What follows belongs to an exercise in optimizing a design on an open flow for small area; a production flow would make more cautious choices.
Where RTL was checked, it was by simulation tests only, not by an equivalence proof against the original.
The series may have gaps, and a smaller design here may also do less where the tests do not look.
For runs 2, 3, 5 and 6, only the layout was checked, not whether the RTL still works.

$ cat flow/run.sh
#!/bin/bash
# synth_recipe.tcl (not shown) runs the flow's synth.tcl, then flattens the netlist and writes it again
# the make line also repeats each setting of config.mk as NAME=value (left out here)
make -C /OpenROAD-flow-scripts/flow DESIGN_CONFIG=/design/flow/config.mk WORK_HOME=/design/flow/orfs CLKGATE_MAP_FILE= SYNTH_SCRIPT=/design/flow/synth_recipe.tcl finish
$ cat flow/config.mk
export PLATFORM = sky130hd
export DESIGN_NAME = pdm_top
export DESIGN_NICKNAME = pdm_top
export VERILOG_FILES = /design/flow/design.v
export SDC_FILE = /design/flow/constraint.sdc
export NUM_CORES = 4
export LEC_CHECK = 0
export CAP_MARGIN = 20
export CORE_MARGIN = 2
export CORE_UTILIZATION = 40
export SLEW_MARGIN = 20
$ cat flow/constraint.sdc
create_clock -name core_clock -period 10.0 [get_ports {clk_i}]
set_input_delay 2.0000 -clock core_clock [delete_from_list [all_inputs] [get_ports {clk_i}]]
set_output_delay 2.0000 -clock core_clock [all_outputs]
set_load 0.01 [all_outputs]
$ cat flow/design.v
module cic_integrator #(
  parameter WIDTH  = 51,
  parameter STAGES = 5
) (
  input  logic             clk_i,
  input  logic             long_i,
  input  logic             clr_i,
  input  logic             data_i,
  output logic [WIDTH-1:0] data_o
);
  logic [WIDTH-1:0] r_s0 [STAGES];
  logic [WIDTH-1:0] r_s1 [STAGES];
  logic [WIDTH-1:0] r_s2 [STAGES];
  logic [WIDTH-1:0] r_s3 [STAGES];
  logic [WIDTH-1:0] s_tap [STAGES];
  logic [WIDTH-1:0] s_in  [STAGES];
  logic             s_sel3, s_sel1;
  assign s_sel3 = ~clr_i &  long_i;
  assign s_sel1 = ~clr_i & ~long_i;
  genvar i;
  generate
    for (i = 0; i < STAGES; i++) begin : g_st
      assign s_tap[i] = ({WIDTH{s_sel3}} & r_s3[i]) | ({WIDTH{s_sel1}} & r_s1[i]);
      if (i == 0) begin : g_in0
        assign s_in[i] = data_i ? {{(WIDTH-1){1'b0}}, 1'b1} : {WIDTH{1'b1}};
      end else begin : g_in
        assign s_in[i] = s_tap[i-1];
      end
      always_ff @(posedge clk_i) begin
        r_s0[i] <= s_tap[i] + s_in[i];
        r_s1[i] <= r_s0[i];
        r_s2[i] <= r_s1[i];
        r_s3[i] <= r_s2[i];
      end
    end
  endgenerate
  assign data_o = s_tap[STAGES-1];
endmodule
module cic_comb #(
  parameter WIDTH  = 51,
  parameter STAGES = 5,
  parameter NF     = 3
) (
  input  logic             clk_i,
  input  logic             long_i,
  input  logic             clr_i,
  input  logic             en_i,
  input  logic [2:0]       shift_i,
  input  logic [WIDTH-1:0] data_i,
  output logic [15:0]      data_o
);
  logic [WIDTH-1:0] r_c0 [STAGES];
  logic [WIDTH-1:0] r_c1 [STAGES];
  logic [WIDTH-1:0] r_c2 [STAGES];
  logic [WIDTH-1:0] r_c3 [STAGES];
  logic [15:0]      r_q0 [STAGES];
  logic [15:0]      r_q1 [STAGES];
  logic [15:0]      r_q2 [STAGES];
  logic [15:0]      r_q3 [STAGES];
  logic [WIDTH-1:0] r_e;
  logic             r_en;
  logic [WIDTH-1:0] s_p [STAGES];
  logic [15:0]      s_q [STAGES];
  logic [WIDTH-1:0] s_t [STAGES+1];
  logic [15:0]      s_win;
  logic             s_sel3, s_sel1;
  assign s_sel3 = ~clr_i &  long_i;
  assign s_sel1 = ~clr_i & ~long_i;
  genvar i;
  generate
    for (i = 0; i < STAGES; i++) begin : g_tap
      assign s_p[i] = ({WIDTH{s_sel3}} & r_c3[i]) | ({WIDTH{s_sel1}} & r_c1[i]);
      assign s_q[i] = ({16{s_sel3}} & r_q3[i]) | ({16{s_sel1}} & r_q1[i]);
    end
  endgenerate
  assign s_t[0] = data_i;
  generate
    for (i = 0; i < NF; i++) begin : g_f
      assign s_t[i+1] = s_t[i] - s_p[i];
      always_ff @(posedge clk_i)
        r_c0[i] <= en_i ? s_t[i] : s_p[i];
    end
    for (i = NF; i < STAGES; i++) begin : g_fp
      always_ff @(posedge clk_i)
        r_c0[i] <= s_p[i];
    end
    for (i = 0; i < STAGES; i++) begin : g_fq
      always_ff @(posedge clk_i)
        r_q0[i] <= s_q[i];
    end
  endgenerate
  always_ff @(posedge clk_i) begin
    r_e  <= s_t[NF];
    r_en <= en_i;
  end
  generate
    for (i = NF; i < STAGES; i++) begin : g_g
      if (i == NF) begin : g_g0
        assign s_t[i+1] = r_e - r_c0[i];
        always_ff @(posedge clk_i)
          r_c1[i] <= r_en ? r_e : r_c0[i];
      end else begin : g_gn
        assign s_t[i+1] = s_t[i] - r_c0[i];
        always_ff @(posedge clk_i)
          r_c1[i] <= r_en ? s_t[i] : r_c0[i];
      end
    end
    for (i = 0; i < NF; i++) begin : g_gp
      always_ff @(posedge clk_i)
        r_c1[i] <= r_c0[i];
    end
  endgenerate
  always_comb begin
    case (shift_i)
      3'd0: s_win = s_t[STAGES][50:35];
      3'd1: s_win = s_t[STAGES][45:30];
      3'd2: s_win = s_t[STAGES][40:25];
      3'd3: s_win = s_t[STAGES][35:20];
      3'd4: s_win = s_t[STAGES][30:15];
      3'd5: s_win = s_t[STAGES][25:10];
      3'd6: s_win = s_t[STAGES][20:5];
      default: s_win = s_t[STAGES][15:0];
    endcase
  end
  always_ff @(posedge clk_i) begin
    r_q1[0] <= r_en ? s_win : r_q0[0];
    for (int k = 1; k < STAGES; k++)
      r_q1[k] <= r_en ? r_q0[k-1] : r_q0[k];
  end
  always_ff @(posedge clk_i) begin
    for (int k = 0; k < STAGES; k++) begin
      r_c2[k] <= r_c1[k];
      r_c3[k] <= r_c2[k];
      r_q2[k] <= r_q1[k];
      r_q3[k] <= r_q2[k];
    end
  end
  assign data_o = s_q[STAGES-1];
endmodule
module varcic #(
  parameter STAGES = 5,
  parameter ACC_WIDTH = 51
) (
  input  logic             clk_i,
  input  logic             rstn_i,
  input  logic             cfg_en_i,
  input  logic  [1:0]      cfg_ch_num_i,
  input  logic  [9:0]      cfg_decimation_i,
  input  logic  [2:0]      cfg_shift_i,
  input  logic             data_i,
  input  logic             data_valid_i,
  output logic [15:0]      data_o,
  output logic             data_valid_o
);
logic [9:0] r_sample_nr;
logic [1:0] r_ch_nr;
logic       r_en;
logic       s_clr;
logic       r_int_first;    
logic       r_comb_first;   
logic       s_last_ch;
logic       s_out_data_valid;
logic       s_long;
logic [ACC_WIDTH-1:0] s_int_out;
assign s_clr     = cfg_en_i & !r_en;
assign s_last_ch = (r_ch_nr == cfg_ch_num_i);
assign s_long    = (cfg_ch_num_i == 2'd3);
always_ff @(posedge clk_i or negedge rstn_i)
begin
  if(~rstn_i)
    r_en <= 'h0;
  else
    r_en <= cfg_en_i;
end
always_ff @(posedge clk_i or negedge rstn_i)
begin
  if(~rstn_i)
  begin
    r_sample_nr  <=  'h0;
    r_ch_nr      <=  'h0;
    r_int_first  <= 1'b1;
    r_comb_first <= 1'b1;
  end
  else
  begin
    if (s_clr)
    begin
      r_sample_nr  <= 0;
      r_ch_nr      <= 0;
      r_int_first  <= 1'b1;
      r_comb_first <= 1'b1;
    end
    else if (data_valid_i)
    begin
      if(s_last_ch)
      begin
        r_ch_nr <= 'h0;
        r_int_first <= 1'b0;
        if (r_sample_nr == cfg_decimation_i)
        begin
          r_sample_nr  <= 0;
          r_comb_first <= 1'b0;
        end
        else
          r_sample_nr  <= r_sample_nr + 1;
      end
      else
        r_ch_nr <= r_ch_nr + 1;
    end
  end
end
assign s_out_data_valid = data_valid_i & (r_sample_nr == cfg_decimation_i);
assign data_valid_o     = s_out_data_valid;
cic_integrator #(.WIDTH(ACC_WIDTH), .STAGES(STAGES)) i_int (
  .clk_i   ( clk_i       ),
  .long_i  ( s_long      ),
  .clr_i   ( r_int_first ),
  .data_i  ( data_i      ),
  .data_o  ( s_int_out   )
);
cic_comb #(.WIDTH(ACC_WIDTH), .STAGES(STAGES)) i_comb (
  .clk_i   ( clk_i            ),
  .long_i  ( s_long           ),
  .clr_i   ( r_comb_first     ),
  .en_i    ( s_out_data_valid ),
  .shift_i ( cfg_shift_i      ),
  .data_i  ( s_int_out        ),
  .data_o  ( data_o           )
);
endmodule
module pdm_top (
	input  logic          clk_i,
	input  logic          rstn_i,
	output logic          pdm_clk_o,
    input  logic  [1:0]   cfg_pdm_ch_mode_i,
    input  logic  [9:0]   cfg_pdm_decimation_i,
    input  logic  [2:0]   cfg_pdm_shift_i,
    input  logic          cfg_pdm_en_i,
	input  logic          pdm_ch0_i,
	input  logic          pdm_ch1_i,
	output logic   [15:0] pcm_data_o,
	output logic          pcm_data_valid_o,
	input  logic          pcm_data_ready_i
);
	logic [1:0] s_ch_target;
	logic       s_data;
	logic       s_data_valid;
	logic       r_store_ch0;
	logic       r_store_ch1;
	logic       r_store_ch2;
	logic       r_store_ch3;
	logic       r_send_ch0;
	logic       r_send_ch1;
	logic       r_send_ch2;
	logic       r_send_ch3;
	logic       r_data_ch0;
	logic       r_data_ch1;
	logic       r_data_ch2;
	logic       r_data_ch3;
	logic       r_clk;
	logic       r_clk_dly;
	assign pdm_clk_o = r_clk;
	varcic #( 
  		.STAGES(5),
  		.ACC_WIDTH(51)
	) i_varcic (
  		.clk_i            ( clk_i                ),
  		.rstn_i           ( rstn_i               ),
  		.cfg_en_i         ( cfg_pdm_en_i         ),
  		.cfg_ch_num_i     ( s_ch_target          ),
  		.cfg_decimation_i ( cfg_pdm_decimation_i ),
  		.cfg_shift_i      ( cfg_pdm_shift_i      ),
  		.data_i           ( s_data               ),
  		.data_valid_i     ( s_data_valid         ),
  		.data_o           ( pcm_data_o           ),
  		.data_valid_o     ( pcm_data_valid_o     )
	);
	always_comb begin : proc_s_ch_target
		s_ch_target = 0;
		case(cfg_pdm_ch_mode_i)
			2'b00:
				s_ch_target = 0;
			2'b01:
				s_ch_target = 1;
			2'b10:
				s_ch_target = 1;
			2'b11:
				s_ch_target = 3;
		endcase  
	end
	always_ff @(posedge clk_i or negedge rstn_i) begin : proc_r_store
		if(~rstn_i) begin
			r_store_ch0 <= 1;
			r_store_ch1 <= 0;
			r_store_ch2 <= 0;
			r_store_ch3 <= 0;
			r_send_ch0  <= 0;
			r_send_ch1  <= 0;
			r_send_ch2  <= 0;
			r_send_ch3  <= 0;
			r_data_ch0  <= 0;
			r_data_ch1  <= 0;
			r_data_ch2  <= 0;
			r_data_ch3  <= 0;
			r_clk       <= 0;
			r_clk_dly   <= 0;
		end else begin
	  		if(cfg_pdm_en_i)
	  		begin
	        case(cfg_pdm_ch_mode_i)
	        	2'b00:
	        	begin
	        		r_store_ch0 <= ~r_store_ch0;
	        		r_send_ch0  <= ~r_send_ch0;
	        		if(r_store_ch0)
	        			r_data_ch0 <= pdm_ch0_i;
	        		r_clk <= ~r_clk;
	        	end
	        	2'b01:
	        	begin
	        		r_store_ch0 <= ~r_store_ch0;
	        		r_send_ch0  <= ~r_send_ch0;
	        		r_store_ch1 <= ~r_store_ch1;
	        		r_send_ch1  <=  r_send_ch0;
	        		if(r_store_ch0)
	        			r_data_ch0 <= pdm_ch0_i;
	        		if(r_store_ch1)
	        			r_data_ch1 <= pdm_ch0_i;
	        		r_clk <= ~r_clk;
	        	end
	        	2'b10:
	        	begin
	        		r_store_ch0 <= ~r_store_ch0;
	        		r_send_ch0  <= ~r_send_ch0;
	        		r_send_ch1  <=  r_send_ch0;
	        		if(r_store_ch0)
	        		begin
	        			r_data_ch0 <= pdm_ch0_i;
	        			r_data_ch1 <= pdm_ch1_i;
	        		end
	        		r_clk <= ~r_clk;
	        	end
	        	2'b11:
	        	begin
	        		r_store_ch0 <=  r_clk_dly & ~r_clk;
	        		r_store_ch2 <= ~r_clk_dly &  r_clk;
	        		r_send_ch0 <= r_store_ch0;
	        		r_send_ch1 <= r_send_ch0;
	        		r_send_ch2 <= r_send_ch1;
	        		r_send_ch3 <= r_send_ch2;
	        		if(r_store_ch0)
	        		begin
	        			r_data_ch0 <= pdm_ch0_i;
	        			r_data_ch1 <= pdm_ch1_i;
	        		end
	        		if(r_store_ch2)
	        		begin
	        			r_data_ch2 <= pdm_ch0_i;
	        			r_data_ch3 <= pdm_ch1_i;
	        		end
	        		r_clk      <= ~r_clk_dly;
	        		r_clk_dly  <= r_clk;
	        	end
	        endcase  
			end	
			else
			begin
				r_store_ch0 <= 1'b1;
				r_store_ch1 <= 0;
				r_store_ch2 <= 0;
				r_store_ch3 <= 0;
				r_send_ch0  <= 0;
				r_send_ch1  <= 0;
				r_send_ch2  <= 0;
				r_send_ch3  <= 0;
				r_clk       <= 0;
				r_clk_dly   <= 0;
			end
		end
	end
	always_comb begin : proc_s_data
		if(r_send_ch0)
		begin
				s_data = r_data_ch0;
		end
		else if(r_send_ch1)
		begin
				s_data = r_data_ch1;
		end
		else if(r_send_ch2)
		begin
				s_data = r_data_ch2;
		end
		else
		begin
				s_data = r_data_ch3;
		end
	end
	assign s_data_valid = r_send_ch0 | r_send_ch1 | r_send_ch2 | r_send_ch3;
endmodule
==> results_dict.tcl, run 1 <==
set metrics [dict create \
    setup_viol 0 \
    cts_resized 0 \
    max_stage_delay_ns 0.51 \
    worstPathRequired_ns 10.76 \
    critical_path_class "primary input to flip-flop" \
    drt-wirelength-per-cell_um 14.7 \
    clock_skew_ns 0.106 \
    outcome "timing/DRC/antenna clean" \
    clk-insertion-delay-late_ns 0.89 \
    crit_family "compound AO/OA/AOI/OAI gates" \
    multi_input_area_um2 37300 \
    r2r_cells 37 \
    synth_fa_ha_area_frac 0.0708 \
    cpMostUsedCell "buf_4" \
    n_antenna_cell 0 \
    synthTopCellsByArea "dfxtp_1 (55%), nand2_1 (8.1%), ha_1 (6.7%)" \
    holdPathEnd "i_varcic.i_comb.r_c3[3][10]$_DFF_P_" \
    maxCapViolCount 0 \
    synth-seq-cells 2440 \
    path_clk_slew_ns 0.06 \
    final_cell_mix "dfxtp_1 (2411), nand2_1 (1901), a21oi_1 (815)" \
    drv_slew 0 \
    routed_via_density 4.86 \
    ys.flop_type "dfxtp_1" \
    nonClkBufAreaFrac 0.0422 \
    signal_buffers 564 \
    synth_compound_area_frac 0.147 \
    synth_edf_count 0 \
    crit_cells 40 \
    yosysUniqueCellTypes 126 \
    nWellTaps 2871 \
    dp_slack_ns -0.800 \
    setup_slack_ns 0.545 \
    synth_xor_area_frac 0.0527 \
    r2r_start "i_varcic.r_comb_first$_DFFE_PN1P_" \
    yosysTopAreaCell "dfxtp_1" \
    antenna_found_initial 3 \
    vias 61400 \
    grt_max_degree 194 \
    crit_fanout 19 \
    synth.area.mux_share 0.0139 \
    cp.arrival_ns 10.21 \
    avgSynthCellArea_um2 9.74 \
    htree_levels 4 \
    ys_seq_area_frac 0.555 \
    root_buffer "clkbuf_16" \
    layout_commonest_cell "dfxtp_1" \
    layout.nets 10100 \
    hold_violations 0 \
    holdBufCountCts 0 \
    place_congestion 0.826 \
    max_freq_mhz 106 \
    syn_nets 9566 \
    yosysTopAreaCellShare 0.547 \
    rows 172 \
    drt_iter0_drc 2827 \
    async_flop_share 0.0115 \
    netlist_area_um2 88300 \
    cp_slowest_cell "or4_1" \
    fin_util 0.473 \
    ant_nets 0 \
    seq_cells 2440 \
    die_w_um 474 \
    grt_pass1_wl_um 306000 \
    min_path_cells 0 \
    io_pins 39 \
    r2r_setup_slack_ns 1.19 \
    die_area_um2 225000 \
    overflow 0 \
    hp-class "flip-flop to flip-flop" \
    area_delta_synth_final_pct 17.7 \
    track_usage 0.164 \
    post-route-drc-count 0 \
    n_fill_cell 20200 \
    clkSinkCount 2440 \
    grt_pass1_vias 62000 \
    start_util 0.402 \
    non_clock_inverter_count 282 \
    hold_start "i_varcic.i_comb.r_c2[3][10]$_DFF_P_" \
    cts_made_buffers 237 \
    crit_path_end "i_varcic.i_comb.r_e[50]$_DFF_P_" \
    cts_tree "built" \
    clock_area_frac 0.0824 \
    yosys.area_share.simple 0.135 \
    seqCellArea_um2 49000 \
    min_period_ns 9.45 \
    cts_setup_buffers 0 \
    biggestCellCategory "registers" \
    r2r-end "i_varcic.i_comb.r_e[50]$_DFF_P_" \
    rsz0062_at_grt "no" \
    fin_crit_sh 0.945 \
    nClkBuffers 339 \
    worst_setup_path_start_kind "primary input" \
    cp-end-kind "flip-flop" \
    seq-cell-share 0.472 \
    tightestPinTransition_ns 1.08 \
    coreArea_um2 220000 \
    clock_path_buffers 3 \
    io_buffers 37 \
    dp_cells 12200 \
    relSlewSlack 0.277 \
    drt-total-wl_um 185000 \
    synth_top_family_by_area "compound AO/OA/AOI/OAI gates" \
    hpwl_um 127000 \
    cp_num_buf_inv 6 \
    netlist_instances 9064 \
    critPathLaunch "cfg_pdm_ch_mode_i[1]" \
    die_h_um 474 \
    yosys_warnings 21 \
    drt-pass1-iter-count 5 \
    drive_above_1_share 0.120 \
    nMultiInputCombCells 6023 \
]
==> run 1: stage by stage <==
| stage | hold WS (ns) | instance area, um^2 | TNS (ns) |
|---|---|---|---|
| finish | 0.237 | 104000 | 0 |
| detailed placement | 0.312 | 95200 | -4.92 |
| global route | 0.250 | 104000 | 0 |
| global placement | 0.310 | 95200 | -4.14 |
| floorplan | 0.310 | 88600 | -2.47 |
| CTS | 0.230 | 104000 | 0 |
==> run 1: flip-flops by register name, summed over array words and instances, names as in the netlist, 2 cells and up <==
register              flops
i_varcic.i_comb.r_c0    255
i_varcic.i_comb.r_c1    255
i_varcic.i_comb.r_c2    255
i_varcic.i_comb.r_c3    255
i_varcic.i_int.r_s0     255
i_varcic.i_int.r_s1     255
i_varcic.i_int.r_s2     255
i_varcic.i_int.r_s3     255
i_varcic.i_comb.r_q0     80
i_varcic.i_comb.r_q1     80
i_varcic.i_comb.r_q2     80
i_varcic.i_comb.r_q3     80
i_varcic.i_comb.r_e      51
i_varcic.r_sample_nr     10
i_varcic.r_ch_nr          2
==> run 1: Yosys cell counts, drive strengths merged (12+ instances only) <==
cell	instances
dfxtp	2412
nand2	1904
a21oi	832
o21ai	504
ha	471
xnor2	348
nor2	310
inv	280
clkbuf	277
a21o	197
xor2	155
nand3	104
o21a	82
mux2	80
nor3	80
nand2b	77
nor2b	74
a31oi	57
o21bai	55
a211oi	48
buf	43
and3	42
a21boi	41
nand4	37
o211ai	37
or2	36
mux2i	32
or3	30
and2	29
dfrtp	25
o22ai	23
o31ai	23
a31o	21
a211o	17
a221oi	16
and4	15
maj3	15
and4b	12
nor4	12
o2111ai	12
o311ai	12
==> run 1: per-layer routing <==
metal	GRT usage	share of wire
met1	0.210	0.47
met2	0.283	0.47
met3	0.0235	0.029
met4	0.0512	0.026
met5	0	0
==> run 1: worst register-to-register path: cells and delay by family (launching register included) <==
kind            cells  cell delay [ns]
compound gates     20             4.43
xor+xnor            2             0.35
fa+ha+maj           3             0.87
buf+inv             5             0.90
flops               1             0.85
mux                 1             0.12
simple gates        6             1.22
==> run_1/met2.png <==
Cells faint in the background.
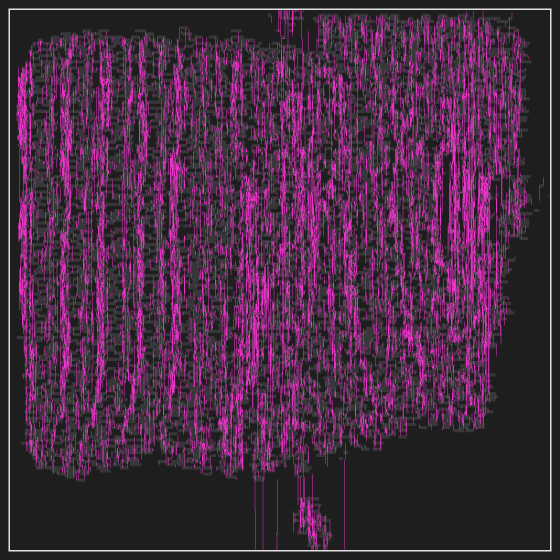
wire length on this layer = 87.1 mm
longest straight run = 131 um
share of all routed wire = 47%
nets with wire on the layer = 8099

==> run_1/gate_families.png <==
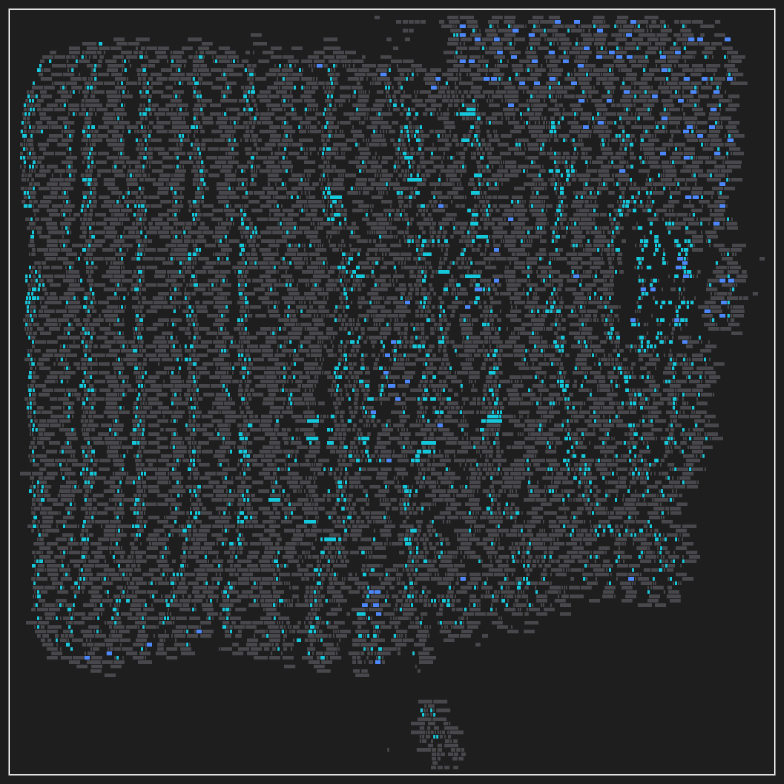
multiplexers -> blue  # cells 112, most used mux2_2
inverting AOI/OAI gates -> cyan  # cells 1723, most used a21oi_1
fin cells: 12600
multi-input combinational area share: 0.359

==> run_1/zoom.png <==
Scale bar: 5 um. Window x 108 to 128, y 345 to 365 um. Cells in grey, sequential cells in the stronger grey; small squares are vias.
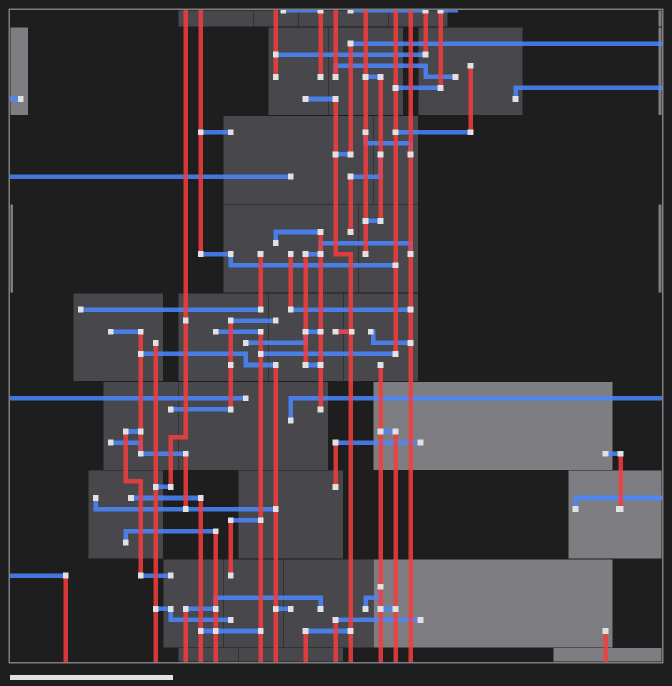
met1 -> blue
met2 -> red
cells with their middle in the window = 20
most frequent = a21oi_1 (4)
sequential cells in the window = 2
netlist names of flops here include = `i_varcic.i_int.r_s0` (2)

==> run_1/final_ir_drop.png <==
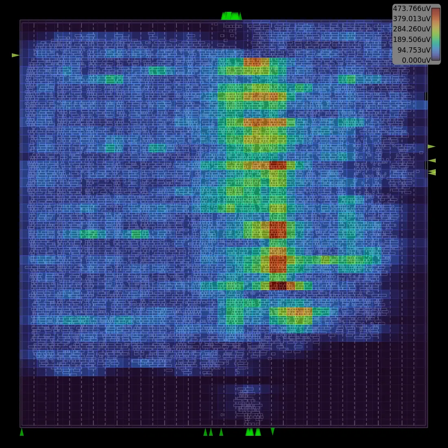

## Run 2: what changed since run 1
--- a/flow/design.v
+++ b/flow/design.v
@@ -1,6 +1,70 @@
+module cic_add #(
+  parameter W    = 51,
+  parameter ARCH = 1,
+  parameter K    = 13
+) (
+  input  logic [W-1:0] a,
+  input  logic [W-1:0] b,
+  input  logic         ci,
+  output logic [W-1:0] s
+);
+  generate
+    if (ARCH == 0) begin : g_plain
+      assign s = a + b + W'(ci);
+    end else if (ARCH == 1) begin : g_chunk
+      localparam NC = (W + K - 1) / K;
+      logic [NC:0] c;
+      assign c[0] = ci;
+      for (genvar j = 0; j < NC; j++) begin : g_c
+        localparam LO = j * K;
+        localparam HI = (j * K + K > W) ? W - 1 : j * K + K - 1;
+        assign {c[j+1], s[HI:LO]} = {1'b0, a[HI:LO]} + {1'b0, b[HI:LO]} + (HI-LO+2)'(c[j]);
+      end
+    end else begin : g_bk
+      localparam L = $clog2(W);
+      logic [W-1:0] g [2*L];
+      logic [W-1:0] p [2*L];
+      logic [W-1:0] gf, pf;
+      logic [W:0]   c;
+      assign g[0] = a & b;
+      assign p[0] = a ^ b;
+      for (genvar d = 0; d < L; d++) begin : g_up
+        for (genvar i = 0; i < W; i++) begin : g_b
+          if ((i % (2 << d)) == (2 << d) - 1) begin : g_op
+            assign g[d+1][i] = g[d][i] | (p[d][i] & g[d][i - (1 << d)]);
+            assign p[d+1][i] = p[d][i] & p[d][i - (1 << d)];
+          end else begin : g_pass
+            assign g[d+1][i] = g[d][i];
+            assign p[d+1][i] = p[d][i];
+          end
+        end
+      end
+      for (genvar d = L - 2; d >= 0; d--) begin : g_dn
+        for (genvar i = 0; i < W; i++) begin : g_b
+          if (i >= (3 << d) - 1 && ((i + 1 - (1 << d)) % (2 << d)) == 0) begin : g_op
+            assign g[2*L-1-d][i] = g[2*L-2-d][i] | (p[2*L-2-d][i] & g[2*L-2-d][i - (1 << d)]);
+            assign p[2*L-1-d][i] = p[2*L-2-d][i] & p[2*L-2-d][i - (1 << d)];
+          end else begin : g_pass
+            assign g[2*L-1-d][i] = g[2*L-2-d][i];
+            assign p[2*L-1-d][i] = p[2*L-2-d][i];
+          end
+        end
+      end
+      assign gf = g[2*L-1];
+      assign pf = p[2*L-1];
+      assign c[0] = ci;
+      for (genvar i = 0; i < W; i++) begin : g_cc
+        assign c[i+1] = gf[i] | (pf[i] & ci);
+      end
+      assign s = p[0] ^ c[W-1:0];
+    end
+  endgenerate
+endmodule
 module cic_integrator #(
   parameter WIDTH  = 51,
-  parameter STAGES = 5
+  parameter STAGES = 5,
+  parameter ARCH   = 1,
+  parameter K      = 13
 ) (
   input  logic             clk_i,
   input  logic             long_i,
@@ -14,6 +78,7 @@
   logic [WIDTH-1:0] r_s3 [STAGES];
   logic [WIDTH-1:0] s_tap [STAGES];
   logic [WIDTH-1:0] s_in  [STAGES];
+  logic [WIDTH-1:0] s_sum [STAGES];
   logic             s_sel3, s_sel1;
   assign s_sel3 = ~clr_i &  long_i;
   assign s_sel1 = ~clr_i & ~long_i;
@@ -22,12 +87,14 @@
     for (i = 0; i < STAGES; i++) begin : g_st
       assign s_tap[i] = ({WIDTH{s_sel3}} & r_s3[i]) | ({WIDTH{s_sel1}} & r_s1[i]);
       if (i == 0) begin : g_in0
-        assign s_in[i] = data_i ? {{(WIDTH-1){1'b0}}, 1'b1} : {WIDTH{1'b1}};
+        assign s_in[i] = {{(WIDTH-1){~data_i}}, 1'b1};
       end else begin : g_in
         assign s_in[i] = s_tap[i-1];
       end
+      cic_add #(.W(WIDTH), .ARCH(ARCH), .K(K)) i_add (
+        .a(s_tap[i]), .b(s_in[i]), .ci(1'b0), .s(s_sum[i]));
       always_ff @(posedge clk_i) begin
-        r_s0[i] <= s_tap[i] + s_in[i];
+        r_s0[i] <= s_sum[i];
         r_s1[i] <= r_s0[i];
         r_s2[i] <= r_s1[i];
         r_s3[i] <= r_s2[i];
@@ -39,7 +106,9 @@
 module cic_comb #(
   parameter WIDTH  = 51,
   parameter STAGES = 5,
-  parameter NF     = 3
+  parameter NF     = 3,
+  parameter ARCH   = 1,
+  parameter K      = 13
 ) (
   input  logic             clk_i,
   input  logic             long_i,
@@ -76,7 +145,8 @@
   assign s_t[0] = data_i;
   generate
     for (i = 0; i < NF; i++) begin : g_f
-      assign s_t[i+1] = s_t[i] - s_p[i];
+      cic_add #(.W(WIDTH), .ARCH(ARCH), .K(K)) i_sub (
+        .a(s_t[i]), .b(~s_p[i]), .ci(1'b1), .s(s_t[i+1]));
       always_ff @(posedge clk_i)
         r_c0[i] <= en_i ? s_t[i] : s_p[i];
     end
@@ -96,11 +166,13 @@
   generate
     for (i = NF; i < STAGES; i++) begin : g_g
       if (i == NF) begin : g_g0
-        assign s_t[i+1] = r_e - r_c0[i];
+        cic_add #(.W(WIDTH), .ARCH(ARCH), .K(K)) i_sub (
+          .a(r_e), .b(~r_c0[i]), .ci(1'b1), .s(s_t[i+1]));
         always_ff @(posedge clk_i)
           r_c1[i] <= r_en ? r_e : r_c0[i];
       end else begin : g_gn
-        assign s_t[i+1] = s_t[i] - r_c0[i];
+        cic_add #(.W(WIDTH), .ARCH(ARCH), .K(K)) i_sub (
+          .a(s_t[i]), .b(~r_c0[i]), .ci(1'b1), .s(s_t[i+1]));
         always_ff @(posedge clk_i)
           r_c1[i] <= r_en ? s_t[i] : r_c0[i];
       end
@@ -139,7 +211,9 @@
 endmodule
 module varcic #(
   parameter STAGES = 5,
-  parameter ACC_WIDTH = 51
+  parameter ACC_WIDTH = 51,
+  parameter ARCH = 2,
+  parameter K = 13
 ) (
   input  logic             clk_i,
   input  logic             rstn_i,
@@ -153,18 +227,26 @@
   output logic             data_valid_o
 );
 logic [9:0] r_sample_nr;
+logic [9:0] s_sample_nr;
 logic [1:0] r_ch_nr;
+logic [1:0] s_ch_nr;
 logic       r_en;
 logic       s_clr;
 logic       r_int_first;    
 logic       r_comb_first;   
+logic       r_hit;          
+logic       r_long;         
+logic [2:0] r_shift;
 logic       s_last_ch;
 logic       s_out_data_valid;
-logic       s_long;
 logic [ACC_WIDTH-1:0] s_int_out;
+always_ff @(posedge clk_i)
+begin
+  r_long  <= (cfg_ch_num_i == 2'd3);
+  r_shift <= cfg_shift_i;
+end
 assign s_clr     = cfg_en_i & !r_en;
 assign s_last_ch = (r_ch_nr == cfg_ch_num_i);
-assign s_long    = (cfg_ch_num_i == 2'd3);
 always_ff @(posedge clk_i or negedge rstn_i)
 begin
   if(~rstn_i)
@@ -172,12 +254,48 @@
   else
     r_en <= cfg_en_i;
 end
+always_comb
+begin
+  s_sample_nr = r_sample_nr;
+  s_ch_nr     = r_ch_nr;
+  if (s_clr)
+  begin
+    s_sample_nr = 0;
+    s_ch_nr     = 0;
+  end
+  else if (data_valid_i)
+  begin
+    if (s_last_ch)
+    begin
+      s_ch_nr = 'h0;
+      if (r_hit)
+        s_sample_nr = 0;
+      else
+        s_sample_nr = r_sample_nr + 1;
+    end
+    else
+      s_ch_nr = r_ch_nr + 1;
+  end
+end
+always_ff @(posedge clk_i or negedge rstn_i)
+begin
+  if(~rstn_i)
+  begin
+    r_sample_nr  <= 'h0;
+    r_ch_nr      <= 'h0;
+  end
+  else
+  begin
+    r_sample_nr  <= s_sample_nr;
+    r_ch_nr      <= s_ch_nr;
+  end
+end
+always_ff @(posedge clk_i)
+  r_hit <= (s_sample_nr == cfg_decimation_i);
 always_ff @(posedge clk_i or negedge rstn_i)
 begin
   if(~rstn_i)
   begin
-    r_sample_nr  <=  'h0;
-    r_ch_nr      <=  'h0;
     r_int_first  <= 1'b1;
     r_comb_first <= 1'b1;
   end
@@ -185,45 +303,32 @@
   begin
     if (s_clr)
     begin
-      r_sample_nr  <= 0;
-      r_ch_nr      <= 0;
       r_int_first  <= 1'b1;
       r_comb_first <= 1'b1;
     end
-    else if (data_valid_i)
+    else if (data_valid_i & s_last_ch)
     begin
-      if(s_last_ch)
-      begin
-        r_ch_nr <= 'h0;
-        r_int_first <= 1'b0;
-        if (r_sample_nr == cfg_decimation_i)
-        begin
-          r_sample_nr  <= 0;
-          r_comb_first <= 1'b0;
-        end
-        else
-          r_sample_nr  <= r_sample_nr + 1;
-      end
-      else
-        r_ch_nr <= r_ch_nr + 1;
+      r_int_first <= 1'b0;
+      if (r_hit)
+        r_comb_first <= 1'b0;
     end
   end
 end
-assign s_out_data_valid = data_valid_i & (r_sample_nr == cfg_decimation_i);
+assign s_out_data_valid = data_valid_i & r_hit;
 assign data_valid_o     = s_out_data_valid;
-cic_integrator #(.WIDTH(ACC_WIDTH), .STAGES(STAGES)) i_int (
+cic_integrator #(.WIDTH(ACC_WIDTH), .STAGES(STAGES), .ARCH(ARCH), .K(K)) i_int (
   .clk_i   ( clk_i       ),
-  .long_i  ( s_long      ),
+  .long_i  ( r_long      ),
   .clr_i   ( r_int_first ),
   .data_i  ( data_i      ),
   .data_o  ( s_int_out   )
 );
-cic_comb #(.WIDTH(ACC_WIDTH), .STAGES(STAGES)) i_comb (
+cic_comb #(.WIDTH(ACC_WIDTH), .STAGES(STAGES), .ARCH(ARCH), .K(K)) i_comb (
   .clk_i   ( clk_i            ),
-  .long_i  ( s_long           ),
+  .long_i  ( r_long           ),
   .clr_i   ( r_comb_first     ),
   .en_i    ( s_out_data_valid ),
-  .shift_i ( cfg_shift_i      ),
+  .shift_i ( r_shift          ),
   .data_i  ( s_int_out        ),
   .data_o  ( data_o           )
 );
--- a/flow/config.mk
+++ b/flow/config.mk
@@ -7,5 +7,9 @@
 export LEC_CHECK = 0
 export CAP_MARGIN = 20
 export CORE_MARGIN = 2
-export CORE_UTILIZATION = 40
+export CORE_UTILIZATION = 65
+export CTS_BUF_LIST = sky130_fd_sc_hd__clkbuf_8
+export CTS_CLUSTER_DIAMETER = 60
+export CTS_CLUSTER_SIZE = 18
+export PLACE_DENSITY = 0.75
 export SLEW_MARGIN = 20
==> run_2/zoom.png <==
Scale bar: 5 um. Window x 81 to 101, y 262 to 282 um. Cells in grey, sequential cells in the stronger grey; small squares are vias.
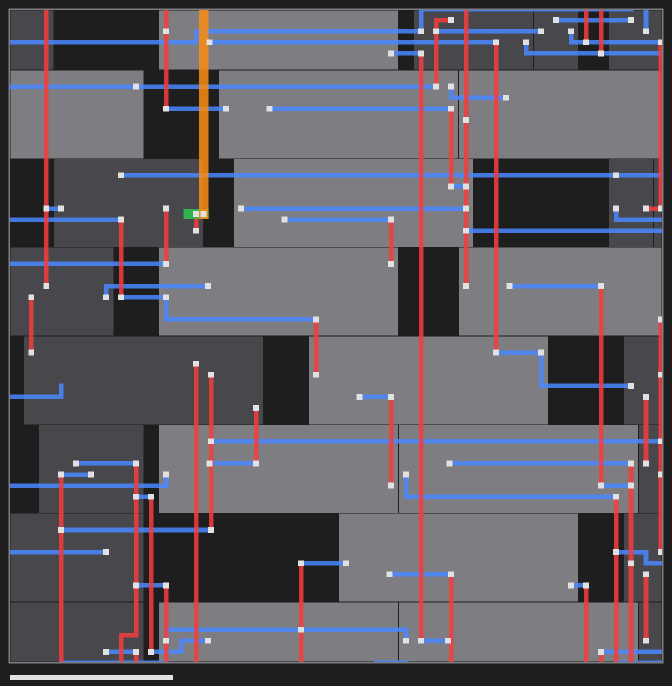
met1 -> blue
met3 -> green
met4 -> orange
met2 -> red
sequential cells in the window = 13
netlist names of flops here include = `i_varcic.i_int.r_s3` (4), `i_varcic.i_int.r_s0` (3), `i_varcic.i_int.r_s1` (3)
cells with their middle in the window = 25
most frequent = dfxtp_1 (13), nor2_1 (4)

==> run_2/final_ir_drop.png <==
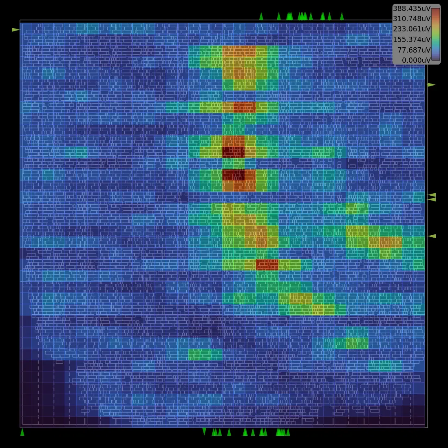

==> run_2/gate_families.png <==
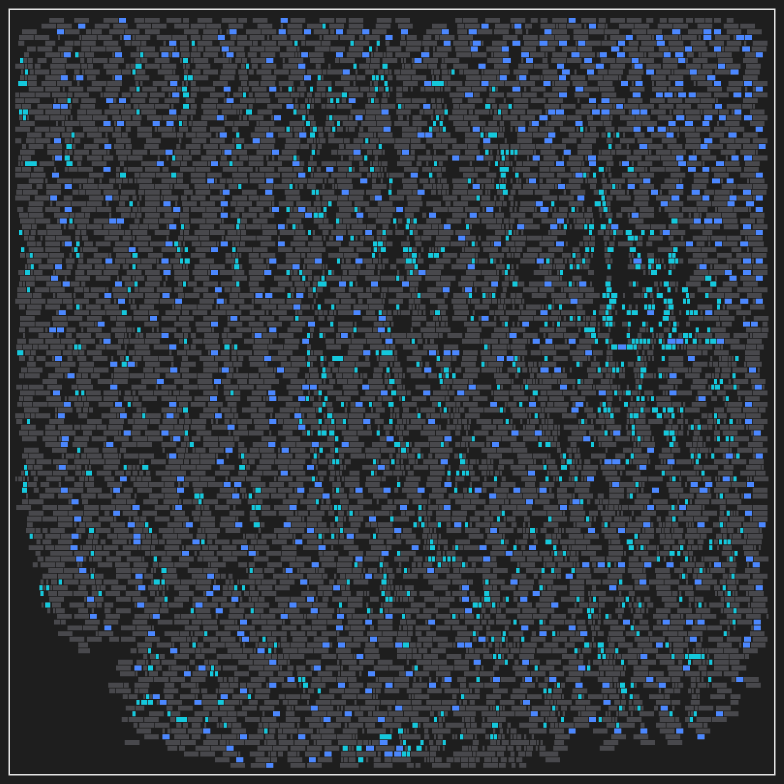
inverting AOI/OAI gates -> cyan  # cells 779, most used o21ai_0, where widely spread
multiplexers -> blue  # cells 674, most used mux2i_1, where widely spread
leading cell type in the layout, fill and taps excluded: dfxtp_1
multi-input combinational area share: 0.373

==> run 2 against run 1 <==
Sequential share of layout area increased by 8.3 points. Highest routed layer unchanged. Largest cell class unchanged. Worst setup slack improved by 0.43 ns. Clock skew decreased by 0.055 ns. Register-to-register slack got worse by 0.22 ns. Utilization increased by 22 points.
==> results_dict.tcl, run 2 <==
set metrics [dict create \
    outcome "timing/DRC/antenna clean" \
    grt_max_degree 183 \
    synth.area.mux_share 0.0819 \
    min_path_cells 0 \
    clkSinkCount 2445 \
    max_freq_mhz 111 \
    max_stage_delay_ns 0.66 \
    area_delta_synth_final_pct 5.83 \
    synth_xor_area_frac 0.0345 \
    yosys.area_share.simple 0.0889 \
    holdBufCountCts 0 \
    drv_slew 0 \
    multi_input_area_um2 33000 \
    synth_top_family_by_area "adder cells" \
    grt_pass1_wl_um 237000 \
    layout.nets 7913 \
    track_usage 0.217 \
    crit_fanout 29 \
    r2r_start "i_varcic.r_long$_DFF_P_" \
    holdPathEnd "i_varcic.i_int.r_s3[3][39]$_DFF_P_" \
    ys_seq_area_frac 0.587 \
    setup_viol 0 \
    post-route-drc-count 0 \
    root_buffer "clkbuf_8" \
    drive_above_1_share 0.0719 \
    start_util 0.655 \
    r2r-end "i_varcic.i_comb.r_e[50]$_DFF_P_" \
    synth_fa_ha_area_frac 0.105 \
    holdWs_ns 0.308 \
    critPathLaunch "i_varcic.r_long$_DFF_P_" \
    grt_pass1_vias 48900 \
    tns_ns 0 \
    maxCapViolCount 0 \
    cts_tree "built" \
    ys.flop_type "dfxtp_1" \
    hp-class "flip-flop to flip-flop" \
    place_congestion 0.885 \
    cts_made_buffers 161 \
    clock_path_buffers 3 \
    worst_setup_path_start_kind "flip-flop" \
    htree_levels 4 \
    hold_start "i_varcic.i_int.r_s2[3][39]$_DFF_P_" \
    syn_nets 7888 \
    cts_setup_buffers 0 \
    path_clk_slew_ns 0.10 \
    io_pins 39 \
    rows 131 \
    coreArea_um2 128000 \
    fin_crit_sh 0.903 \
    n_fill_cell 9490 \
    die_h_um 363 \
    cp_slowest_cell "dfxtp_4" \
    tightestPinTransition_ns 1.09 \
    ant_nets 0 \
    r2r_cells 35 \
    hpwl_um 96600 \
    synthTopCellsByArea "dfxtp_1 (58%), ha_1 (7.5%), mux2i_1 (7.1%)" \
    drt-pass1-iter-count 5 \
    seqCellArea_um2 49100 \
    crit_path_end "i_varcic.i_comb.r_e[50]$_DFF_P_" \
    antenna_found_initial 2 \
    stdcell_area_um2 88500 \
    netlist_area_um2 83600 \
    io_buffers 37 \
    cp-end-kind "flip-flop" \
    hold_violations 0 \
    synth-seq-cells 2445 \
    yosysTopAreaCellShare 0.579 \
    relSlewSlack 0.274 \
    drt-wirelength-per-cell_um 15.6 \
    instances_no_fill 8982 \
    avgSynthCellArea_um2 11.5 \
    clk-insertion-delay-late_ns 0.91 \
    final_cell_mix "dfxtp_1 (2415), nor2_1 (695), mux2i_1 (593)" \
    critical_path_class "flip-flop to flip-flop" \
    synth_edf_count 0 \
    min_period_ns 9.03 \
    r2r_setup_slack_ns 0.97 \
    drt_iter0_drc 2398 \
    clock_skew_ns 0.0515 \
    cts_resized 0 \
    dp_cells 8766 \
    netlist_instances 7242 \
    async_flop_share 0.0115 \
    overflow 0 \
    drt-total-wl_um 140000 \
    synth_compound_area_frac 0.0840 \
    yosys-top-cells-count "dfxtp_1 (2417), nor2_1 (695), mux2i_1 (593), ha_1 (500), nand2_1 (415)" \
    cp.arrival_ns 9.85 \
    yosysUniqueCellTypes 90 \
    routed_via_density 5.38 \
    die_area_um2 131000 \
    die_w_um 363 \
    yosys_warnings 42 \
    yosysTopAreaCell "dfxtp_1" \
    rsz0062_at_grt "no" \
    vias 48300 \
    placed_cell_area_um2 85600 \
    synth.most_common_cell "dfxtp_1" \
    worstPathRequired_ns 10.82 \
]
==> run 2: cell types whose count changed after synthesis, moves of 43 or more <==
| cell | change |
|---|---|
| nand2_1 | -1487 |
| a21oi_1 | -598 |
| mux2i_1 | +562 |
| nor2_1 | +388 |
| xnor2_1 | -188 |
| o21ai_0 | -145 |
| or2_2 | +131 |
| clkbuf_1 | -124 |
| fa_1 | +115 |
| inv_1 | -84 |
| nand3_1 | -61 |
| nand2b_1 | -43 |
==> run 2: routing by layer <==
layer  GRT usage  wire length, um  up-vias
met5           0                0        -
met4      0.0669             3450        0
met3      0.0305             3960      233
met2       0.363            65300      528
met1       0.292            67500    23000
li1            -                -    24600
==> run 2: metrics by stage <==
step	setup slack (ns)	utilization
after floorplan	0.874	-
after global placement	1.19	0.672
after detailed placement	1.00	0.672
after CTS	0.924	0.694
after global routing	0.198	0.694
final	0.974	0.694
==> run 2: cells by family (layout without fill, tap and decap cells) <==
logic type,Yosys count,after routing
muxes,674,674
other,0,1
DFF,2445,2445
and+or+nand+nor,1647,1647
adders and majority gates,625,625
buffers and inverters,413,490
xor gates and xnor gates,329,329
AOI/OAI and AO/OA,1109,1109
==> run 2: area by class of cell <==
class | count | area share
antenna | 1 | 0.0000283
clock buffer | 177 | 0.0275
clock inverter | 38 | 0.00440
inverter | 196 | 0.00840
multi-input combinational | 4384 | 0.373
sequential | 2445 | 0.555
tap | 1662 | 0.0235
timing repair buffer | 79 | 0.00846
==> run 2: critical path, delay by kind of cell, from the launching register on <==
family          cells  cell delay, ns
simple gates        5            0.96
fa+ha+maj           3            0.95
flops               1            0.66
compound gates     21            5.26
mux                 1            0.11
xor+xnor            4            0.71
buf+inv             1            0.30
## Run 3: what changed since run 2
--- a/flow/design.v
+++ b/flow/design.v
@@ -21,7 +21,7 @@
         assign {c[j+1], s[HI:LO]} = {1'b0, a[HI:LO]} + {1'b0, b[HI:LO]} + (HI-LO+2)'(c[j]);
       end
     end else begin : g_bk
-      localparam L = $clog2(W);
+      localparam L = (W > 64) ? 7 : (W > 32) ? 6 : (W > 16) ? 5 : (W > 8) ? 4 : (W > 4) ? 3 : (W > 2) ? 2 : 1;
       logic [W-1:0] g [2*L];
       logic [W-1:0] p [2*L];
       logic [W-1:0] gf, pf;
@@ -67,8 +67,8 @@
   parameter K      = 13
 ) (
   input  logic             clk_i,
-  input  logic             long_i,
-  input  logic             clr_i,
+  input  logic             sel3_i,
+  input  logic             sel1_i,
   input  logic             data_i,
   output logic [WIDTH-1:0] data_o
 );
@@ -79,13 +79,10 @@
   logic [WIDTH-1:0] s_tap [STAGES];
   logic [WIDTH-1:0] s_in  [STAGES];
   logic [WIDTH-1:0] s_sum [STAGES];
-  logic             s_sel3, s_sel1;
-  assign s_sel3 = ~clr_i &  long_i;
-  assign s_sel1 = ~clr_i & ~long_i;
   genvar i;
   generate
     for (i = 0; i < STAGES; i++) begin : g_st
-      assign s_tap[i] = ({WIDTH{s_sel3}} & r_s3[i]) | ({WIDTH{s_sel1}} & r_s1[i]);
+      assign s_tap[i] = ({WIDTH{sel3_i}} & r_s3[i]) | ({WIDTH{sel1_i}} & r_s1[i]);
       if (i == 0) begin : g_in0
         assign s_in[i] = {{(WIDTH-1){~data_i}}, 1'b1};
       end else begin : g_in
@@ -111,8 +108,8 @@
   parameter K      = 13
 ) (
   input  logic             clk_i,
-  input  logic             long_i,
-  input  logic             clr_i,
+  input  logic             sel3_i,
+  input  logic             sel1_i,
   input  logic             en_i,
   input  logic [2:0]       shift_i,
   input  logic [WIDTH-1:0] data_i,
@@ -132,14 +129,11 @@
   logic [15:0]      s_q [STAGES];
   logic [WIDTH-1:0] s_t [STAGES+1];
   logic [15:0]      s_win;
-  logic             s_sel3, s_sel1;
-  assign s_sel3 = ~clr_i &  long_i;
-  assign s_sel1 = ~clr_i & ~long_i;
   genvar i;
   generate
     for (i = 0; i < STAGES; i++) begin : g_tap
-      assign s_p[i] = ({WIDTH{s_sel3}} & r_c3[i]) | ({WIDTH{s_sel1}} & r_c1[i]);
-      assign s_q[i] = ({16{s_sel3}} & r_q3[i]) | ({16{s_sel1}} & r_q1[i]);
+      assign s_p[i] = ({WIDTH{sel3_i}} & r_c3[i]) | ({WIDTH{sel1_i}} & r_c1[i]);
+      assign s_q[i] = ({16{sel3_i}} & r_q3[i]) | ({16{sel1_i}} & r_q1[i]);
     end
   endgenerate
   assign s_t[0] = data_i;
@@ -232,19 +226,20 @@
 logic [1:0] s_ch_nr;
 logic       r_en;
 logic       s_clr;
-logic       r_int_first;    
-logic       r_comb_first;   
+logic       s_int_first;    
+logic       s_comb_first;   
+logic       s_int_first_nxt, s_comb_first_nxt;
+logic       r_int_sel3, r_int_sel1;     
+logic       r_comb_sel3, r_comb_sel1;   
+logic       s_long;         
 logic       r_hit;          
-logic       r_long;         
 logic [2:0] r_shift;
 logic       s_last_ch;
 logic       s_out_data_valid;
 logic [ACC_WIDTH-1:0] s_int_out;
 always_ff @(posedge clk_i)
-begin
-  r_long  <= (cfg_ch_num_i == 2'd3);
   r_shift <= cfg_shift_i;
-end
+assign s_long = (cfg_ch_num_i == 2'd3);
 assign s_clr     = cfg_en_i & !r_en;
 assign s_last_ch = (r_ch_nr == cfg_ch_num_i);
 always_ff @(posedge clk_i or negedge rstn_i)
@@ -292,41 +287,54 @@
 end
 always_ff @(posedge clk_i)
   r_hit <= (s_sample_nr == cfg_decimation_i);
+assign s_int_first  = ~(r_int_sel3 | r_int_sel1);
+assign s_comb_first = ~(r_comb_sel3 | r_comb_sel1);
+always_comb
+begin
+  s_int_first_nxt  = s_int_first;
+  s_comb_first_nxt = s_comb_first;
+  if (s_clr)
+  begin
+    s_int_first_nxt  = 1'b1;
+    s_comb_first_nxt = 1'b1;
+  end
+  else if (data_valid_i & s_last_ch)
+  begin
+    s_int_first_nxt = 1'b0;
+    if (r_hit)
+      s_comb_first_nxt = 1'b0;
+  end
+end
 always_ff @(posedge clk_i or negedge rstn_i)
 begin
   if(~rstn_i)
   begin
-    r_int_first  <= 1'b1;
-    r_comb_first <= 1'b1;
+    r_int_sel3  <= 1'b0;
+    r_int_sel1  <= 1'b0;
+    r_comb_sel3 <= 1'b0;
+    r_comb_sel1 <= 1'b0;
   end
   else
   begin
-    if (s_clr)
-    begin
-      r_int_first  <= 1'b1;
-      r_comb_first <= 1'b1;
-    end
-    else if (data_valid_i & s_last_ch)
-    begin
-      r_int_first <= 1'b0;
-      if (r_hit)
-        r_comb_first <= 1'b0;
-    end
+    r_int_sel3  <= ~s_int_first_nxt  &  s_long;
+    r_int_sel1  <= ~s_int_first_nxt  & ~s_long;
+    r_comb_sel3 <= ~s_comb_first_nxt &  s_long;
+    r_comb_sel1 <= ~s_comb_first_nxt & ~s_long;
   end
 end
 assign s_out_data_valid = data_valid_i & r_hit;
 assign data_valid_o     = s_out_data_valid;
 cic_integrator #(.WIDTH(ACC_WIDTH), .STAGES(STAGES), .ARCH(ARCH), .K(K)) i_int (
   .clk_i   ( clk_i       ),
-  .long_i  ( r_long      ),
-  .clr_i   ( r_int_first ),
+  .sel3_i  ( r_int_sel3  ),
+  .sel1_i  ( r_int_sel1  ),
   .data_i  ( data_i      ),
   .data_o  ( s_int_out   )
 );
 cic_comb #(.WIDTH(ACC_WIDTH), .STAGES(STAGES), .ARCH(ARCH), .K(K)) i_comb (
   .clk_i   ( clk_i            ),
-  .long_i  ( r_long           ),
-  .clr_i   ( r_comb_first     ),
+  .sel3_i  ( r_comb_sel3      ),
+  .sel1_i  ( r_comb_sel1      ),
   .en_i    ( s_out_data_valid ),
   .shift_i ( r_shift          ),
   .data_i  ( s_int_out        ),
==> run_3/met2.png <==
Cells faint in the background.
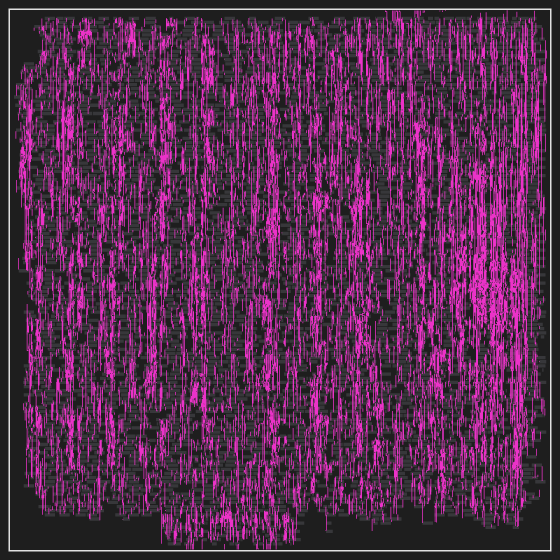
longest straight run = 113 um
nets with wire on the layer = 6359
main direction = vertical
final wirelength: 135000 um
GRT met2 Usage: 0.358
routed vias: 46100

==> run_3/zoom.png <==
Scale bar: 5 um. Window x 79 to 99, y 256 to 276 um. Cells in grey, sequential cells in the stronger grey; small squares are vias.
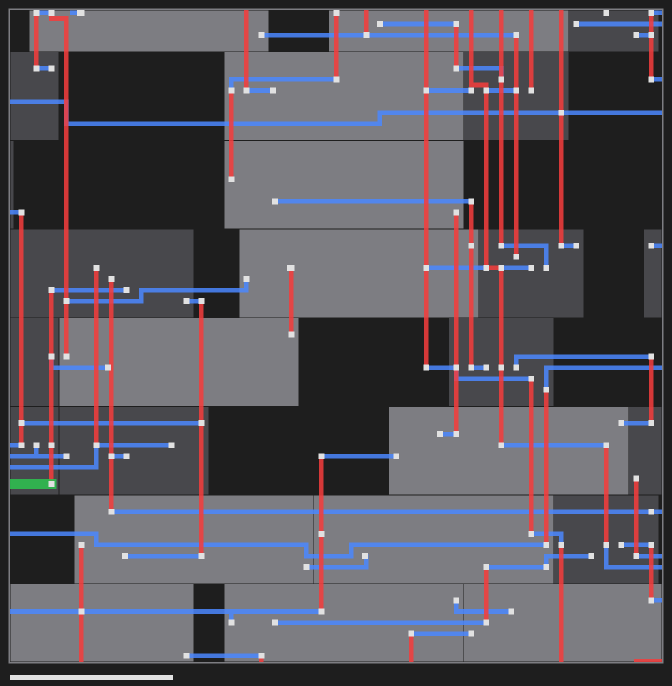
met3 -> green
met2 -> red
met1 -> blue
cells with their middle in the window = 17
sequential cells in the window = 10
most frequent = dfxtp_1 (10), a22o_1 (4)
netlist names of flops here include = `i_varcic.i_int.r_s1` (4), `i_varcic.i_int.r_s0` (2), `i_varcic.i_int.r_s2` (2)

==> run_3/gate_families.png <==
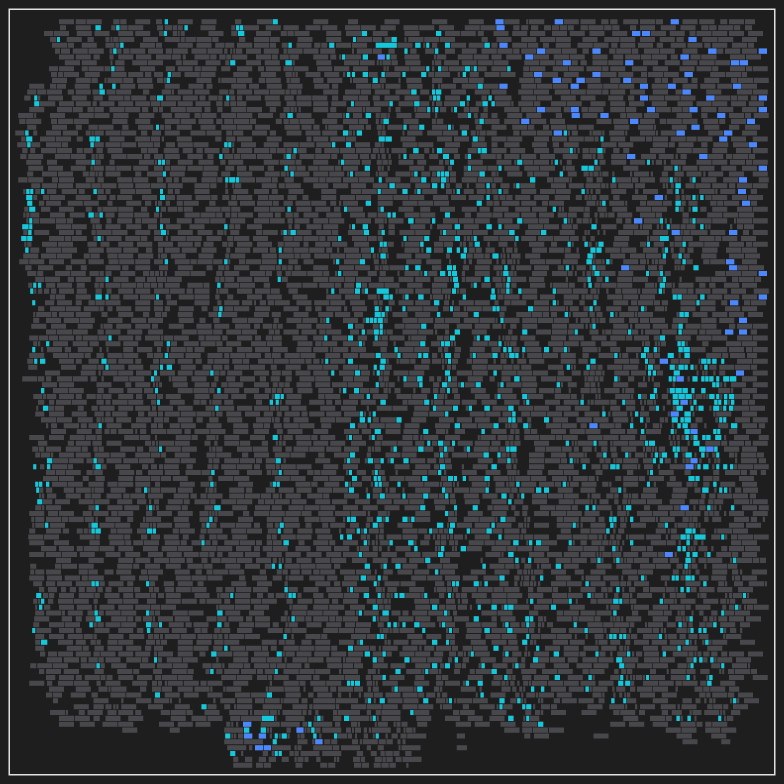
inverting AOI/OAI gates -> cyan  # cells 964, most used a21oi_1, where widely spread
multiplexers -> blue  # cells 89, most used mux2_2

==> run 3 against run 2 <==
Wire length shrank 3.9%. Design area shrank 4.4%. Cell count shrank 7.6%. Synthesized area shrank 4.2%.
==> results_dict.tcl, run 3 <==
set metrics [dict create \
    netlist_instances 6626 \
    cpMostUsedCell "a21oi_1" \
    cp.arrival_ns 9.58 \
    seqCellArea_um2 49100 \
    cts_made_buffers 160 \
    outcome "timing/DRC/antenna clean" \
    multi_input_area_share 0.348 \
    tightestPinTransition_ns 1.07 \
    drt-wirelength-per-cell_um 16.2 \
    netlist_area_um2 80100 \
    yosys_warnings 42 \
    syn_nets 7272 \
    track_usage 0.217 \
    synth_compound_area_frac 0.150 \
    antenna_found_initial 1 \
    overflow 0 \
    wl_met2_um 62300 \
    synth_xor_area_frac 0.0373 \
    clock_skew_ns 0.0393 \
    grt_pass1_vias 46500 \
    nClkBuffers 166 \
    rows 128 \
    io_buffers 37 \
    nWellTaps 1625 \
    hold_violations 0 \
    wl_met3_um 3960 \
    synth_top_family_by_area "compound AO/OA/AOI/OAI gates" \
    clkSinkCount 2446 \
    critical_path_class "flip-flop to flip-flop" \
    yosys.area_share.simple 0.0573 \
    relSlewSlack 0.285 \
    cts_resized 0 \
    crit_fanout 74 \
    n_fill_cell 8796 \
    cts_tree "built" \
    synth_edf_count 0 \
    clock_area_frac 0.0306 \
    met1_length_um 63900 \
    nMultiInputCombCells 3752 \
    yosys-top-cells-count "dfxtp_1 (2416), ha_1 (500), a22o_1 (442), a21oi_1 (383), nor2_1 (352)" \
    yosysTopAreaCell "dfxtp_1" \
    nonClkBufAreaFrac 0.00696 \
    layout_commonest_cell "dfxtp_1" \
    r2r_start "i_varcic.r_comb_sel3$_DFF_PN0_" \
    biggestCellCategory "registers" \
    rsz0062_at_grt "no" \
    place_congestion 0.889 \
    setup_viol 0 \
    coreArea_um2 122000 \
    hpwl_um 92200 \
    synth.most_common_cell "dfxtp_1" \
    clk-insertion-delay-late_ns 0.90 \
    r2r_cells 33 \
    drt_iter0_drc 2286 \
    hp-class "flip-flop to flip-flop" \
    grt_use_met3 0.0303 \
    seq_cells 2446 \
    path_clk_slew_ns 0.11 \
    met1_usage 0.289 \
    signal_buffers 61 \
    yosysTopAreaCellShare 0.604 \
    layout.nets 7276 \
    io_pins 39 \
    start_util 0.656 \
    routed_via_density 5.55 \
    cp_slowest_cell "dfrtp_4" \
    synth.area.mux_share 0.0124 \
    r2r_setup_slack_ns 1.20 \
    min_period_ns 8.80 \
    hold_start "i_varcic.i_int.r_s2[2][12]$_DFF_P_" \
    holdPathEnd "i_varcic.i_int.r_s3[2][12]$_DFF_P_" \
    max_freq_mhz 114 \
    drv_slew 0 \
    ant_nets 0 \
    n_antenna_cell 1 \
    ys.flop_type "dfxtp_1" \
    top_usage_layer "met2" \
    cts_setup_buffers 0 \
    root_buffer "clkbuf_8" \
    area_delta_synth_final_pct 5.54 \
    avgSynthCellArea_um2 12.1 \
    grt_pass1_wl_um 228000 \
    final_cell_mix "dfxtp_1 (2414), ha_1 (500), a22o_1 (442)" \
    die_w_um 355 \
    max_stage_delay_ns 1.04 \
    tns_ns 0 \
    cp-end-kind "flip-flop" \
    non_clock_inverter_count 209 \
    synth_fa_ha_area_frac 0.109 \
    post-route-drc-count 0 \
    drt-pass1-iter-count 7 \
    grt_max_degree 226 \
    fin_crit_sh 0.880 \
    worst_setup_path_start_kind "flip-flop" \
    holdBufCountCts 0 \
    r2r-end "i_varcic.i_comb.r_e[49]$_DFF_P_" \
    top_layer "met4" \
    die_area_um2 126000 \
    min_path_cells 0 \
    clock_path_buffers 3 \
    ys_seq_area_frac 0.613 \
    multi_input_area_um2 29400 \
    seq-cell-share 0.581 \
    synth-seq-cells 2446 \
    drive_above_1_share 0.0529 \
    yosysUniqueCellTypes 82 \
    synthTopCellsByArea "dfxtp_1 (60%), ha_1 (7.8%), a22o_1 (4.8%)" \
    maxCapViolCount 0 \
    die_h_um 355 \
    worstPathRequired_ns 10.77 \
    htree_levels 4 \
    async_flop_share 0.0123 \
]
[run 3: cell types whose count changed in the layout (fill, tap and decap cells not counted), sizes merged, moves of 18 or more]
cell   delta
a22o    +439
nand2   -150
mux2i   -583
o21a     -23
xnor2    -22
xor2     +29
or2     -150
a22oi   +151
buf      -18
o21ai   -145
nor2    -343
a21oi   +150
inv      +19
[run 3: cell families after synthesis]
| group | after synthesis |
|---|---|
| AO/OA/AOI/OAI | 1709 |
| XOR/XNOR | 338 |
| adder cells (fa/ha/maj) | 625 |
| buffers and inverters | 428 |
| flip-flops | 2446 |
| multiplexers | 89 |
| AND/OR/NAND/NOR | 991 |
[run 3: worst max-delay path by stage]
stage	startpoint	end	slack [ns]	cells past startpoint
floorplan	r_send_ch2$_DFFE_PN0P_	i_varcic.i_int.r_s0[0][43]$_DFF_P_	0.92	19
global placement	i_varcic.r_comb_sel3$_DFF_PN0_	i_varcic.i_comb.r_e[49]$_DFF_P_	1.34	33
CTS	i_varcic.r_comb_sel3$_DFF_PN0_	i_varcic.i_comb.r_e[49]$_DFF_P_	1.17	33
global route	i_varcic.r_comb_sel3$_DFF_PN0_	i_varcic.i_comb.r_e[49]$_DFF_P_	0.49	33
detailed placement	i_varcic.r_comb_sel3$_DFF_PN0_	i_varcic.i_comb.r_e[49]$_DFF_P_	1.23	33
finish	i_varcic.r_comb_sel3$_DFF_PN0_	i_varcic.i_comb.r_e[49]$_DFF_P_	1.20	33
[run 3: critical path, delay by kind of cell, from the launching register on]
kind / cells / cell delay (ns)
simple gates: 10 / 1.85
xor+xnor: 2 / 0.27
compound gates: 18 / 4.44
flops: 1 / 1.04
fa+ha+maj: 3 / 1.06
[run 3: metrics by stage]
stage	instance area (um^2)	worst slack (ns)	util	instances	hold WS (ns)
global placement	81900	1.34	0.671	8093	0.309
detailed placement	81900	1.23	0.671	8093	0.312
finish	84500	1.20	0.693	8303	0.303
CTS	84500	1.17	0.693	8302	0.301
floorplan	80100	0.919	-	6626	0.310
global route	84500	0.487	0.693	8303	0.308
## Run 4: what changed since run 3
--- a/flow/design.v
+++ b/flow/design.v
@@ -69,6 +69,7 @@
   input  logic             clk_i,
   input  logic             sel3_i,
   input  logic             sel1_i,
+  input  logic             dump_i,
   input  logic             data_i,
   output logic [WIDTH-1:0] data_o
 );
@@ -79,6 +80,7 @@
   logic [WIDTH-1:0] s_tap [STAGES];
   logic [WIDTH-1:0] s_in  [STAGES];
   logic [WIDTH-1:0] s_sum [STAGES];
+  logic [WIDTH-1:0] s_acc [STAGES];
   genvar i;
   generate
     for (i = 0; i < STAGES; i++) begin : g_st
@@ -88,8 +90,13 @@
       end else begin : g_in
         assign s_in[i] = s_tap[i-1];
       end
+      if (i == STAGES-1) begin : g_dump
+        assign s_acc[i] = s_tap[i] & {WIDTH{~dump_i}};
+      end else begin : g_keep
+        assign s_acc[i] = s_tap[i];
+      end
       cic_add #(.W(WIDTH), .ARCH(ARCH), .K(K)) i_add (
-        .a(s_tap[i]), .b(s_in[i]), .ci(1'b0), .s(s_sum[i]));
+        .a(s_acc[i]), .b(s_in[i]), .ci(1'b0), .s(s_sum[i]));
       always_ff @(posedge clk_i) begin
         r_s0[i] <= s_sum[i];
         r_s1[i] <= r_s0[i];
@@ -103,7 +110,7 @@
 module cic_comb #(
   parameter WIDTH  = 51,
   parameter STAGES = 5,
-  parameter NF     = 3,
+  parameter NF     = 2,
   parameter ARCH   = 1,
   parameter K      = 13
 ) (
@@ -115,24 +122,27 @@
   input  logic [WIDTH-1:0] data_i,
   output logic [15:0]      data_o
 );
-  logic [WIDTH-1:0] r_c0 [STAGES];
-  logic [WIDTH-1:0] r_c1 [STAGES];
-  logic [WIDTH-1:0] r_c2 [STAGES];
-  logic [WIDTH-1:0] r_c3 [STAGES];
+  localparam NP = STAGES - 1;   
+  logic [WIDTH-1:0] r_c0 [NP];
+  logic [WIDTH-1:0] r_c1 [NP];
+  logic [WIDTH-1:0] r_c2 [NP];
+  logic [WIDTH-1:0] r_c3 [NP];
   logic [15:0]      r_q0 [STAGES];
   logic [15:0]      r_q1 [STAGES];
   logic [15:0]      r_q2 [STAGES];
   logic [15:0]      r_q3 [STAGES];
   logic [WIDTH-1:0] r_e;
   logic             r_en;
-  logic [WIDTH-1:0] s_p [STAGES];
+  logic [WIDTH-1:0] s_p [NP];
   logic [15:0]      s_q [STAGES];
-  logic [WIDTH-1:0] s_t [STAGES+1];
+  logic [WIDTH-1:0] s_t [NP+1];
   logic [15:0]      s_win;
   genvar i;
   generate
-    for (i = 0; i < STAGES; i++) begin : g_tap
+    for (i = 0; i < NP; i++) begin : g_tap
       assign s_p[i] = ({WIDTH{sel3_i}} & r_c3[i]) | ({WIDTH{sel1_i}} & r_c1[i]);
+    end
+    for (i = 0; i < STAGES; i++) begin : g_tapq
       assign s_q[i] = ({16{sel3_i}} & r_q3[i]) | ({16{sel1_i}} & r_q1[i]);
     end
   endgenerate
@@ -144,7 +154,7 @@
       always_ff @(posedge clk_i)
         r_c0[i] <= en_i ? s_t[i] : s_p[i];
     end
-    for (i = NF; i < STAGES; i++) begin : g_fp
+    for (i = NF; i < NP; i++) begin : g_fp
       always_ff @(posedge clk_i)
         r_c0[i] <= s_p[i];
     end
@@ -158,7 +168,7 @@
     r_en <= en_i;
   end
   generate
-    for (i = NF; i < STAGES; i++) begin : g_g
+    for (i = NF; i < NP; i++) begin : g_g
       if (i == NF) begin : g_g0
         cic_add #(.W(WIDTH), .ARCH(ARCH), .K(K)) i_sub (
           .a(r_e), .b(~r_c0[i]), .ci(1'b1), .s(s_t[i+1]));
@@ -178,14 +188,14 @@
   endgenerate
   always_comb begin
     case (shift_i)
-      3'd0: s_win = s_t[STAGES][50:35];
-      3'd1: s_win = s_t[STAGES][45:30];
-      3'd2: s_win = s_t[STAGES][40:25];
-      3'd3: s_win = s_t[STAGES][35:20];
-      3'd4: s_win = s_t[STAGES][30:15];
-      3'd5: s_win = s_t[STAGES][25:10];
-      3'd6: s_win = s_t[STAGES][20:5];
-      default: s_win = s_t[STAGES][15:0];
+      3'd0: s_win = s_t[NP][50:35];
+      3'd1: s_win = s_t[NP][45:30];
+      3'd2: s_win = s_t[NP][40:25];
+      3'd3: s_win = s_t[NP][35:20];
+      3'd4: s_win = s_t[NP][30:15];
+      3'd5: s_win = s_t[NP][25:10];
+      3'd6: s_win = s_t[NP][20:5];
+      default: s_win = s_t[NP][15:0];
     endcase
   end
   always_ff @(posedge clk_i) begin
@@ -193,14 +203,20 @@
     for (int k = 1; k < STAGES; k++)
       r_q1[k] <= r_en ? r_q0[k-1] : r_q0[k];
   end
-  always_ff @(posedge clk_i) begin
-    for (int k = 0; k < STAGES; k++) begin
-      r_c2[k] <= r_c1[k];
-      r_c3[k] <= r_c2[k];
-      r_q2[k] <= r_q1[k];
-      r_q3[k] <= r_q2[k];
+  generate
+    for (i = 0; i < NP; i++) begin : g_rc
+      always_ff @(posedge clk_i) begin
+        r_c2[i] <= r_c1[i];
+        r_c3[i] <= r_c2[i];
+      end
     end
-  end
+    for (i = 0; i < STAGES; i++) begin : g_rq
+      always_ff @(posedge clk_i) begin
+        r_q2[i] <= r_q1[i];
+        r_q3[i] <= r_q2[i];
+      end
+    end
+  endgenerate
   assign data_o = s_q[STAGES-1];
 endmodule
 module varcic #(
@@ -328,6 +344,7 @@
   .clk_i   ( clk_i       ),
   .sel3_i  ( r_int_sel3  ),
   .sel1_i  ( r_int_sel1  ),
+  .dump_i  ( s_out_data_valid ),
   .data_i  ( data_i      ),
   .data_o  ( s_int_out   )
 );
==> run_4/zoom.png <==
Scale bar: 5 um. Window x 75 to 95, y 245 to 265 um. Cells in grey, sequential cells in the stronger grey; small squares are vias.
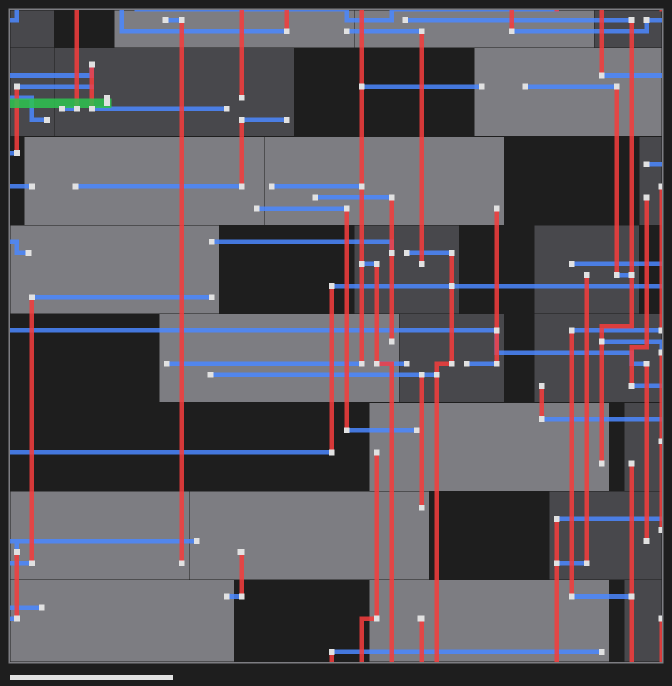
met2 -> red
met1 -> blue
met3 -> green
sequential cells in the window = 10
cells with their middle in the window = 15
most frequent = dfxtp_1 (10), a22o_1 (2)
netlist names of flops here include = `i_varcic.i_int.r_s0` (3), `i_varcic.i_int.r_s1` (3), `i_varcic.i_int.r_s2` (3)

==> run_4/gate_families.png <==
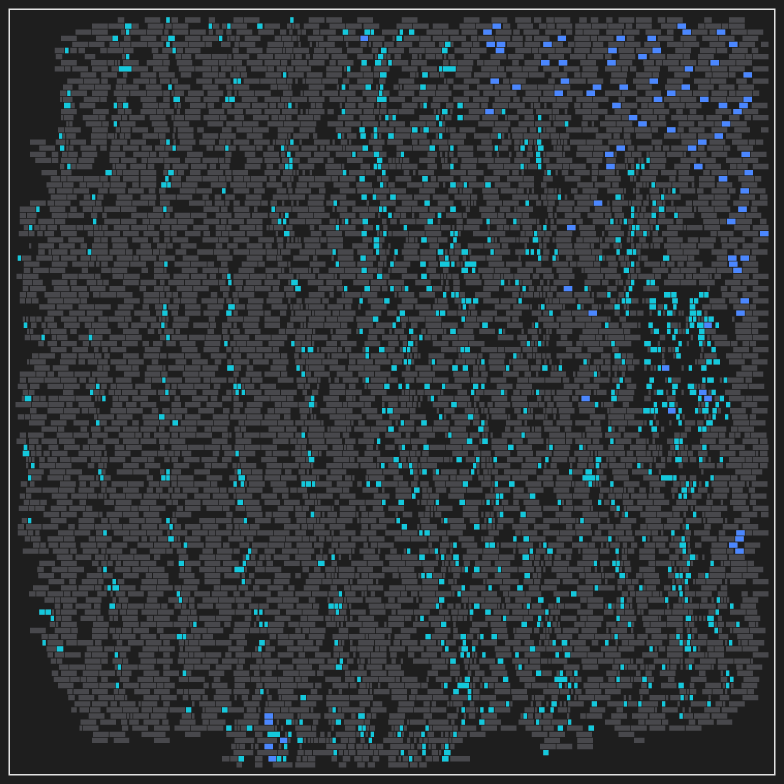
inverting AOI/OAI gates -> cyan  # cells 800, most used a21oi_1, where widely spread
multiplexers -> blue  # cells 84, most used mux2_2
multi-input combinational area share: 0.345
fin cells: 7624

==> run_4/final_ir_drop.png <==
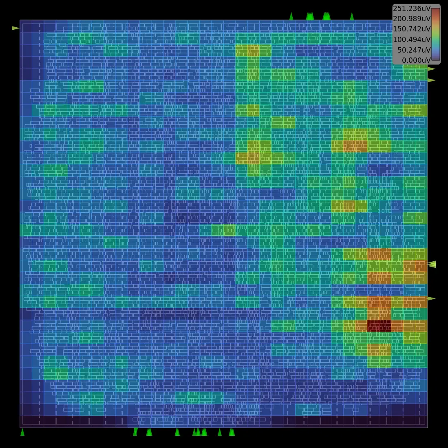

==> run 4 against run 3 <==
Still clean. Via count decreased by 9.0%. Clock-buffer cell count decreased by 11. Sequential share of layout area decreased by 0.15 points. Global-route usage decreased by 0.51 points. First-iteration DRC count decreased by 12%. Register-to-register slack improved by 1.5 ns.
==> results_dict.tcl, run 4 <==
set metrics [dict create \
    critical_path_class "flip-flop to flip-flop" \
    cp_slowest_cell "dfrtp_4" \
    max_stage_delay_ns 1.12 \
    io_buffers 37 \
    hold_violations 0 \
    grt_pass1_vias 42000 \
    grt_max_degree 230 \
    async_flop_share 0.0134 \
    start_util 0.655 \
    setup_viol 0 \
    synth_fa_ha_area_frac 0.110 \
    synth-seq-cells 2242 \
    relSlewSlack 0.295 \
    avgSynthCellArea_um2 12.1 \
    cp_num_buf_inv 0 \
    drt_iter0_drc 2016 \
    synthTopCellsByArea "dfxtp_1 (60%), ha_1 (7.6%), a22o_1 (5.3%)" \
    n_fill_cell 8236 \
    htree_levels 4 \
    maxCapViolCount 0 \
    hpwl_um 83700 \
    ys_seq_area_frac 0.612 \
    drt-wirelength-per-cell_um 15.9 \
    cts_setup_buffers 0 \
    yosysTopAreaCellShare 0.602 \
    worst_setup_path_start_kind "flip-flop" \
    yosysTopAreaCell "dfxtp_1" \
    cp.arrival_ns 8.13 \
    ys.flop_type "dfxtp_1" \
    setup_slack_ns 2.66 \
    cts_made_buffers 146 \
    drt-total-wl_um 121000 \
    synth_edf_count 0 \
    layout_commonest_cell "dfxtp_1" \
    clock_skew_ns 0.0249 \
    max_freq_mhz 136 \
    ant_nets 0 \
    r2r_setup_slack_ns 2.66 \
    outcome "timing/DRC/antenna clean" \
    area_delta_synth_final_pct 5.64 \
    synth_top_family_by_area "compound AO/OA/AOI/OAI gates" \
    syn_nets 6671 \
    drv_slew 0 \
    holdWs_ns 0.319 \
    tns_ns 0 \
    final_cell_mix "dfxtp_1 (2211), ha_1 (449), a22o_1 (441)" \
    yosys.area_share.simple 0.0559 \
    track_usage 0.211 \
    root_buffer "clkbuf_8" \
    die_area_um2 116000 \
    cp-end-kind "flip-flop" \
    yosysUniqueCellTypes 81 \
    overflow 0 \
    dp_slack_ns 2.66 \
    synth_xor_area_frac 0.0357 \
    fin_crit_sh 0.734 \
    yosys-top-cells-count "dfxtp_1 (2212), ha_1 (449), a22o_1 (441), a21oi_1 (305), nor2_1 (272)" \
    worstPathRequired_ns 10.80 \
    post-route-drc-count 0 \
    drive_above_1_share 0.0536 \
    synth_compound_area_frac 0.150 \
    layout.nets 6676 \
    io_pins 39 \
    min_period_ns 7.34 \
    holdBufCountCts 0 \
    vias 41900 \
    routed_via_density 5.50 \
    synth.most_common_cell "dfxtp_1" \
    cts_resized 0 \
    rows 123 \
    coreArea_um2 112000 \
    yosys_warnings 44 \
    grt_pass1_wl_um 205000 \
    tightestPinTransition_ns 1.06 \
    crit_fanout 94 \
    clk-insertion-delay-late_ns 0.88 \
    dp_cells 7433 \
    cts_tree "built" \
    die_w_um 340 \
    place_congestion 0.874 \
    drt-pass1-iter-count 5 \
    crit_family "compound AO/OA/AOI/OAI gates" \
    netlist_instances 6076 \
    die_h_um 340 \
    netlist_area_um2 73500 \
    clock_path_buffers 3 \
    antenna_found_initial 2 \
    hp-class "flip-flop to flip-flop" \
    rsz0062_at_grt "no" \
    clkSinkCount 2242 \
    path_clk_slew_ns 0.10 \
    synth.area.mux_share 0.0127 \
]
## run 4: final timing paths
check / start / to / cells after the start
max in group asynchronous: rstn_i / i_varcic.r_comb_sel3$_DFF_PN0_ / 2
max reg2reg: i_varcic.r_int_sel3$_DFF_PN0_ / i_varcic.i_comb.r_e[50]$_DFF_P_ / 25
min in group asynchronous: rstn_i / r_clk$_DFF_PN0_ / 2
max: i_varcic.r_int_sel3$_DFF_PN0_ / i_varcic.i_comb.r_e[50]$_DFF_P_ / 25
min: i_varcic.i_comb.r_c2[3][49]$_DFF_P_ / i_varcic.i_comb.r_c3[3][49]$_DFF_P_ / 0
min reg2reg: i_varcic.i_comb.r_c2[3][49]$_DFF_P_ / i_varcic.i_comb.r_c3[3][49]$_DFF_P_ / 0
## run 4: cell families after synthesis
group / Yosys count
muxes: 84
buffers and inverters: 454
and+or+nand+nor: 882
adders and majority gates: 574
DFF: 2242
xor gates and xnor gates: 300
AOI/OAI and AO/OA: 1540
## run 4: final cells by class
class                      count  area (um^2)  share of cell area
antenna                        3         7.51           0.0000966
clock buffer                 155         2130              0.0275
clock inverter                33          289             0.00372
inverter                     251          942              0.0121
multi-input combinational   3380        26800               0.345
sequential                  2242        45100               0.580
tap                         1500         1880              0.0242
timing repair buffer          60          568             0.00731
## run 4: metal layers
| layer | GRT usage | up-vias | share of wire | wire, um |
|---|---|---|---|---|
| li1 | - | 21300 | - | - |
| met1 | 0.287 | 20000 | 0.49 | 59000 |
| met2 | 0.346 | 445 | 0.46 | 55500 |
| met3 | 0.0304 | 226 | 0.026 | 3130 |
| met4 | 0.0776 | 0 | 0.031 | 3780 |
| met5 | 0 | - | 0 | 0 |
## run 4: stage by stage
stage	cell area, um^2	util
5_1_grt	77700	0.692
4_1_cts	77700	0.692
6_report	77700	0.692
3_3_place_gp	75300	0.670
2_1_floorplan	73500	-
3_5_place_dp	75300	0.670
## Run 5: what changed since run 4
--- a/flow/design.v
+++ b/flow/design.v
@@ -110,7 +110,6 @@
 module cic_comb #(
   parameter WIDTH  = 51,
   parameter STAGES = 5,
-  parameter NF     = 2,
   parameter ARCH   = 1,
   parameter K      = 13
 ) (
@@ -131,8 +130,6 @@
   logic [15:0]      r_q1 [STAGES];
   logic [15:0]      r_q2 [STAGES];
   logic [15:0]      r_q3 [STAGES];
-  logic [WIDTH-1:0] r_e;
-  logic             r_en;
   logic [WIDTH-1:0] s_p [NP];
   logic [15:0]      s_q [STAGES];
   logic [WIDTH-1:0] s_t [NP+1];
@@ -148,43 +145,12 @@
   endgenerate
   assign s_t[0] = data_i;
   generate
-    for (i = 0; i < NF; i++) begin : g_f
+    for (i = 0; i < NP; i++) begin : g_f
       cic_add #(.W(WIDTH), .ARCH(ARCH), .K(K)) i_sub (
         .a(s_t[i]), .b(~s_p[i]), .ci(1'b1), .s(s_t[i+1]));
       always_ff @(posedge clk_i)
         r_c0[i] <= en_i ? s_t[i] : s_p[i];
     end
-    for (i = NF; i < NP; i++) begin : g_fp
-      always_ff @(posedge clk_i)
-        r_c0[i] <= s_p[i];
-    end
-    for (i = 0; i < STAGES; i++) begin : g_fq
-      always_ff @(posedge clk_i)
-        r_q0[i] <= s_q[i];
-    end
-  endgenerate
-  always_ff @(posedge clk_i) begin
-    r_e  <= s_t[NF];
-    r_en <= en_i;
-  end
-  generate
-    for (i = NF; i < NP; i++) begin : g_g
-      if (i == NF) begin : g_g0
-        cic_add #(.W(WIDTH), .ARCH(ARCH), .K(K)) i_sub (
-          .a(r_e), .b(~r_c0[i]), .ci(1'b1), .s(s_t[i+1]));
-        always_ff @(posedge clk_i)
-          r_c1[i] <= r_en ? r_e : r_c0[i];
-      end else begin : g_gn
-        cic_add #(.W(WIDTH), .ARCH(ARCH), .K(K)) i_sub (
-          .a(s_t[i]), .b(~r_c0[i]), .ci(1'b1), .s(s_t[i+1]));
-        always_ff @(posedge clk_i)
-          r_c1[i] <= r_en ? s_t[i] : r_c0[i];
-      end
-    end
-    for (i = 0; i < NF; i++) begin : g_gp
-      always_ff @(posedge clk_i)
-        r_c1[i] <= r_c0[i];
-    end
   endgenerate
   always_comb begin
     case (shift_i)
@@ -199,19 +165,25 @@
     endcase
   end
   always_ff @(posedge clk_i) begin
-    r_q1[0] <= r_en ? s_win : r_q0[0];
-    for (int k = 1; k < STAGES; k++)
-      r_q1[k] <= r_en ? r_q0[k-1] : r_q0[k];
+    r_q0[0] <= en_i ? s_win : s_q[0];
   end
   generate
+    for (i = 1; i < STAGES; i++) begin : g_fq
+      always_ff @(posedge clk_i)
+        r_q0[i] <= en_i ? s_q[i-1] : s_q[i];
+    end
+  endgenerate
+  generate
     for (i = 0; i < NP; i++) begin : g_rc
       always_ff @(posedge clk_i) begin
+        r_c1[i] <= r_c0[i];
         r_c2[i] <= r_c1[i];
         r_c3[i] <= r_c2[i];
       end
     end
     for (i = 0; i < STAGES; i++) begin : g_rq
       always_ff @(posedge clk_i) begin
+        r_q1[i] <= r_q0[i];
         r_q2[i] <= r_q1[i];
         r_q3[i] <= r_q2[i];
       end
==> run_5/met2.png <==
Cells faint in the background.
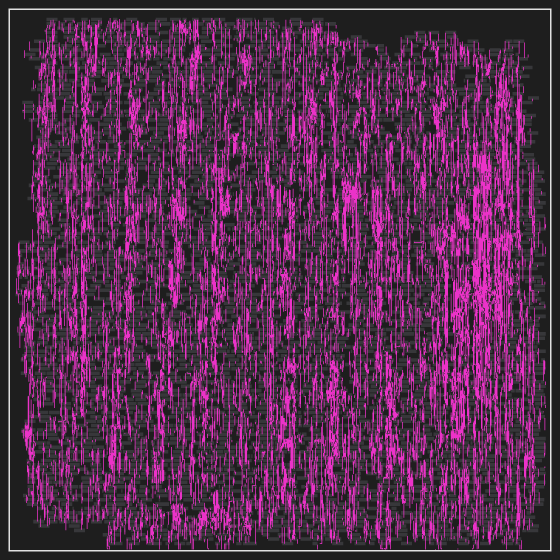
main direction = vertical
longest straight run = 145 um
nets with wire on the layer = 5924

==> run_5/final_ir_drop.png <==
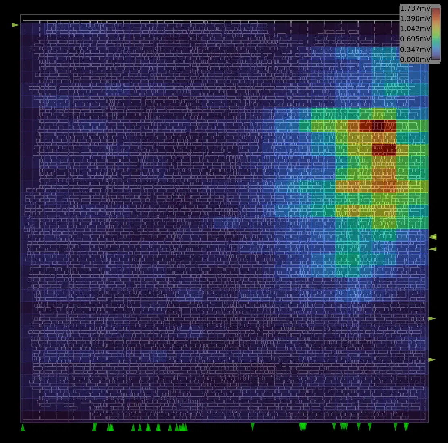

==> run_5/zoom.png <==
Scale bar: 5 um. Window x 74 to 94, y 242 to 262 um. Cells in grey, sequential cells in the stronger grey; small squares are vias.
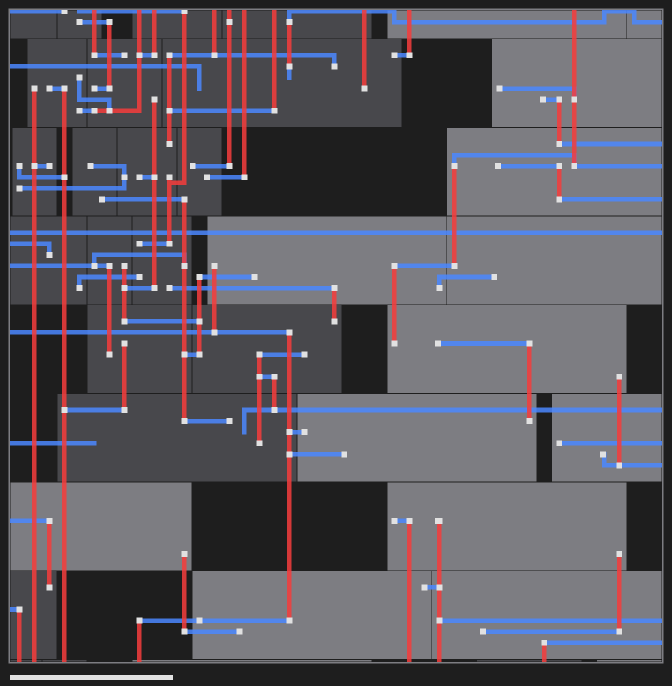
met2 -> red
met1 -> blue
cells with their middle in the window = 23
netlist names of flops here include = `i_varcic.i_int.r_s0` (3), `i_varcic.i_int.r_s1` (3), `i_varcic.i_int.r_s2` (2)
most frequent = dfxtp_1 (10)
sequential cells in the window = 10

==> run 5 against run 4 <==
Still clean. Cell count increased by 1.2%. Worst hold slack got worse by 0.012 ns. Sequential share of layout area decreased by 1.8 points. First-iteration DRC count increased by 0.20%. Non-clock buffer count increased by 202. Die area decreased by 2.3%. Utilization increased by 2.6 points. Worst setup slack got worse by 2.5 ns. Global-route usage increased by 0.66 points.
==> results_dict.tcl, run 5 <==
set metrics [dict create \
    cpMostUsedCell "o21a_1" \
    drt-total-wl_um 123000 \
    tightestPinTransition_ns 1.07 \
    met1_length_um 58600 \
    max_freq_mhz 101 \
    dp_cells 7490 \
    top_usage_layer "met2" \
    io_pins 39 \
    cp-end-kind "flip-flop" \
    rsz0062_at_grt "yes" \
    async_flop_share 0.0137 \
    cp_num_buf_inv 2 \
    layout.nets 6781 \
    grt_pass1_wl_um 205000 \
    yosysTopAreaCellShare 0.602 \
    maxCapViolCount 0 \
    yosys_warnings 44 \
    holdBufCountCts 0 \
    min_period_ns 9.85 \
    hpwl_um 82500 \
    cts_resized 21 \
    crit_family "compound AO/OA/AOI/OAI gates" \
    antenna_found_initial 1 \
    setup_viol 0 \
    met1_usage 0.294 \
    io_buffers 37 \
    crit_cells 51 \
    post-route-drc-count 0 \
    cp.arrival_ns 10.58 \
    path_clk_slew_ns 0.11 \
    ant_nets 0 \
    yosys-top-cells-count "dfxtp_1 (2160), a21oi_1 (453), ha_1 (449), nor2_1 (423), a22o_1 (283)" \
    hp-class "flip-flop to flip-flop" \
    holdWs_ns 0.307 \
    clk-insertion-delay-late_ns 0.87 \
    clkSinkCount 2190 \
    cts_tree "built" \
    grt_pass1_vias 42300 \
    clock_path_buffers 3 \
    drt-wirelength-per-cell_um 15.9 \
    r2r_cells 51 \
    ys.flop_type "dfxtp_1" \
    hold_start "i_varcic.i_comb.r_c2[1][10]$_DFF_P_" \
    synth-seq-cells 2190 \
    synth_edf_count 0 \
    routed_via_density 5.50 \
    avgSynthCellArea_um2 12.0 \
    use_met2 0.362 \
    instances_no_fill 7718 \
    syn_nets 6578 \
    wl_met3_um 3250 \
    track_usage 0.218 \
    die_h_um 336 \
    area_delta_synth_final_pct 9.03 \
    place_congestion 0.857 \
    yosysUniqueCellTypes 84 \
    synthTopCellsByArea "dfxtp_1 (60%), ha_1 (7.8%), fa_1 (3.5%)" \
    drv_slew 0 \
    vias 42400 \
    clock_skew_ns 0.0395 \
    wl_met2_um 57700 \
    outcome "timing/DRC/antenna clean" \
    htree_levels 4 \
    grt_use_met3 0.0299 \
    fin_util 0.717 \
    grt_max_degree 218 \
    cp_slowest_cell "dfrtp_4" \
    top_layer "met4" \
    relSlewSlack 0.289 \
    netlist_instances 5983 \
    layout_commonest_cell "dfxtp_1" \
    worstPathRequired_ns 10.72 \
    r2r_start "i_varcic.r_int_sel3$_DFF_PN0_" \
    die_w_um 336 \
    ys_seq_area_frac 0.613 \
    min_path_cells 0 \
    rows 121 \
    final_cell_mix "dfxtp_1 (2160), ha_1 (442), a21oi_1 (424)" \
    r2r-end "i_varcic.i_comb.r_q0[0][15]$_DFF_P_" \
    die_area_um2 113000 \
    hold_violations 0 \
    fin_crit_sh 0.985 \
    r2r_setup_slack_ns 0.15 \
    max_stage_delay_ns 0.52 \
    critical_path_class "flip-flop to flip-flop" \
    yosysTopAreaCell "dfxtp_1" \
    synth.most_common_cell "dfxtp_1" \
    n_fill_cell 7611 \
    overflow 0 \
    netlist_area_um2 71800 \
    worst_setup_path_start_kind "flip-flop" \
    cts_setup_buffers 4 \
    coreArea_um2 109000 \
    start_util 0.658 \
    root_buffer "clkbuf_8" \
    crit_fanout 5 \
    drt_iter0_drc 2020 \
    cts_made_buffers 146 \
    holdPathEnd "i_varcic.i_comb.r_c3[1][10]$_DFF_P_" \
    drt-pass1-iter-count 7 \
    drive_above_1_share 0.0936 \
]
run 5: changes by cell type in the layout (fill, tap and decap cells not counted), sizes merged, moves of 110 or more:
cell / before / now
nand2: 266 / 156
nor2: 272 / 423
a21oi: 305 / 455
a22o: 441 / 283
buf: 23 / 225
a22oi: 118 / 260
run 5: worst max path at each step:
stage / from / endpoint / slack, ns
4_1_cts: i_varcic.r_int_sel3$_DFF_PN0_ / i_varcic.i_comb.r_q0[0][15]$_DFF_P_ / -0.05
3_5_place_dp: i_varcic.r_int_sel3$_DFF_PN0_ / i_varcic.i_comb.r_q0[0][15]$_DFF_P_ / -0.27
5_1_grt: i_varcic.r_comb_sel3$_DFF_PN0_ / i_varcic.i_comb.r_q0[0][15]$_DFF_P_ / -0.34
3_3_place_gp: i_varcic.r_int_sel3$_DFF_PN0_ / i_varcic.i_comb.r_q0[0][15]$_DFF_P_ / -0.03
6_report: i_varcic.r_int_sel3$_DFF_PN0_ / i_varcic.i_comb.r_q0[0][15]$_DFF_P_ / 0.15
2_1_floorplan: i_varcic.r_int_sel1$_DFF_PN0_ / i_varcic.i_comb.r_q0[0][15]$_DFF_P_ / 0.005
run 5: logic make-up after synthesis:
logic type	Yosys count	synth area share
flops	2190	0.613
compound gates	1568	0.151
simple gates	941	0.0608
fa+ha+maj	574	0.113
buf+inv	370	0.0193
xor+xnor	286	0.0352
mux	54	0.00784
run 5: metrics by stage:
step | instance area [um^2] | setup slack [ns] | setup TNS, ns
after detailed placement | 74900 | -0.275 | -0.784
after CTS | 77500 | -0.0516 | -0.0516
after global placement | 74900 | -0.0334 | -0.0334
final | 78300 | 0.146 | 0
after floorplan | 71900 | 0.00480 | 0
after global routing | 78300 | -0.336 | -2.00
run 5: layout make-up:
cell class | instances | area [um^2] | area share
Tap cell | 1476 | 1850 | 0.0236
Multi-Input combinational cell | 3423 | 27200 | 0.347
Sequential cell | 2190 | 44000 | 0.562
Timing Repair Buffer | 262 | 2190 | 0.0280
Clock inverter | 48 | 375 | 0.00479
Clock buffer | 151 | 2080 | 0.0265
Antenna cell | 5 | 12.5 | 0.000160
Inverter | 163 | 614 | 0.00785
## Run 6: large edit since run 5, in outline
flow/design.v: 502 -> 545 lines; modules unchanged: 1
  cic_add: edited, 62 -> 54 lines
  cic_integrator: edited, 47 -> 64 lines
  cic_comb: edited, 84 -> 115 lines
  varcic: edited, 139 -> 142 lines
==> module cic_comb as of run 6 <==
module cic_comb #(
  parameter WIDTH  = 51,
  parameter LO     = 26,
  parameter STAGES = 5,
  parameter ARCH   = 2
) (
  input  logic                clk_i,
  input  logic                sel3_i,
  input  logic                sel1_i,
  input  logic                en_i,
  input  logic [2:0]          shift_i,
  input  logic [LO-1:0]       lo_i,
  input  logic [WIDTH-LO-1:0] hi_i,
  output logic [15:0]         data_o
);
  localparam HI = WIDTH - LO;
  localparam NP = STAGES - 1;   
  logic [WIDTH-1:0] r_c0 [NP];
  logic [WIDTH-1:0] r_c1 [NP];
  logic [WIDTH-1:0] r_c2 [NP];
  logic [WIDTH-1:0] r_c3 [NP];
  logic [15:0]      r_q0 [STAGES];
  logic [15:0]      r_q1 [STAGES];
  logic [15:0]      r_q2 [STAGES];
  logic [15:0]      r_q3 [STAGES];
  logic             r_b  [NP];
  logic             r_en;
  logic [WIDTH-1:0] s_p [NP];
  logic [15:0]      s_q [STAGES];
  logic [LO-1:0]    s_tlo [NP+1];
  logic [HI-1:0]    s_thi [NP+1];
  logic [15:0]      s_win_lo, s_win_hi, s_hi_mask;
  genvar i;
  generate
    for (i = 0; i < NP; i++) begin : g_tap
      assign s_p[i] = ({WIDTH{sel3_i}} & r_c3[i]) | ({WIDTH{sel1_i}} & r_c1[i]);
    end
    for (i = 0; i < STAGES; i++) begin : g_tapq
      assign s_q[i] = ({16{sel3_i}} & r_q3[i]) | ({16{sel1_i}} & r_q1[i]);
    end
  endgenerate
  function automatic logic [15:0] window(input logic [WIDTH-1:0] v, input logic [2:0] s);
    case (s)
      3'd0: window = v[50:35];
      3'd1: window = v[45:30];
      3'd2: window = v[40:25];
      3'd3: window = v[35:20];
      3'd4: window = v[30:15];
      3'd5: window = v[25:10];
      3'd6: window = v[20:5];
      default: window = v[15:0];
    endcase
  endfunction
  generate
    for (i = 0; i < 16; i++) begin : g_mask
      assign s_hi_mask[i] = (35 + i) >= (5 * shift_i + LO);
    end
  endgenerate
  assign s_tlo[0] = lo_i;
  generate
    for (i = 0; i < NP; i++) begin : g_f
      logic s_b;
      cic_add #(.W(LO), .ARCH(ARCH)) i_sub_lo (
        .a(s_tlo[i]), .b(~s_p[i][LO-1:0]), .ci(1'b1), .s(s_tlo[i+1]), .co(s_b));
      always_ff @(posedge clk_i) begin
        r_c0[i] <= {s_p[i][WIDTH-1:LO], en_i ? s_tlo[i] : s_p[i][LO-1:0]};
        r_b[i]  <= s_b;
      end
    end
  endgenerate
  assign s_win_lo = window({{HI{1'b0}}, s_tlo[NP]}, shift_i);
  always_ff @(posedge clk_i) begin
    r_en    <= en_i;
    r_q0[0] <= en_i ? s_win_lo : s_q[0];
  end
  generate
    for (i = 1; i < STAGES; i++) begin : g_fq
      always_ff @(posedge clk_i)
        r_q0[i] <= en_i ? s_q[i-1] : s_q[i];
    end
  endgenerate
  assign s_thi[0] = hi_i;
  generate
    for (i = 0; i < NP; i++) begin : g_g
      logic s_b_hi;
      cic_add #(.W(HI), .ARCH(ARCH)) i_sub_hi (
        .a(s_thi[i]), .b(~r_c0[i][WIDTH-1:LO]), .ci(r_b[i]), .s(s_thi[i+1]), .co(s_b_hi));
      always_ff @(posedge clk_i)
        r_c1[i] <= {r_en ? s_thi[i] : r_c0[i][WIDTH-1:LO], r_c0[i][LO-1:0]};
    end
  endgenerate
  assign s_win_hi = window({s_thi[NP], {LO{1'b0}}}, shift_i);
  always_ff @(posedge clk_i) begin
    r_q1[0] <= (r_en ? (s_hi_mask & s_win_hi) | (~s_hi_mask & r_q0[0]) : r_q0[0]);
  end
  generate
    for (i = 1; i < STAGES; i++) begin : g_gq
      always_ff @(posedge clk_i)
        r_q1[i] <= r_q0[i];
    end
    for (i = 0; i < NP; i++) begin : g_rc
      always_ff @(posedge clk_i) begin
        r_c2[i] <= r_c1[i];
        r_c3[i] <= r_c2[i];
      end
    end
    for (i = 0; i < STAGES; i++) begin : g_rq
      always_ff @(posedge clk_i) begin
        r_q2[i] <= r_q1[i];
        r_q3[i] <= r_q2[i];
      end
    end
  endgenerate
  assign data_o = s_q[STAGES-1];
endmodule
==> module cic_integrator as of run 6 <==
module cic_integrator #(
  parameter WIDTH  = 51,
  parameter LO     = 26,
  parameter STAGES = 5,
  parameter ARCH   = 2
) (
  input  logic                  clk_i,
  input  logic                  sel3_i,
  input  logic                  sel1_i,
  input  logic                  dump_i,
  input  logic                  data_i,
  output logic [LO-1:0]         lo_o,    
  output logic [WIDTH-LO-1:0]   hi_o     
);
  localparam HI = WIDTH - LO;
  logic [WIDTH-1:0] r_s0 [STAGES];
  logic [WIDTH-1:0] r_s1 [STAGES];
  logic [WIDTH-1:0] r_s2 [STAGES];
  logic [WIDTH-1:0] r_s3 [STAGES];
  logic             r_c  [STAGES];
  logic             r_dump;
  logic             r_data;
  logic [WIDTH-1:0] s_tap [STAGES];
  always_ff @(posedge clk_i) begin
    r_dump <= dump_i;
    r_data <= data_i;
  end
  genvar i;
  generate
    for (i = 0; i < STAGES; i++) begin : g_st
      logic [LO-1:0] s_acc_lo, s_in_lo, s_sum_lo;
      logic [HI-1:0] s_acc_hi, s_in_hi, s_sum_hi;
      logic          s_co, s_co_hi;
      assign s_tap[i] = ({WIDTH{sel3_i}} & r_s3[i]) | ({WIDTH{sel1_i}} & r_s1[i]);
      if (i == 0) begin : g_in0
        assign s_in_lo = {{(LO-1){~data_i}}, 1'b1};
        assign s_in_hi = {HI{~r_data}};
      end else begin : g_in
        assign s_in_lo = s_tap[i-1][LO-1:0];
        assign s_in_hi = r_s0[i-1][WIDTH-1:LO];
      end
      if (i == STAGES-1) begin : g_dump
        assign s_acc_lo = s_tap[i][LO-1:0] & {LO{~dump_i}};
        assign s_acc_hi = r_s0[i][WIDTH-1:LO] & {HI{~r_dump}};
      end else begin : g_keep
        assign s_acc_lo = s_tap[i][LO-1:0];
        assign s_acc_hi = r_s0[i][WIDTH-1:LO];
      end
      cic_add #(.W(LO), .ARCH(ARCH)) i_add_lo (
        .a(s_acc_lo), .b(s_in_lo), .ci(1'b0), .s(s_sum_lo), .co(s_co));
      cic_add #(.W(HI), .ARCH(ARCH)) i_add_hi (
        .a(s_acc_hi), .b(s_in_hi), .ci(r_c[i]), .s(s_sum_hi), .co(s_co_hi));
      always_ff @(posedge clk_i) begin
        r_s0[i] <= {s_tap[i][WIDTH-1:LO], s_sum_lo};
        r_c[i]  <= s_co;
        r_s1[i] <= {s_sum_hi, r_s0[i][LO-1:0]};
        r_s2[i] <= r_s1[i];
        r_s3[i] <= r_s2[i];
      end
    end
  endgenerate
  assign lo_o = s_tap[STAGES-1][LO-1:0];
  assign hi_o = r_s0[STAGES-1][WIDTH-1:LO];
endmodule
==> run_6/final_ir_drop.png <==
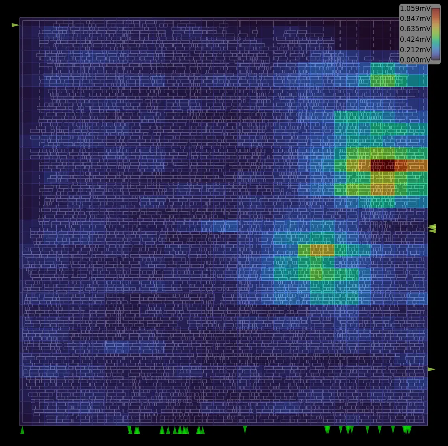

==> run_6/zoom.png <==
Scale bar: 5 um. Window x 74 to 94, y 243 to 263 um. Cells in grey, sequential cells in the stronger grey; small squares are vias.
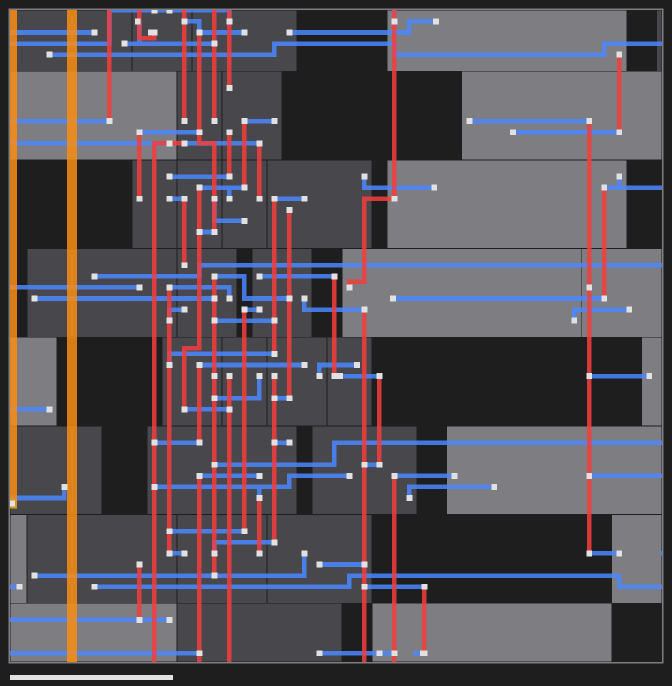
met1 -> blue
met4 -> orange
met2 -> red
met3 -> green
most frequent = dfxtp_1 (8), a21oi_1 (5), ha_1 (4)
sequential cells in the window = 8
netlist names of flops here include = `i_varcic.i_int.r_s1` (4), `i_varcic.i_int.r_s2` (2)
cells with their middle in the window = 31

==> run_6/met2.png <==
Cells faint in the background.
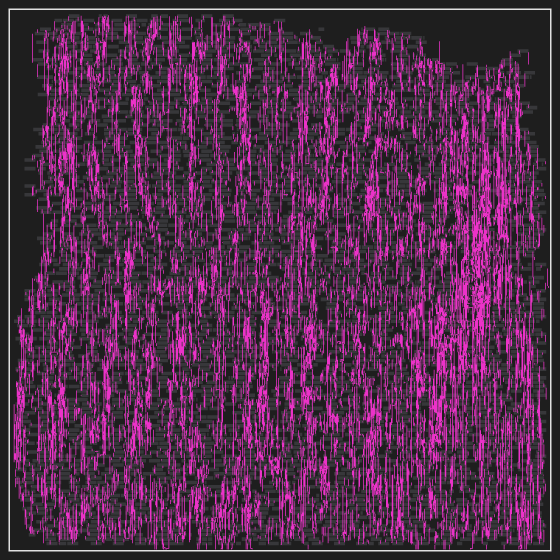
main direction = vertical
share of all routed wire = 46%
longest straight run = 124 um
nets with wire on the layer = 5755

==> run 6 against run 5 <==
Sequential cell count up 11. Highest routed layer unchanged. Maximum frequency grew 12%. Cell count decreased by 1.1%. Critical endpoint unchanged. Worst hold slack improved by 0.0075 ns. Global-route usage decreased by 0.67 points. Register-to-register slack gained 1.0 ns. Critical path depth is 15 lower. First-iteration DRC count is 3.6% lower. Clock-buffer cell count up 7. Still clean on timing, DRC and antenna.
==> results_dict.tcl, run 6 <==
set metrics [dict create \
    synthTopCellsByArea "dfxtp_1 (60%), ha_1 (7.9%), a22o_1 (4.7%)" \
    die_area_um2 114000 \
    placed_cell_area_um2 73800 \
    vias 41700 \
    place_congestion 0.868 \
    hpwl_um 80600 \
    setup_slack_ns 1.18 \
    area_delta_synth_final_pct 5.86 \
    yosys-top-cells-count "dfxtp_1 (2171), ha_1 (458), a22o_1 (383), nor2_1 (363), a21oi_1 (309)" \
    grt_max_degree 162 \
    drt-total-wl_um 119000 \
    antenna_found_initial 1 \
    netlist_area_um2 72100 \
    stdcell_area_um2 76300 \
    clkSinkCount 2201 \
    drt-wirelength-per-cell_um 15.5 \
    holdWs_ns 0.315 \
    post-route-drc-count 0 \
    yosys_warnings 48 \
    coreArea_um2 110000 \
    dp_cells 7441 \
    min_path_cells 0 \
    clock_path_buffers 3 \
    root_buffer "clkbuf_8" \
    r2r_setup_slack_ns 1.18 \
    holdBufCountCts 0 \
    cts_made_buffers 147 \
    drv_slew 0 \
    holdPathEnd "i_varcic.i_int.r_s1[1][5]$_DFF_P_" \
    cts_setup_buffers 0 \
    drive_above_1_share 0.0452 \
    rows 122 \
    async_flop_share 0.0136 \
    fin_util 0.691 \
    ant_nets 0 \
    grt_pass1_vias 41600 \
    critical_path_class "flip-flop to flip-flop" \
    netlist_instances 6098 \
    cp-end-kind "flip-flop" \
    cpMostUsedCell "a21oi_1" \
    cp.arrival_ns 9.50 \
    instances_no_fill 7636 \
    final_cell_mix "dfxtp_1 (2170), ha_1 (458), a22o_1 (383)" \
    io_buffers 37 \
    max_stage_delay_ns 0.71 \
    maxCapViolCount 0 \
    crit_fanout 43 \
    start_util 0.653 \
    setup_viol 0 \
    htree_levels 4 \
    dp_slack_ns 1.30 \
    r2r_start "i_varcic.r_int_sel3$_DFF_PN0_" \
    outcome "timing/DRC/antenna clean" \
    overflow 0 \
    layout_commonest_cell "dfxtp_1" \
    layout.nets 6656 \
    yosysUniqueCellTypes 84 \
    synth-seq-cells 2201 \
    drt_iter0_drc 1947 \
    drt-pass1-iter-count 5 \
    cts_resized 0 \
    relSlewSlack 0.228 \
    clk-insertion-delay-late_ns 0.85 \
    r2r_cells 36 \
    tightestPinTransition_ns 1.16 \
    tns_ns 0 \
    die_h_um 337 \
    max_freq_mhz 113 \
    worstPathRequired_ns 10.68 \
    die_w_um 337 \
    grt_pass1_wl_um 200000 \
    synth.most_common_cell "dfxtp_1" \
    rsz0062_at_grt "no" \
    min_period_ns 8.82 \
    fin_crit_sh 0.882 \
    track_usage 0.211 \
    yosysTopAreaCell "dfxtp_1" \
    hp-class "flip-flop to flip-flop" \
    clock_skew_ns 0.0310 \
    syn_nets 6652 \
    r2r-end "i_varcic.i_comb.r_q0[0][15]$_DFF_P_" \
    cts_tree "built" \
    hold_start "i_varcic.i_int.r_s0[1][5]$_DFF_P_" \
    io_pins 39 \
    cp_slowest_cell "dfrtp_4" \
    routed_via_density 5.46 \
    avgSynthCellArea_um2 11.8 \
    ys.flop_type "dfxtp_1" \
    synth_edf_count 0 \
    yosysTopAreaCellShare 0.603 \
    hold_violations 0 \
    worst_setup_path_start_kind "flip-flop" \
    path_clk_slew_ns 0.10 \
    ys_seq_area_frac 0.613 \
]
## run 6: routing by layer
metal  up-vias  share of wire  GRT usage
li1      21300              -          -
met1     19800           0.49      0.289
met2       449           0.46      0.348
met3       190          0.027     0.0302
met4         0          0.024     0.0654
met5         -              0          0
## run 6: critical path: cells and delay by family, from the launching register on
| kind | cells | cell delay [ns] |
|---|---|---|
| and+or+nand+nor | 8 | 1.37 |
| adders and majority gates | 5 | 1.70 |
| DFF | 1 | 0.71 |
| xor gates and xnor gates | 3 | 0.77 |
| AOI/OAI and AO/OA | 20 | 4.10 |
## run 6: final cells by class
| cell class | count | area [um^2] |
|---|---|---|
| antenna | 1 | 2.50 |
| fill | 8021 | 34100 |
| clock inverter | 36 | 365 |
| clock buffer | 158 | 2170 |
| sequential | 2201 | 44200 |
| multi-input combinational | 3443 | 26200 |
| timing repair buffer | 61 | 563 |
| inverter | 248 | 933 |
| tap | 1488 | 1860 |
## run 6: worst max-delay path by stage
stage | startpoint | to | cells past startpoint
floorplan | i_varcic.r_comb_sel3$_DFF_PN0_ | i_varcic.i_comb.r_q0[0][10]$_DFF_P_ | 38
detailed placement | i_varcic.r_int_sel3$_DFF_PN0_ | i_varcic.i_comb.r_q0[0][15]$_DFF_P_ | 36
global route | i_varcic.r_int_sel3$_DFF_PN0_ | i_varcic.i_comb.r_q0[0][15]$_DFF_P_ | 36
global placement | i_varcic.r_int_sel3$_DFF_PN0_ | i_varcic.i_comb.r_q0[0][10]$_DFF_P_ | 36
CTS | i_varcic.r_int_sel3$_DFF_PN0_ | i_varcic.i_comb.r_q0[0][15]$_DFF_P_ | 36
finish | i_varcic.r_int_sel3$_DFF_PN0_ | i_varcic.i_comb.r_q0[0][15]$_DFF_P_ | 36
## run 6: kinds of logic after synthesis
group,after synthesis,share of synthesized area
buffers and inverters,454,0.0237
multiplexers,69,0.0104
adder cells (fa/ha/maj),534,0.100
AO/OA/AOI/OAI,1503,0.148
AND/OR/NAND/NOR,1021,0.0652
XOR/XNOR,316,0.0388
flip-flops,2201,0.613
## Run 7: what changed since run 6
--- a/flow/design.v
+++ b/flow/design.v
@@ -11,6 +11,30 @@
   generate
     if (ARCH == 0) begin : g_plain
       assign {co, s} = {1'b0, a} + {1'b0, b} + {{W{1'b0}}, ci};
+    end else if (ARCH == 3) begin : g_cinc
+      localparam K  = 9;
+      localparam NB = (W + K - 1) / K;
+      logic [W-1:0] r;
+      logic [W-1:0] s0;
+      logic [W-1:0] k;
+      logic [NB:0] c;
+      assign c[0] = ci;
+      for (genvar j = 0; j < NB; j++) begin : g_blk
+        localparam BL = j * K;
+        localparam BH = (j * K + K > W) ? W - 1 : j * K + K - 1;
+        assign r[BL] = 1'b0;
+        assign k[BL] = c[j];
+        for (genvar i = BL; i <= BH; i++) begin : g_bt
+          assign s0[i] = a[i] ^ b[i] ^ r[i];
+          if (i < BH) begin : g_k
+            assign r[i+1] = (a[i] & b[i]) | (r[i] & (a[i] ^ b[i]));
+            assign k[i+1] = s0[i] & k[i];
+          end
+          assign s[i] = s0[i] ^ k[i];
+        end
+        assign c[j+1] = (a[BH] & b[BH]) | (r[BH] & (a[BH] ^ b[BH])) | (&s0[BH:BL] & c[j]);
+      end
+      assign co = c[NB];
     end else begin : g_bk
       localparam L = (W > 64) ? 7 : (W > 32) ? 6 : (W > 16) ? 5 : (W > 8) ? 4 : (W > 4) ? 3 : (W > 2) ? 2 : 1;
       logic [W-1:0] g [2*L];
@@ -235,7 +259,7 @@
   parameter STAGES = 5,
   parameter ACC_WIDTH = 51,
   parameter LO = 26,
-  parameter ARCH = 2
+  parameter ARCH = 3
 ) (
   input  logic             clk_i,
   input  logic             rstn_i,
@@ -362,7 +386,7 @@
   .lo_o    ( s_int_lo         ),
   .hi_o    ( s_int_hi         )
 );
-cic_comb #(.WIDTH(ACC_WIDTH), .LO(LO), .STAGES(STAGES), .ARCH(ARCH)) i_comb (
+cic_comb #(.WIDTH(ACC_WIDTH), .LO(LO), .STAGES(STAGES), .ARCH(2)) i_comb (
   .clk_i   ( clk_i            ),
   .sel3_i  ( r_comb_sel3      ),
   .sel1_i  ( r_comb_sel1      ),
==> run_7/final_ir_drop.png <==
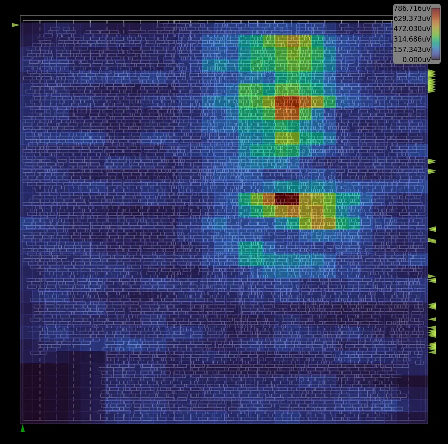

==> run_7/gate_families.png <==
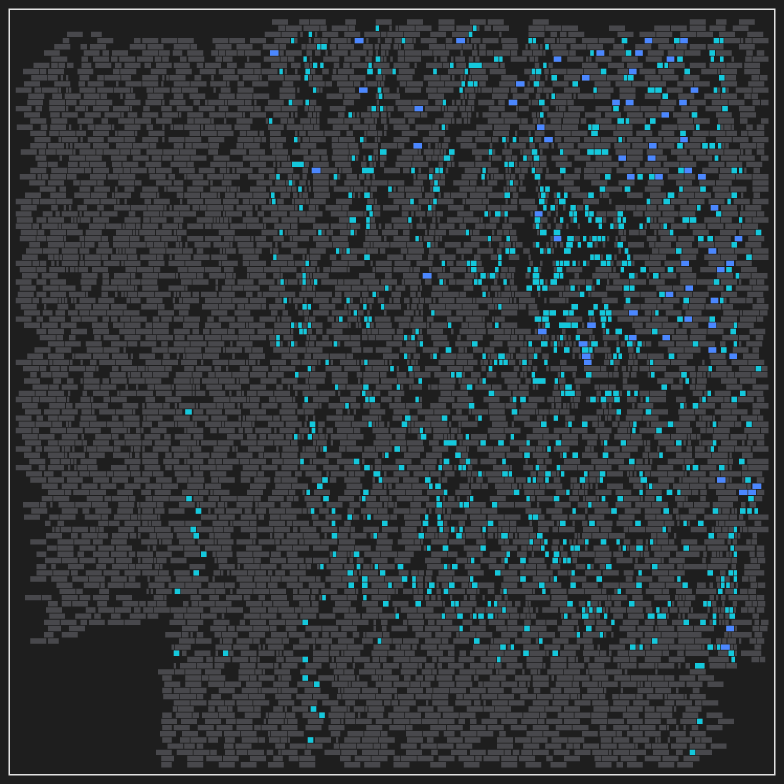
multiplexers -> blue  # cells 62, most used mux2i_1
inverting AOI/OAI gates -> cyan  # cells 748, most used a21oi_1
fin cells: 7269
multi-input combinational area share: 0.331

==> run_7/met2.png <==
Cells faint in the background.
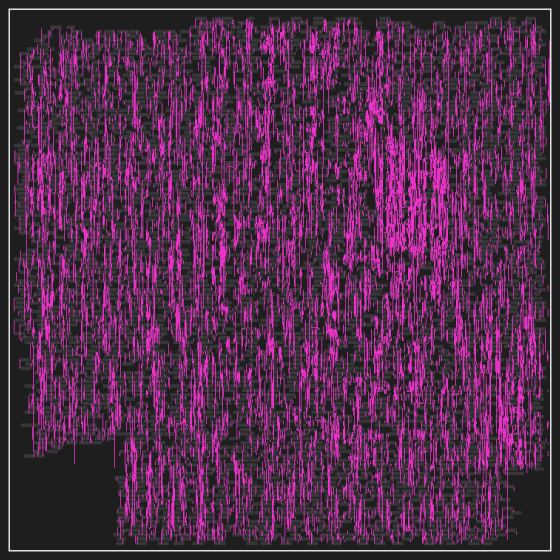
nets with wire on the layer = 5669
longest straight run = 106 um
wire length on this layer = 54.9 mm
main direction = vertical
share of all routed wire = 47%
final wirelength: 117000 um
routed vias: 39700
GRT met2 Usage: 0.360

==> run 7 against run 6 <==
Die area down 0.75%. First-iteration DRC count up 3.5%. Critical endpoint is now i_varcic.i_comb.r_q0[0][10]$_DFF_P_. Highest routed layer unchanged.
==> results_dict.tcl, run 7 <==
set metrics [dict create \
    track_usage 0.213 \
    maxCapViolCount 0 \
    cp.arrival_ns 9.42 \
    dp_slack_ns 1.40 \
    stdcell_area_um2 75600 \
    grt_pass1_vias 40800 \
    relSlewSlack 0.288 \
    hold_violations 0 \
    fin_util 0.693 \
    multi_input_area_um2 25000 \
    layout_commonest_cell "dfxtp_1" \
    holdBufCountCts 0 \
    hpwl_um 78800 \
    routed_via_density 5.46 \
    synth_edf_count 0 \
    tightestPinTransition_ns 1.07 \
    coreArea_um2 109000 \
    tns_ns 0 \
    worst_setup_path_start_kind "flip-flop" \
    clkSinkCount 2201 \
    max_freq_mhz 116 \
    worstPathRequired_ns 10.77 \
    post-route-drc-count 0 \
    clock_skew_ns 0.0437 \
    cts_setup_buffers 0 \
    seqCellArea_um2 44200 \
    io_pins 39 \
    ys.flop_type "dfxtp_1" \
    dp_cells 7080 \
    htree_levels 4 \
    die_area_um2 113000 \
    drive_above_1_share 0.0448 \
    start_util 0.656 \
    clk-insertion-delay-late_ns 0.87 \
    root_buffer "clkbuf_8" \
    outcome "timing/DRC/antenna clean" \
    ys_seq_area_frac 0.618 \
    cts_resized 0 \
    rsz0062_at_grt "no" \
    hp-class "flip-flop to flip-flop" \
    yosys-top-cells-count "dfxtp_1 (2171), ha_1 (428), inv_1 (404), a22o_1 (364), nor2_1 (288)" \
    yosysUniqueCellTypes 88 \
    cp-end-kind "flip-flop" \
    holdWs_ns 0.308 \
    n_fill_cell 7823 \
    drt-wirelength-per-cell_um 16.1 \
    area_delta_synth_final_pct 5.66 \
    final_cell_mix "dfxtp_1 (2170), ha_1 (428), inv_1 (409)" \
    grt_max_degree 192 \
    synthTopCellsByArea "dfxtp_1 (61%), ha_1 (7.5%), fa_1 (6.3%)" \
    yosysTopAreaCellShare 0.608 \
    syn_nets 6483 \
    clock_path_buffers 3 \
    synth.most_common_cell "dfxtp_1" \
    crit_fanout 48 \
    path_clk_slew_ns 0.11 \
    yosys_warnings 48 \
    cts_tree "built" \
    place_congestion 0.883 \
    setup_viol 0 \
    yosysTopAreaCell "dfxtp_1" \
    max_stage_delay_ns 0.71 \
    ant_nets 0 \
    drt_iter0_drc 2016 \
    drt-pass1-iter-count 5 \
    avgSynthCellArea_um2 12.3 \
    die_h_um 336 \
    drv_slew 0 \
    die_w_um 336 \
    layout.nets 6488 \
    placed_cell_area_um2 73200 \
    critical_path_class "flip-flop to flip-flop" \
    antenna_found_initial 2 \
    cts_made_buffers 146 \
    rows 121 \
    min_period_ns 8.65 \
    netlist_area_um2 71500 \
    async_flop_share 0.0136 \
    overflow 0 \
    synth-seq-cells 2201 \
    setup_slack_ns 1.35 \
    io_buffers 37 \
    fin_crit_sh 0.865 \
    cp_slowest_cell "dfrtp_4" \
    grt_pass1_wl_um 199000 \
    netlist_instances 5809 \
]
==> run 7: changes by cell type in the layout (fill, tap and decap cells not counted), moves of 42 or more <==
cell | before | now
nor2_1 | 363 | 288
a21o_1 | 140 | 58
nor3_1 | 110 | 68
xnor2_1 | 188 | 118
fa_1 | 75 | 225
xor2_1 | 126 | 70
a21oi_1 | 309 | 239
inv_1 | 250 | 409
==> run 7: critical path, delay by kind of cell (launching register included) <==
kind	cells	cell delay, ns
compound gates	20	4.14
fa+ha+maj	5	1.80
simple gates	8	1.02
xor+xnor	4	0.88
flops	1	0.71
==> run 7: worst paths after layout <==
path                                                   startpoint                                   to  slack [ns]  cells after the start
worst max-delay path                i_varcic.r_int_sel1$_DFF_PN0_  i_varcic.i_comb.r_q0[0][10]$_DFF_P_        1.35                     37
worst min-delay path            i_varcic.i_int.r_s2[0][9]$_DFF_P_    i_varcic.i_int.r_s3[0][9]$_DFF_P_        0.31                      0
worst max register to register      i_varcic.r_int_sel1$_DFF_PN0_  i_varcic.i_comb.r_q0[0][10]$_DFF_P_        1.35                     37
worst min register to register  i_varcic.i_int.r_s2[0][9]$_DFF_P_    i_varcic.i_int.r_s3[0][9]$_DFF_P_        0.31                      0
max in group asynchronous                                  rstn_i       i_varcic.r_comb_sel1$_DFF_PN0_        8.16                      2
min in group asynchronous                                  rstn_i    i_varcic.r_sample_nr[1]$_DFF_PN0_        1.52                      2
==> run 7: kinds of logic (layout without fill, tap and decap cells) <==
family	Yosys count	in the layout	synth area share
multiplexers	62	62	0.00902
AO/OA/AOI/OAI	1254	1254	0.126
flip-flops	2201	2201	0.618
other	0	2	0
buffers and inverters	612	656	0.0321
AND/OR/NAND/NOR	837	837	0.0537
XOR/XNOR	189	189	0.0232
adder cells (fa/ha/maj)	654	654	0.138
==> run 7: routing by layer <==
| layer | part of all wire | vias to the layer above | GRT usage |
|---|---|---|---|
| met3 | 0.030 | 193 | 0.0306 |
| met1 | 0.48 | 19100 | 0.286 |
| met4 | 0.025 | 0 | 0.0663 |
| li1 | - | 19900 | - |
| met2 | 0.47 | 484 | 0.360 |
| met5 | 0 | - | 0 |
==> run 7: final cells by class <==
class	count	share of cell area
Antenna cell	2	0.0000662
Clock buffer	151	0.0275
Clock inverter	36	0.00454
Inverter	404	0.0201
Multi-Input combinational cell	2996	0.331
Sequential cell	2201	0.585
Tap cell	1414	0.0234
Timing Repair Buffer	65	0.00801

-- re-timing with driven ports --
The results above use ideal ports. As a check the final layouts listed here were re-extracted and re-timed, cells and wires unchanged. Step 1 assumes that a clkbuf_16 drives the clock port and a buf_2 every other input. Step 2 adds t to the input delays and takes it off the output delays; t is the mean of the earliest and latest rising clock arrival at the registers after step 1. Input paths then give back, and output paths get back, about the clock's delay inside the block. a / b / c = ideal / step 1 / step 2; a / b = the first two.
run	t, ns	slack for setup (ns)	worst slew at a driven data input, ns	cell pins on the clock port's net
run 1	0.928	0.545 / 0.596 / -0.332	0.26	1
run 2	0.959	0.974 / 0.974 / 0.974	0.03	1
run 3	0.951	1.199 / 1.199 / 1.199	0.03	1
run 4	0.933	2.664 / 2.664 / 2.664	0.03	1
run 5	0.919	0.146 / 0.146 / 0.146	0.03	1
run 6	0.899	1.175 / 1.175 / 1.175	0.04	1
run 7	0.913	1.350 / 1.350 / 1.350	0.04	1
Met with ideal ports but missed after step 2: setup timing in run 1. The setup slack of run 1, which loses most, moves by +0.051 ns with the drivers and by -0.877 ns with both steps.
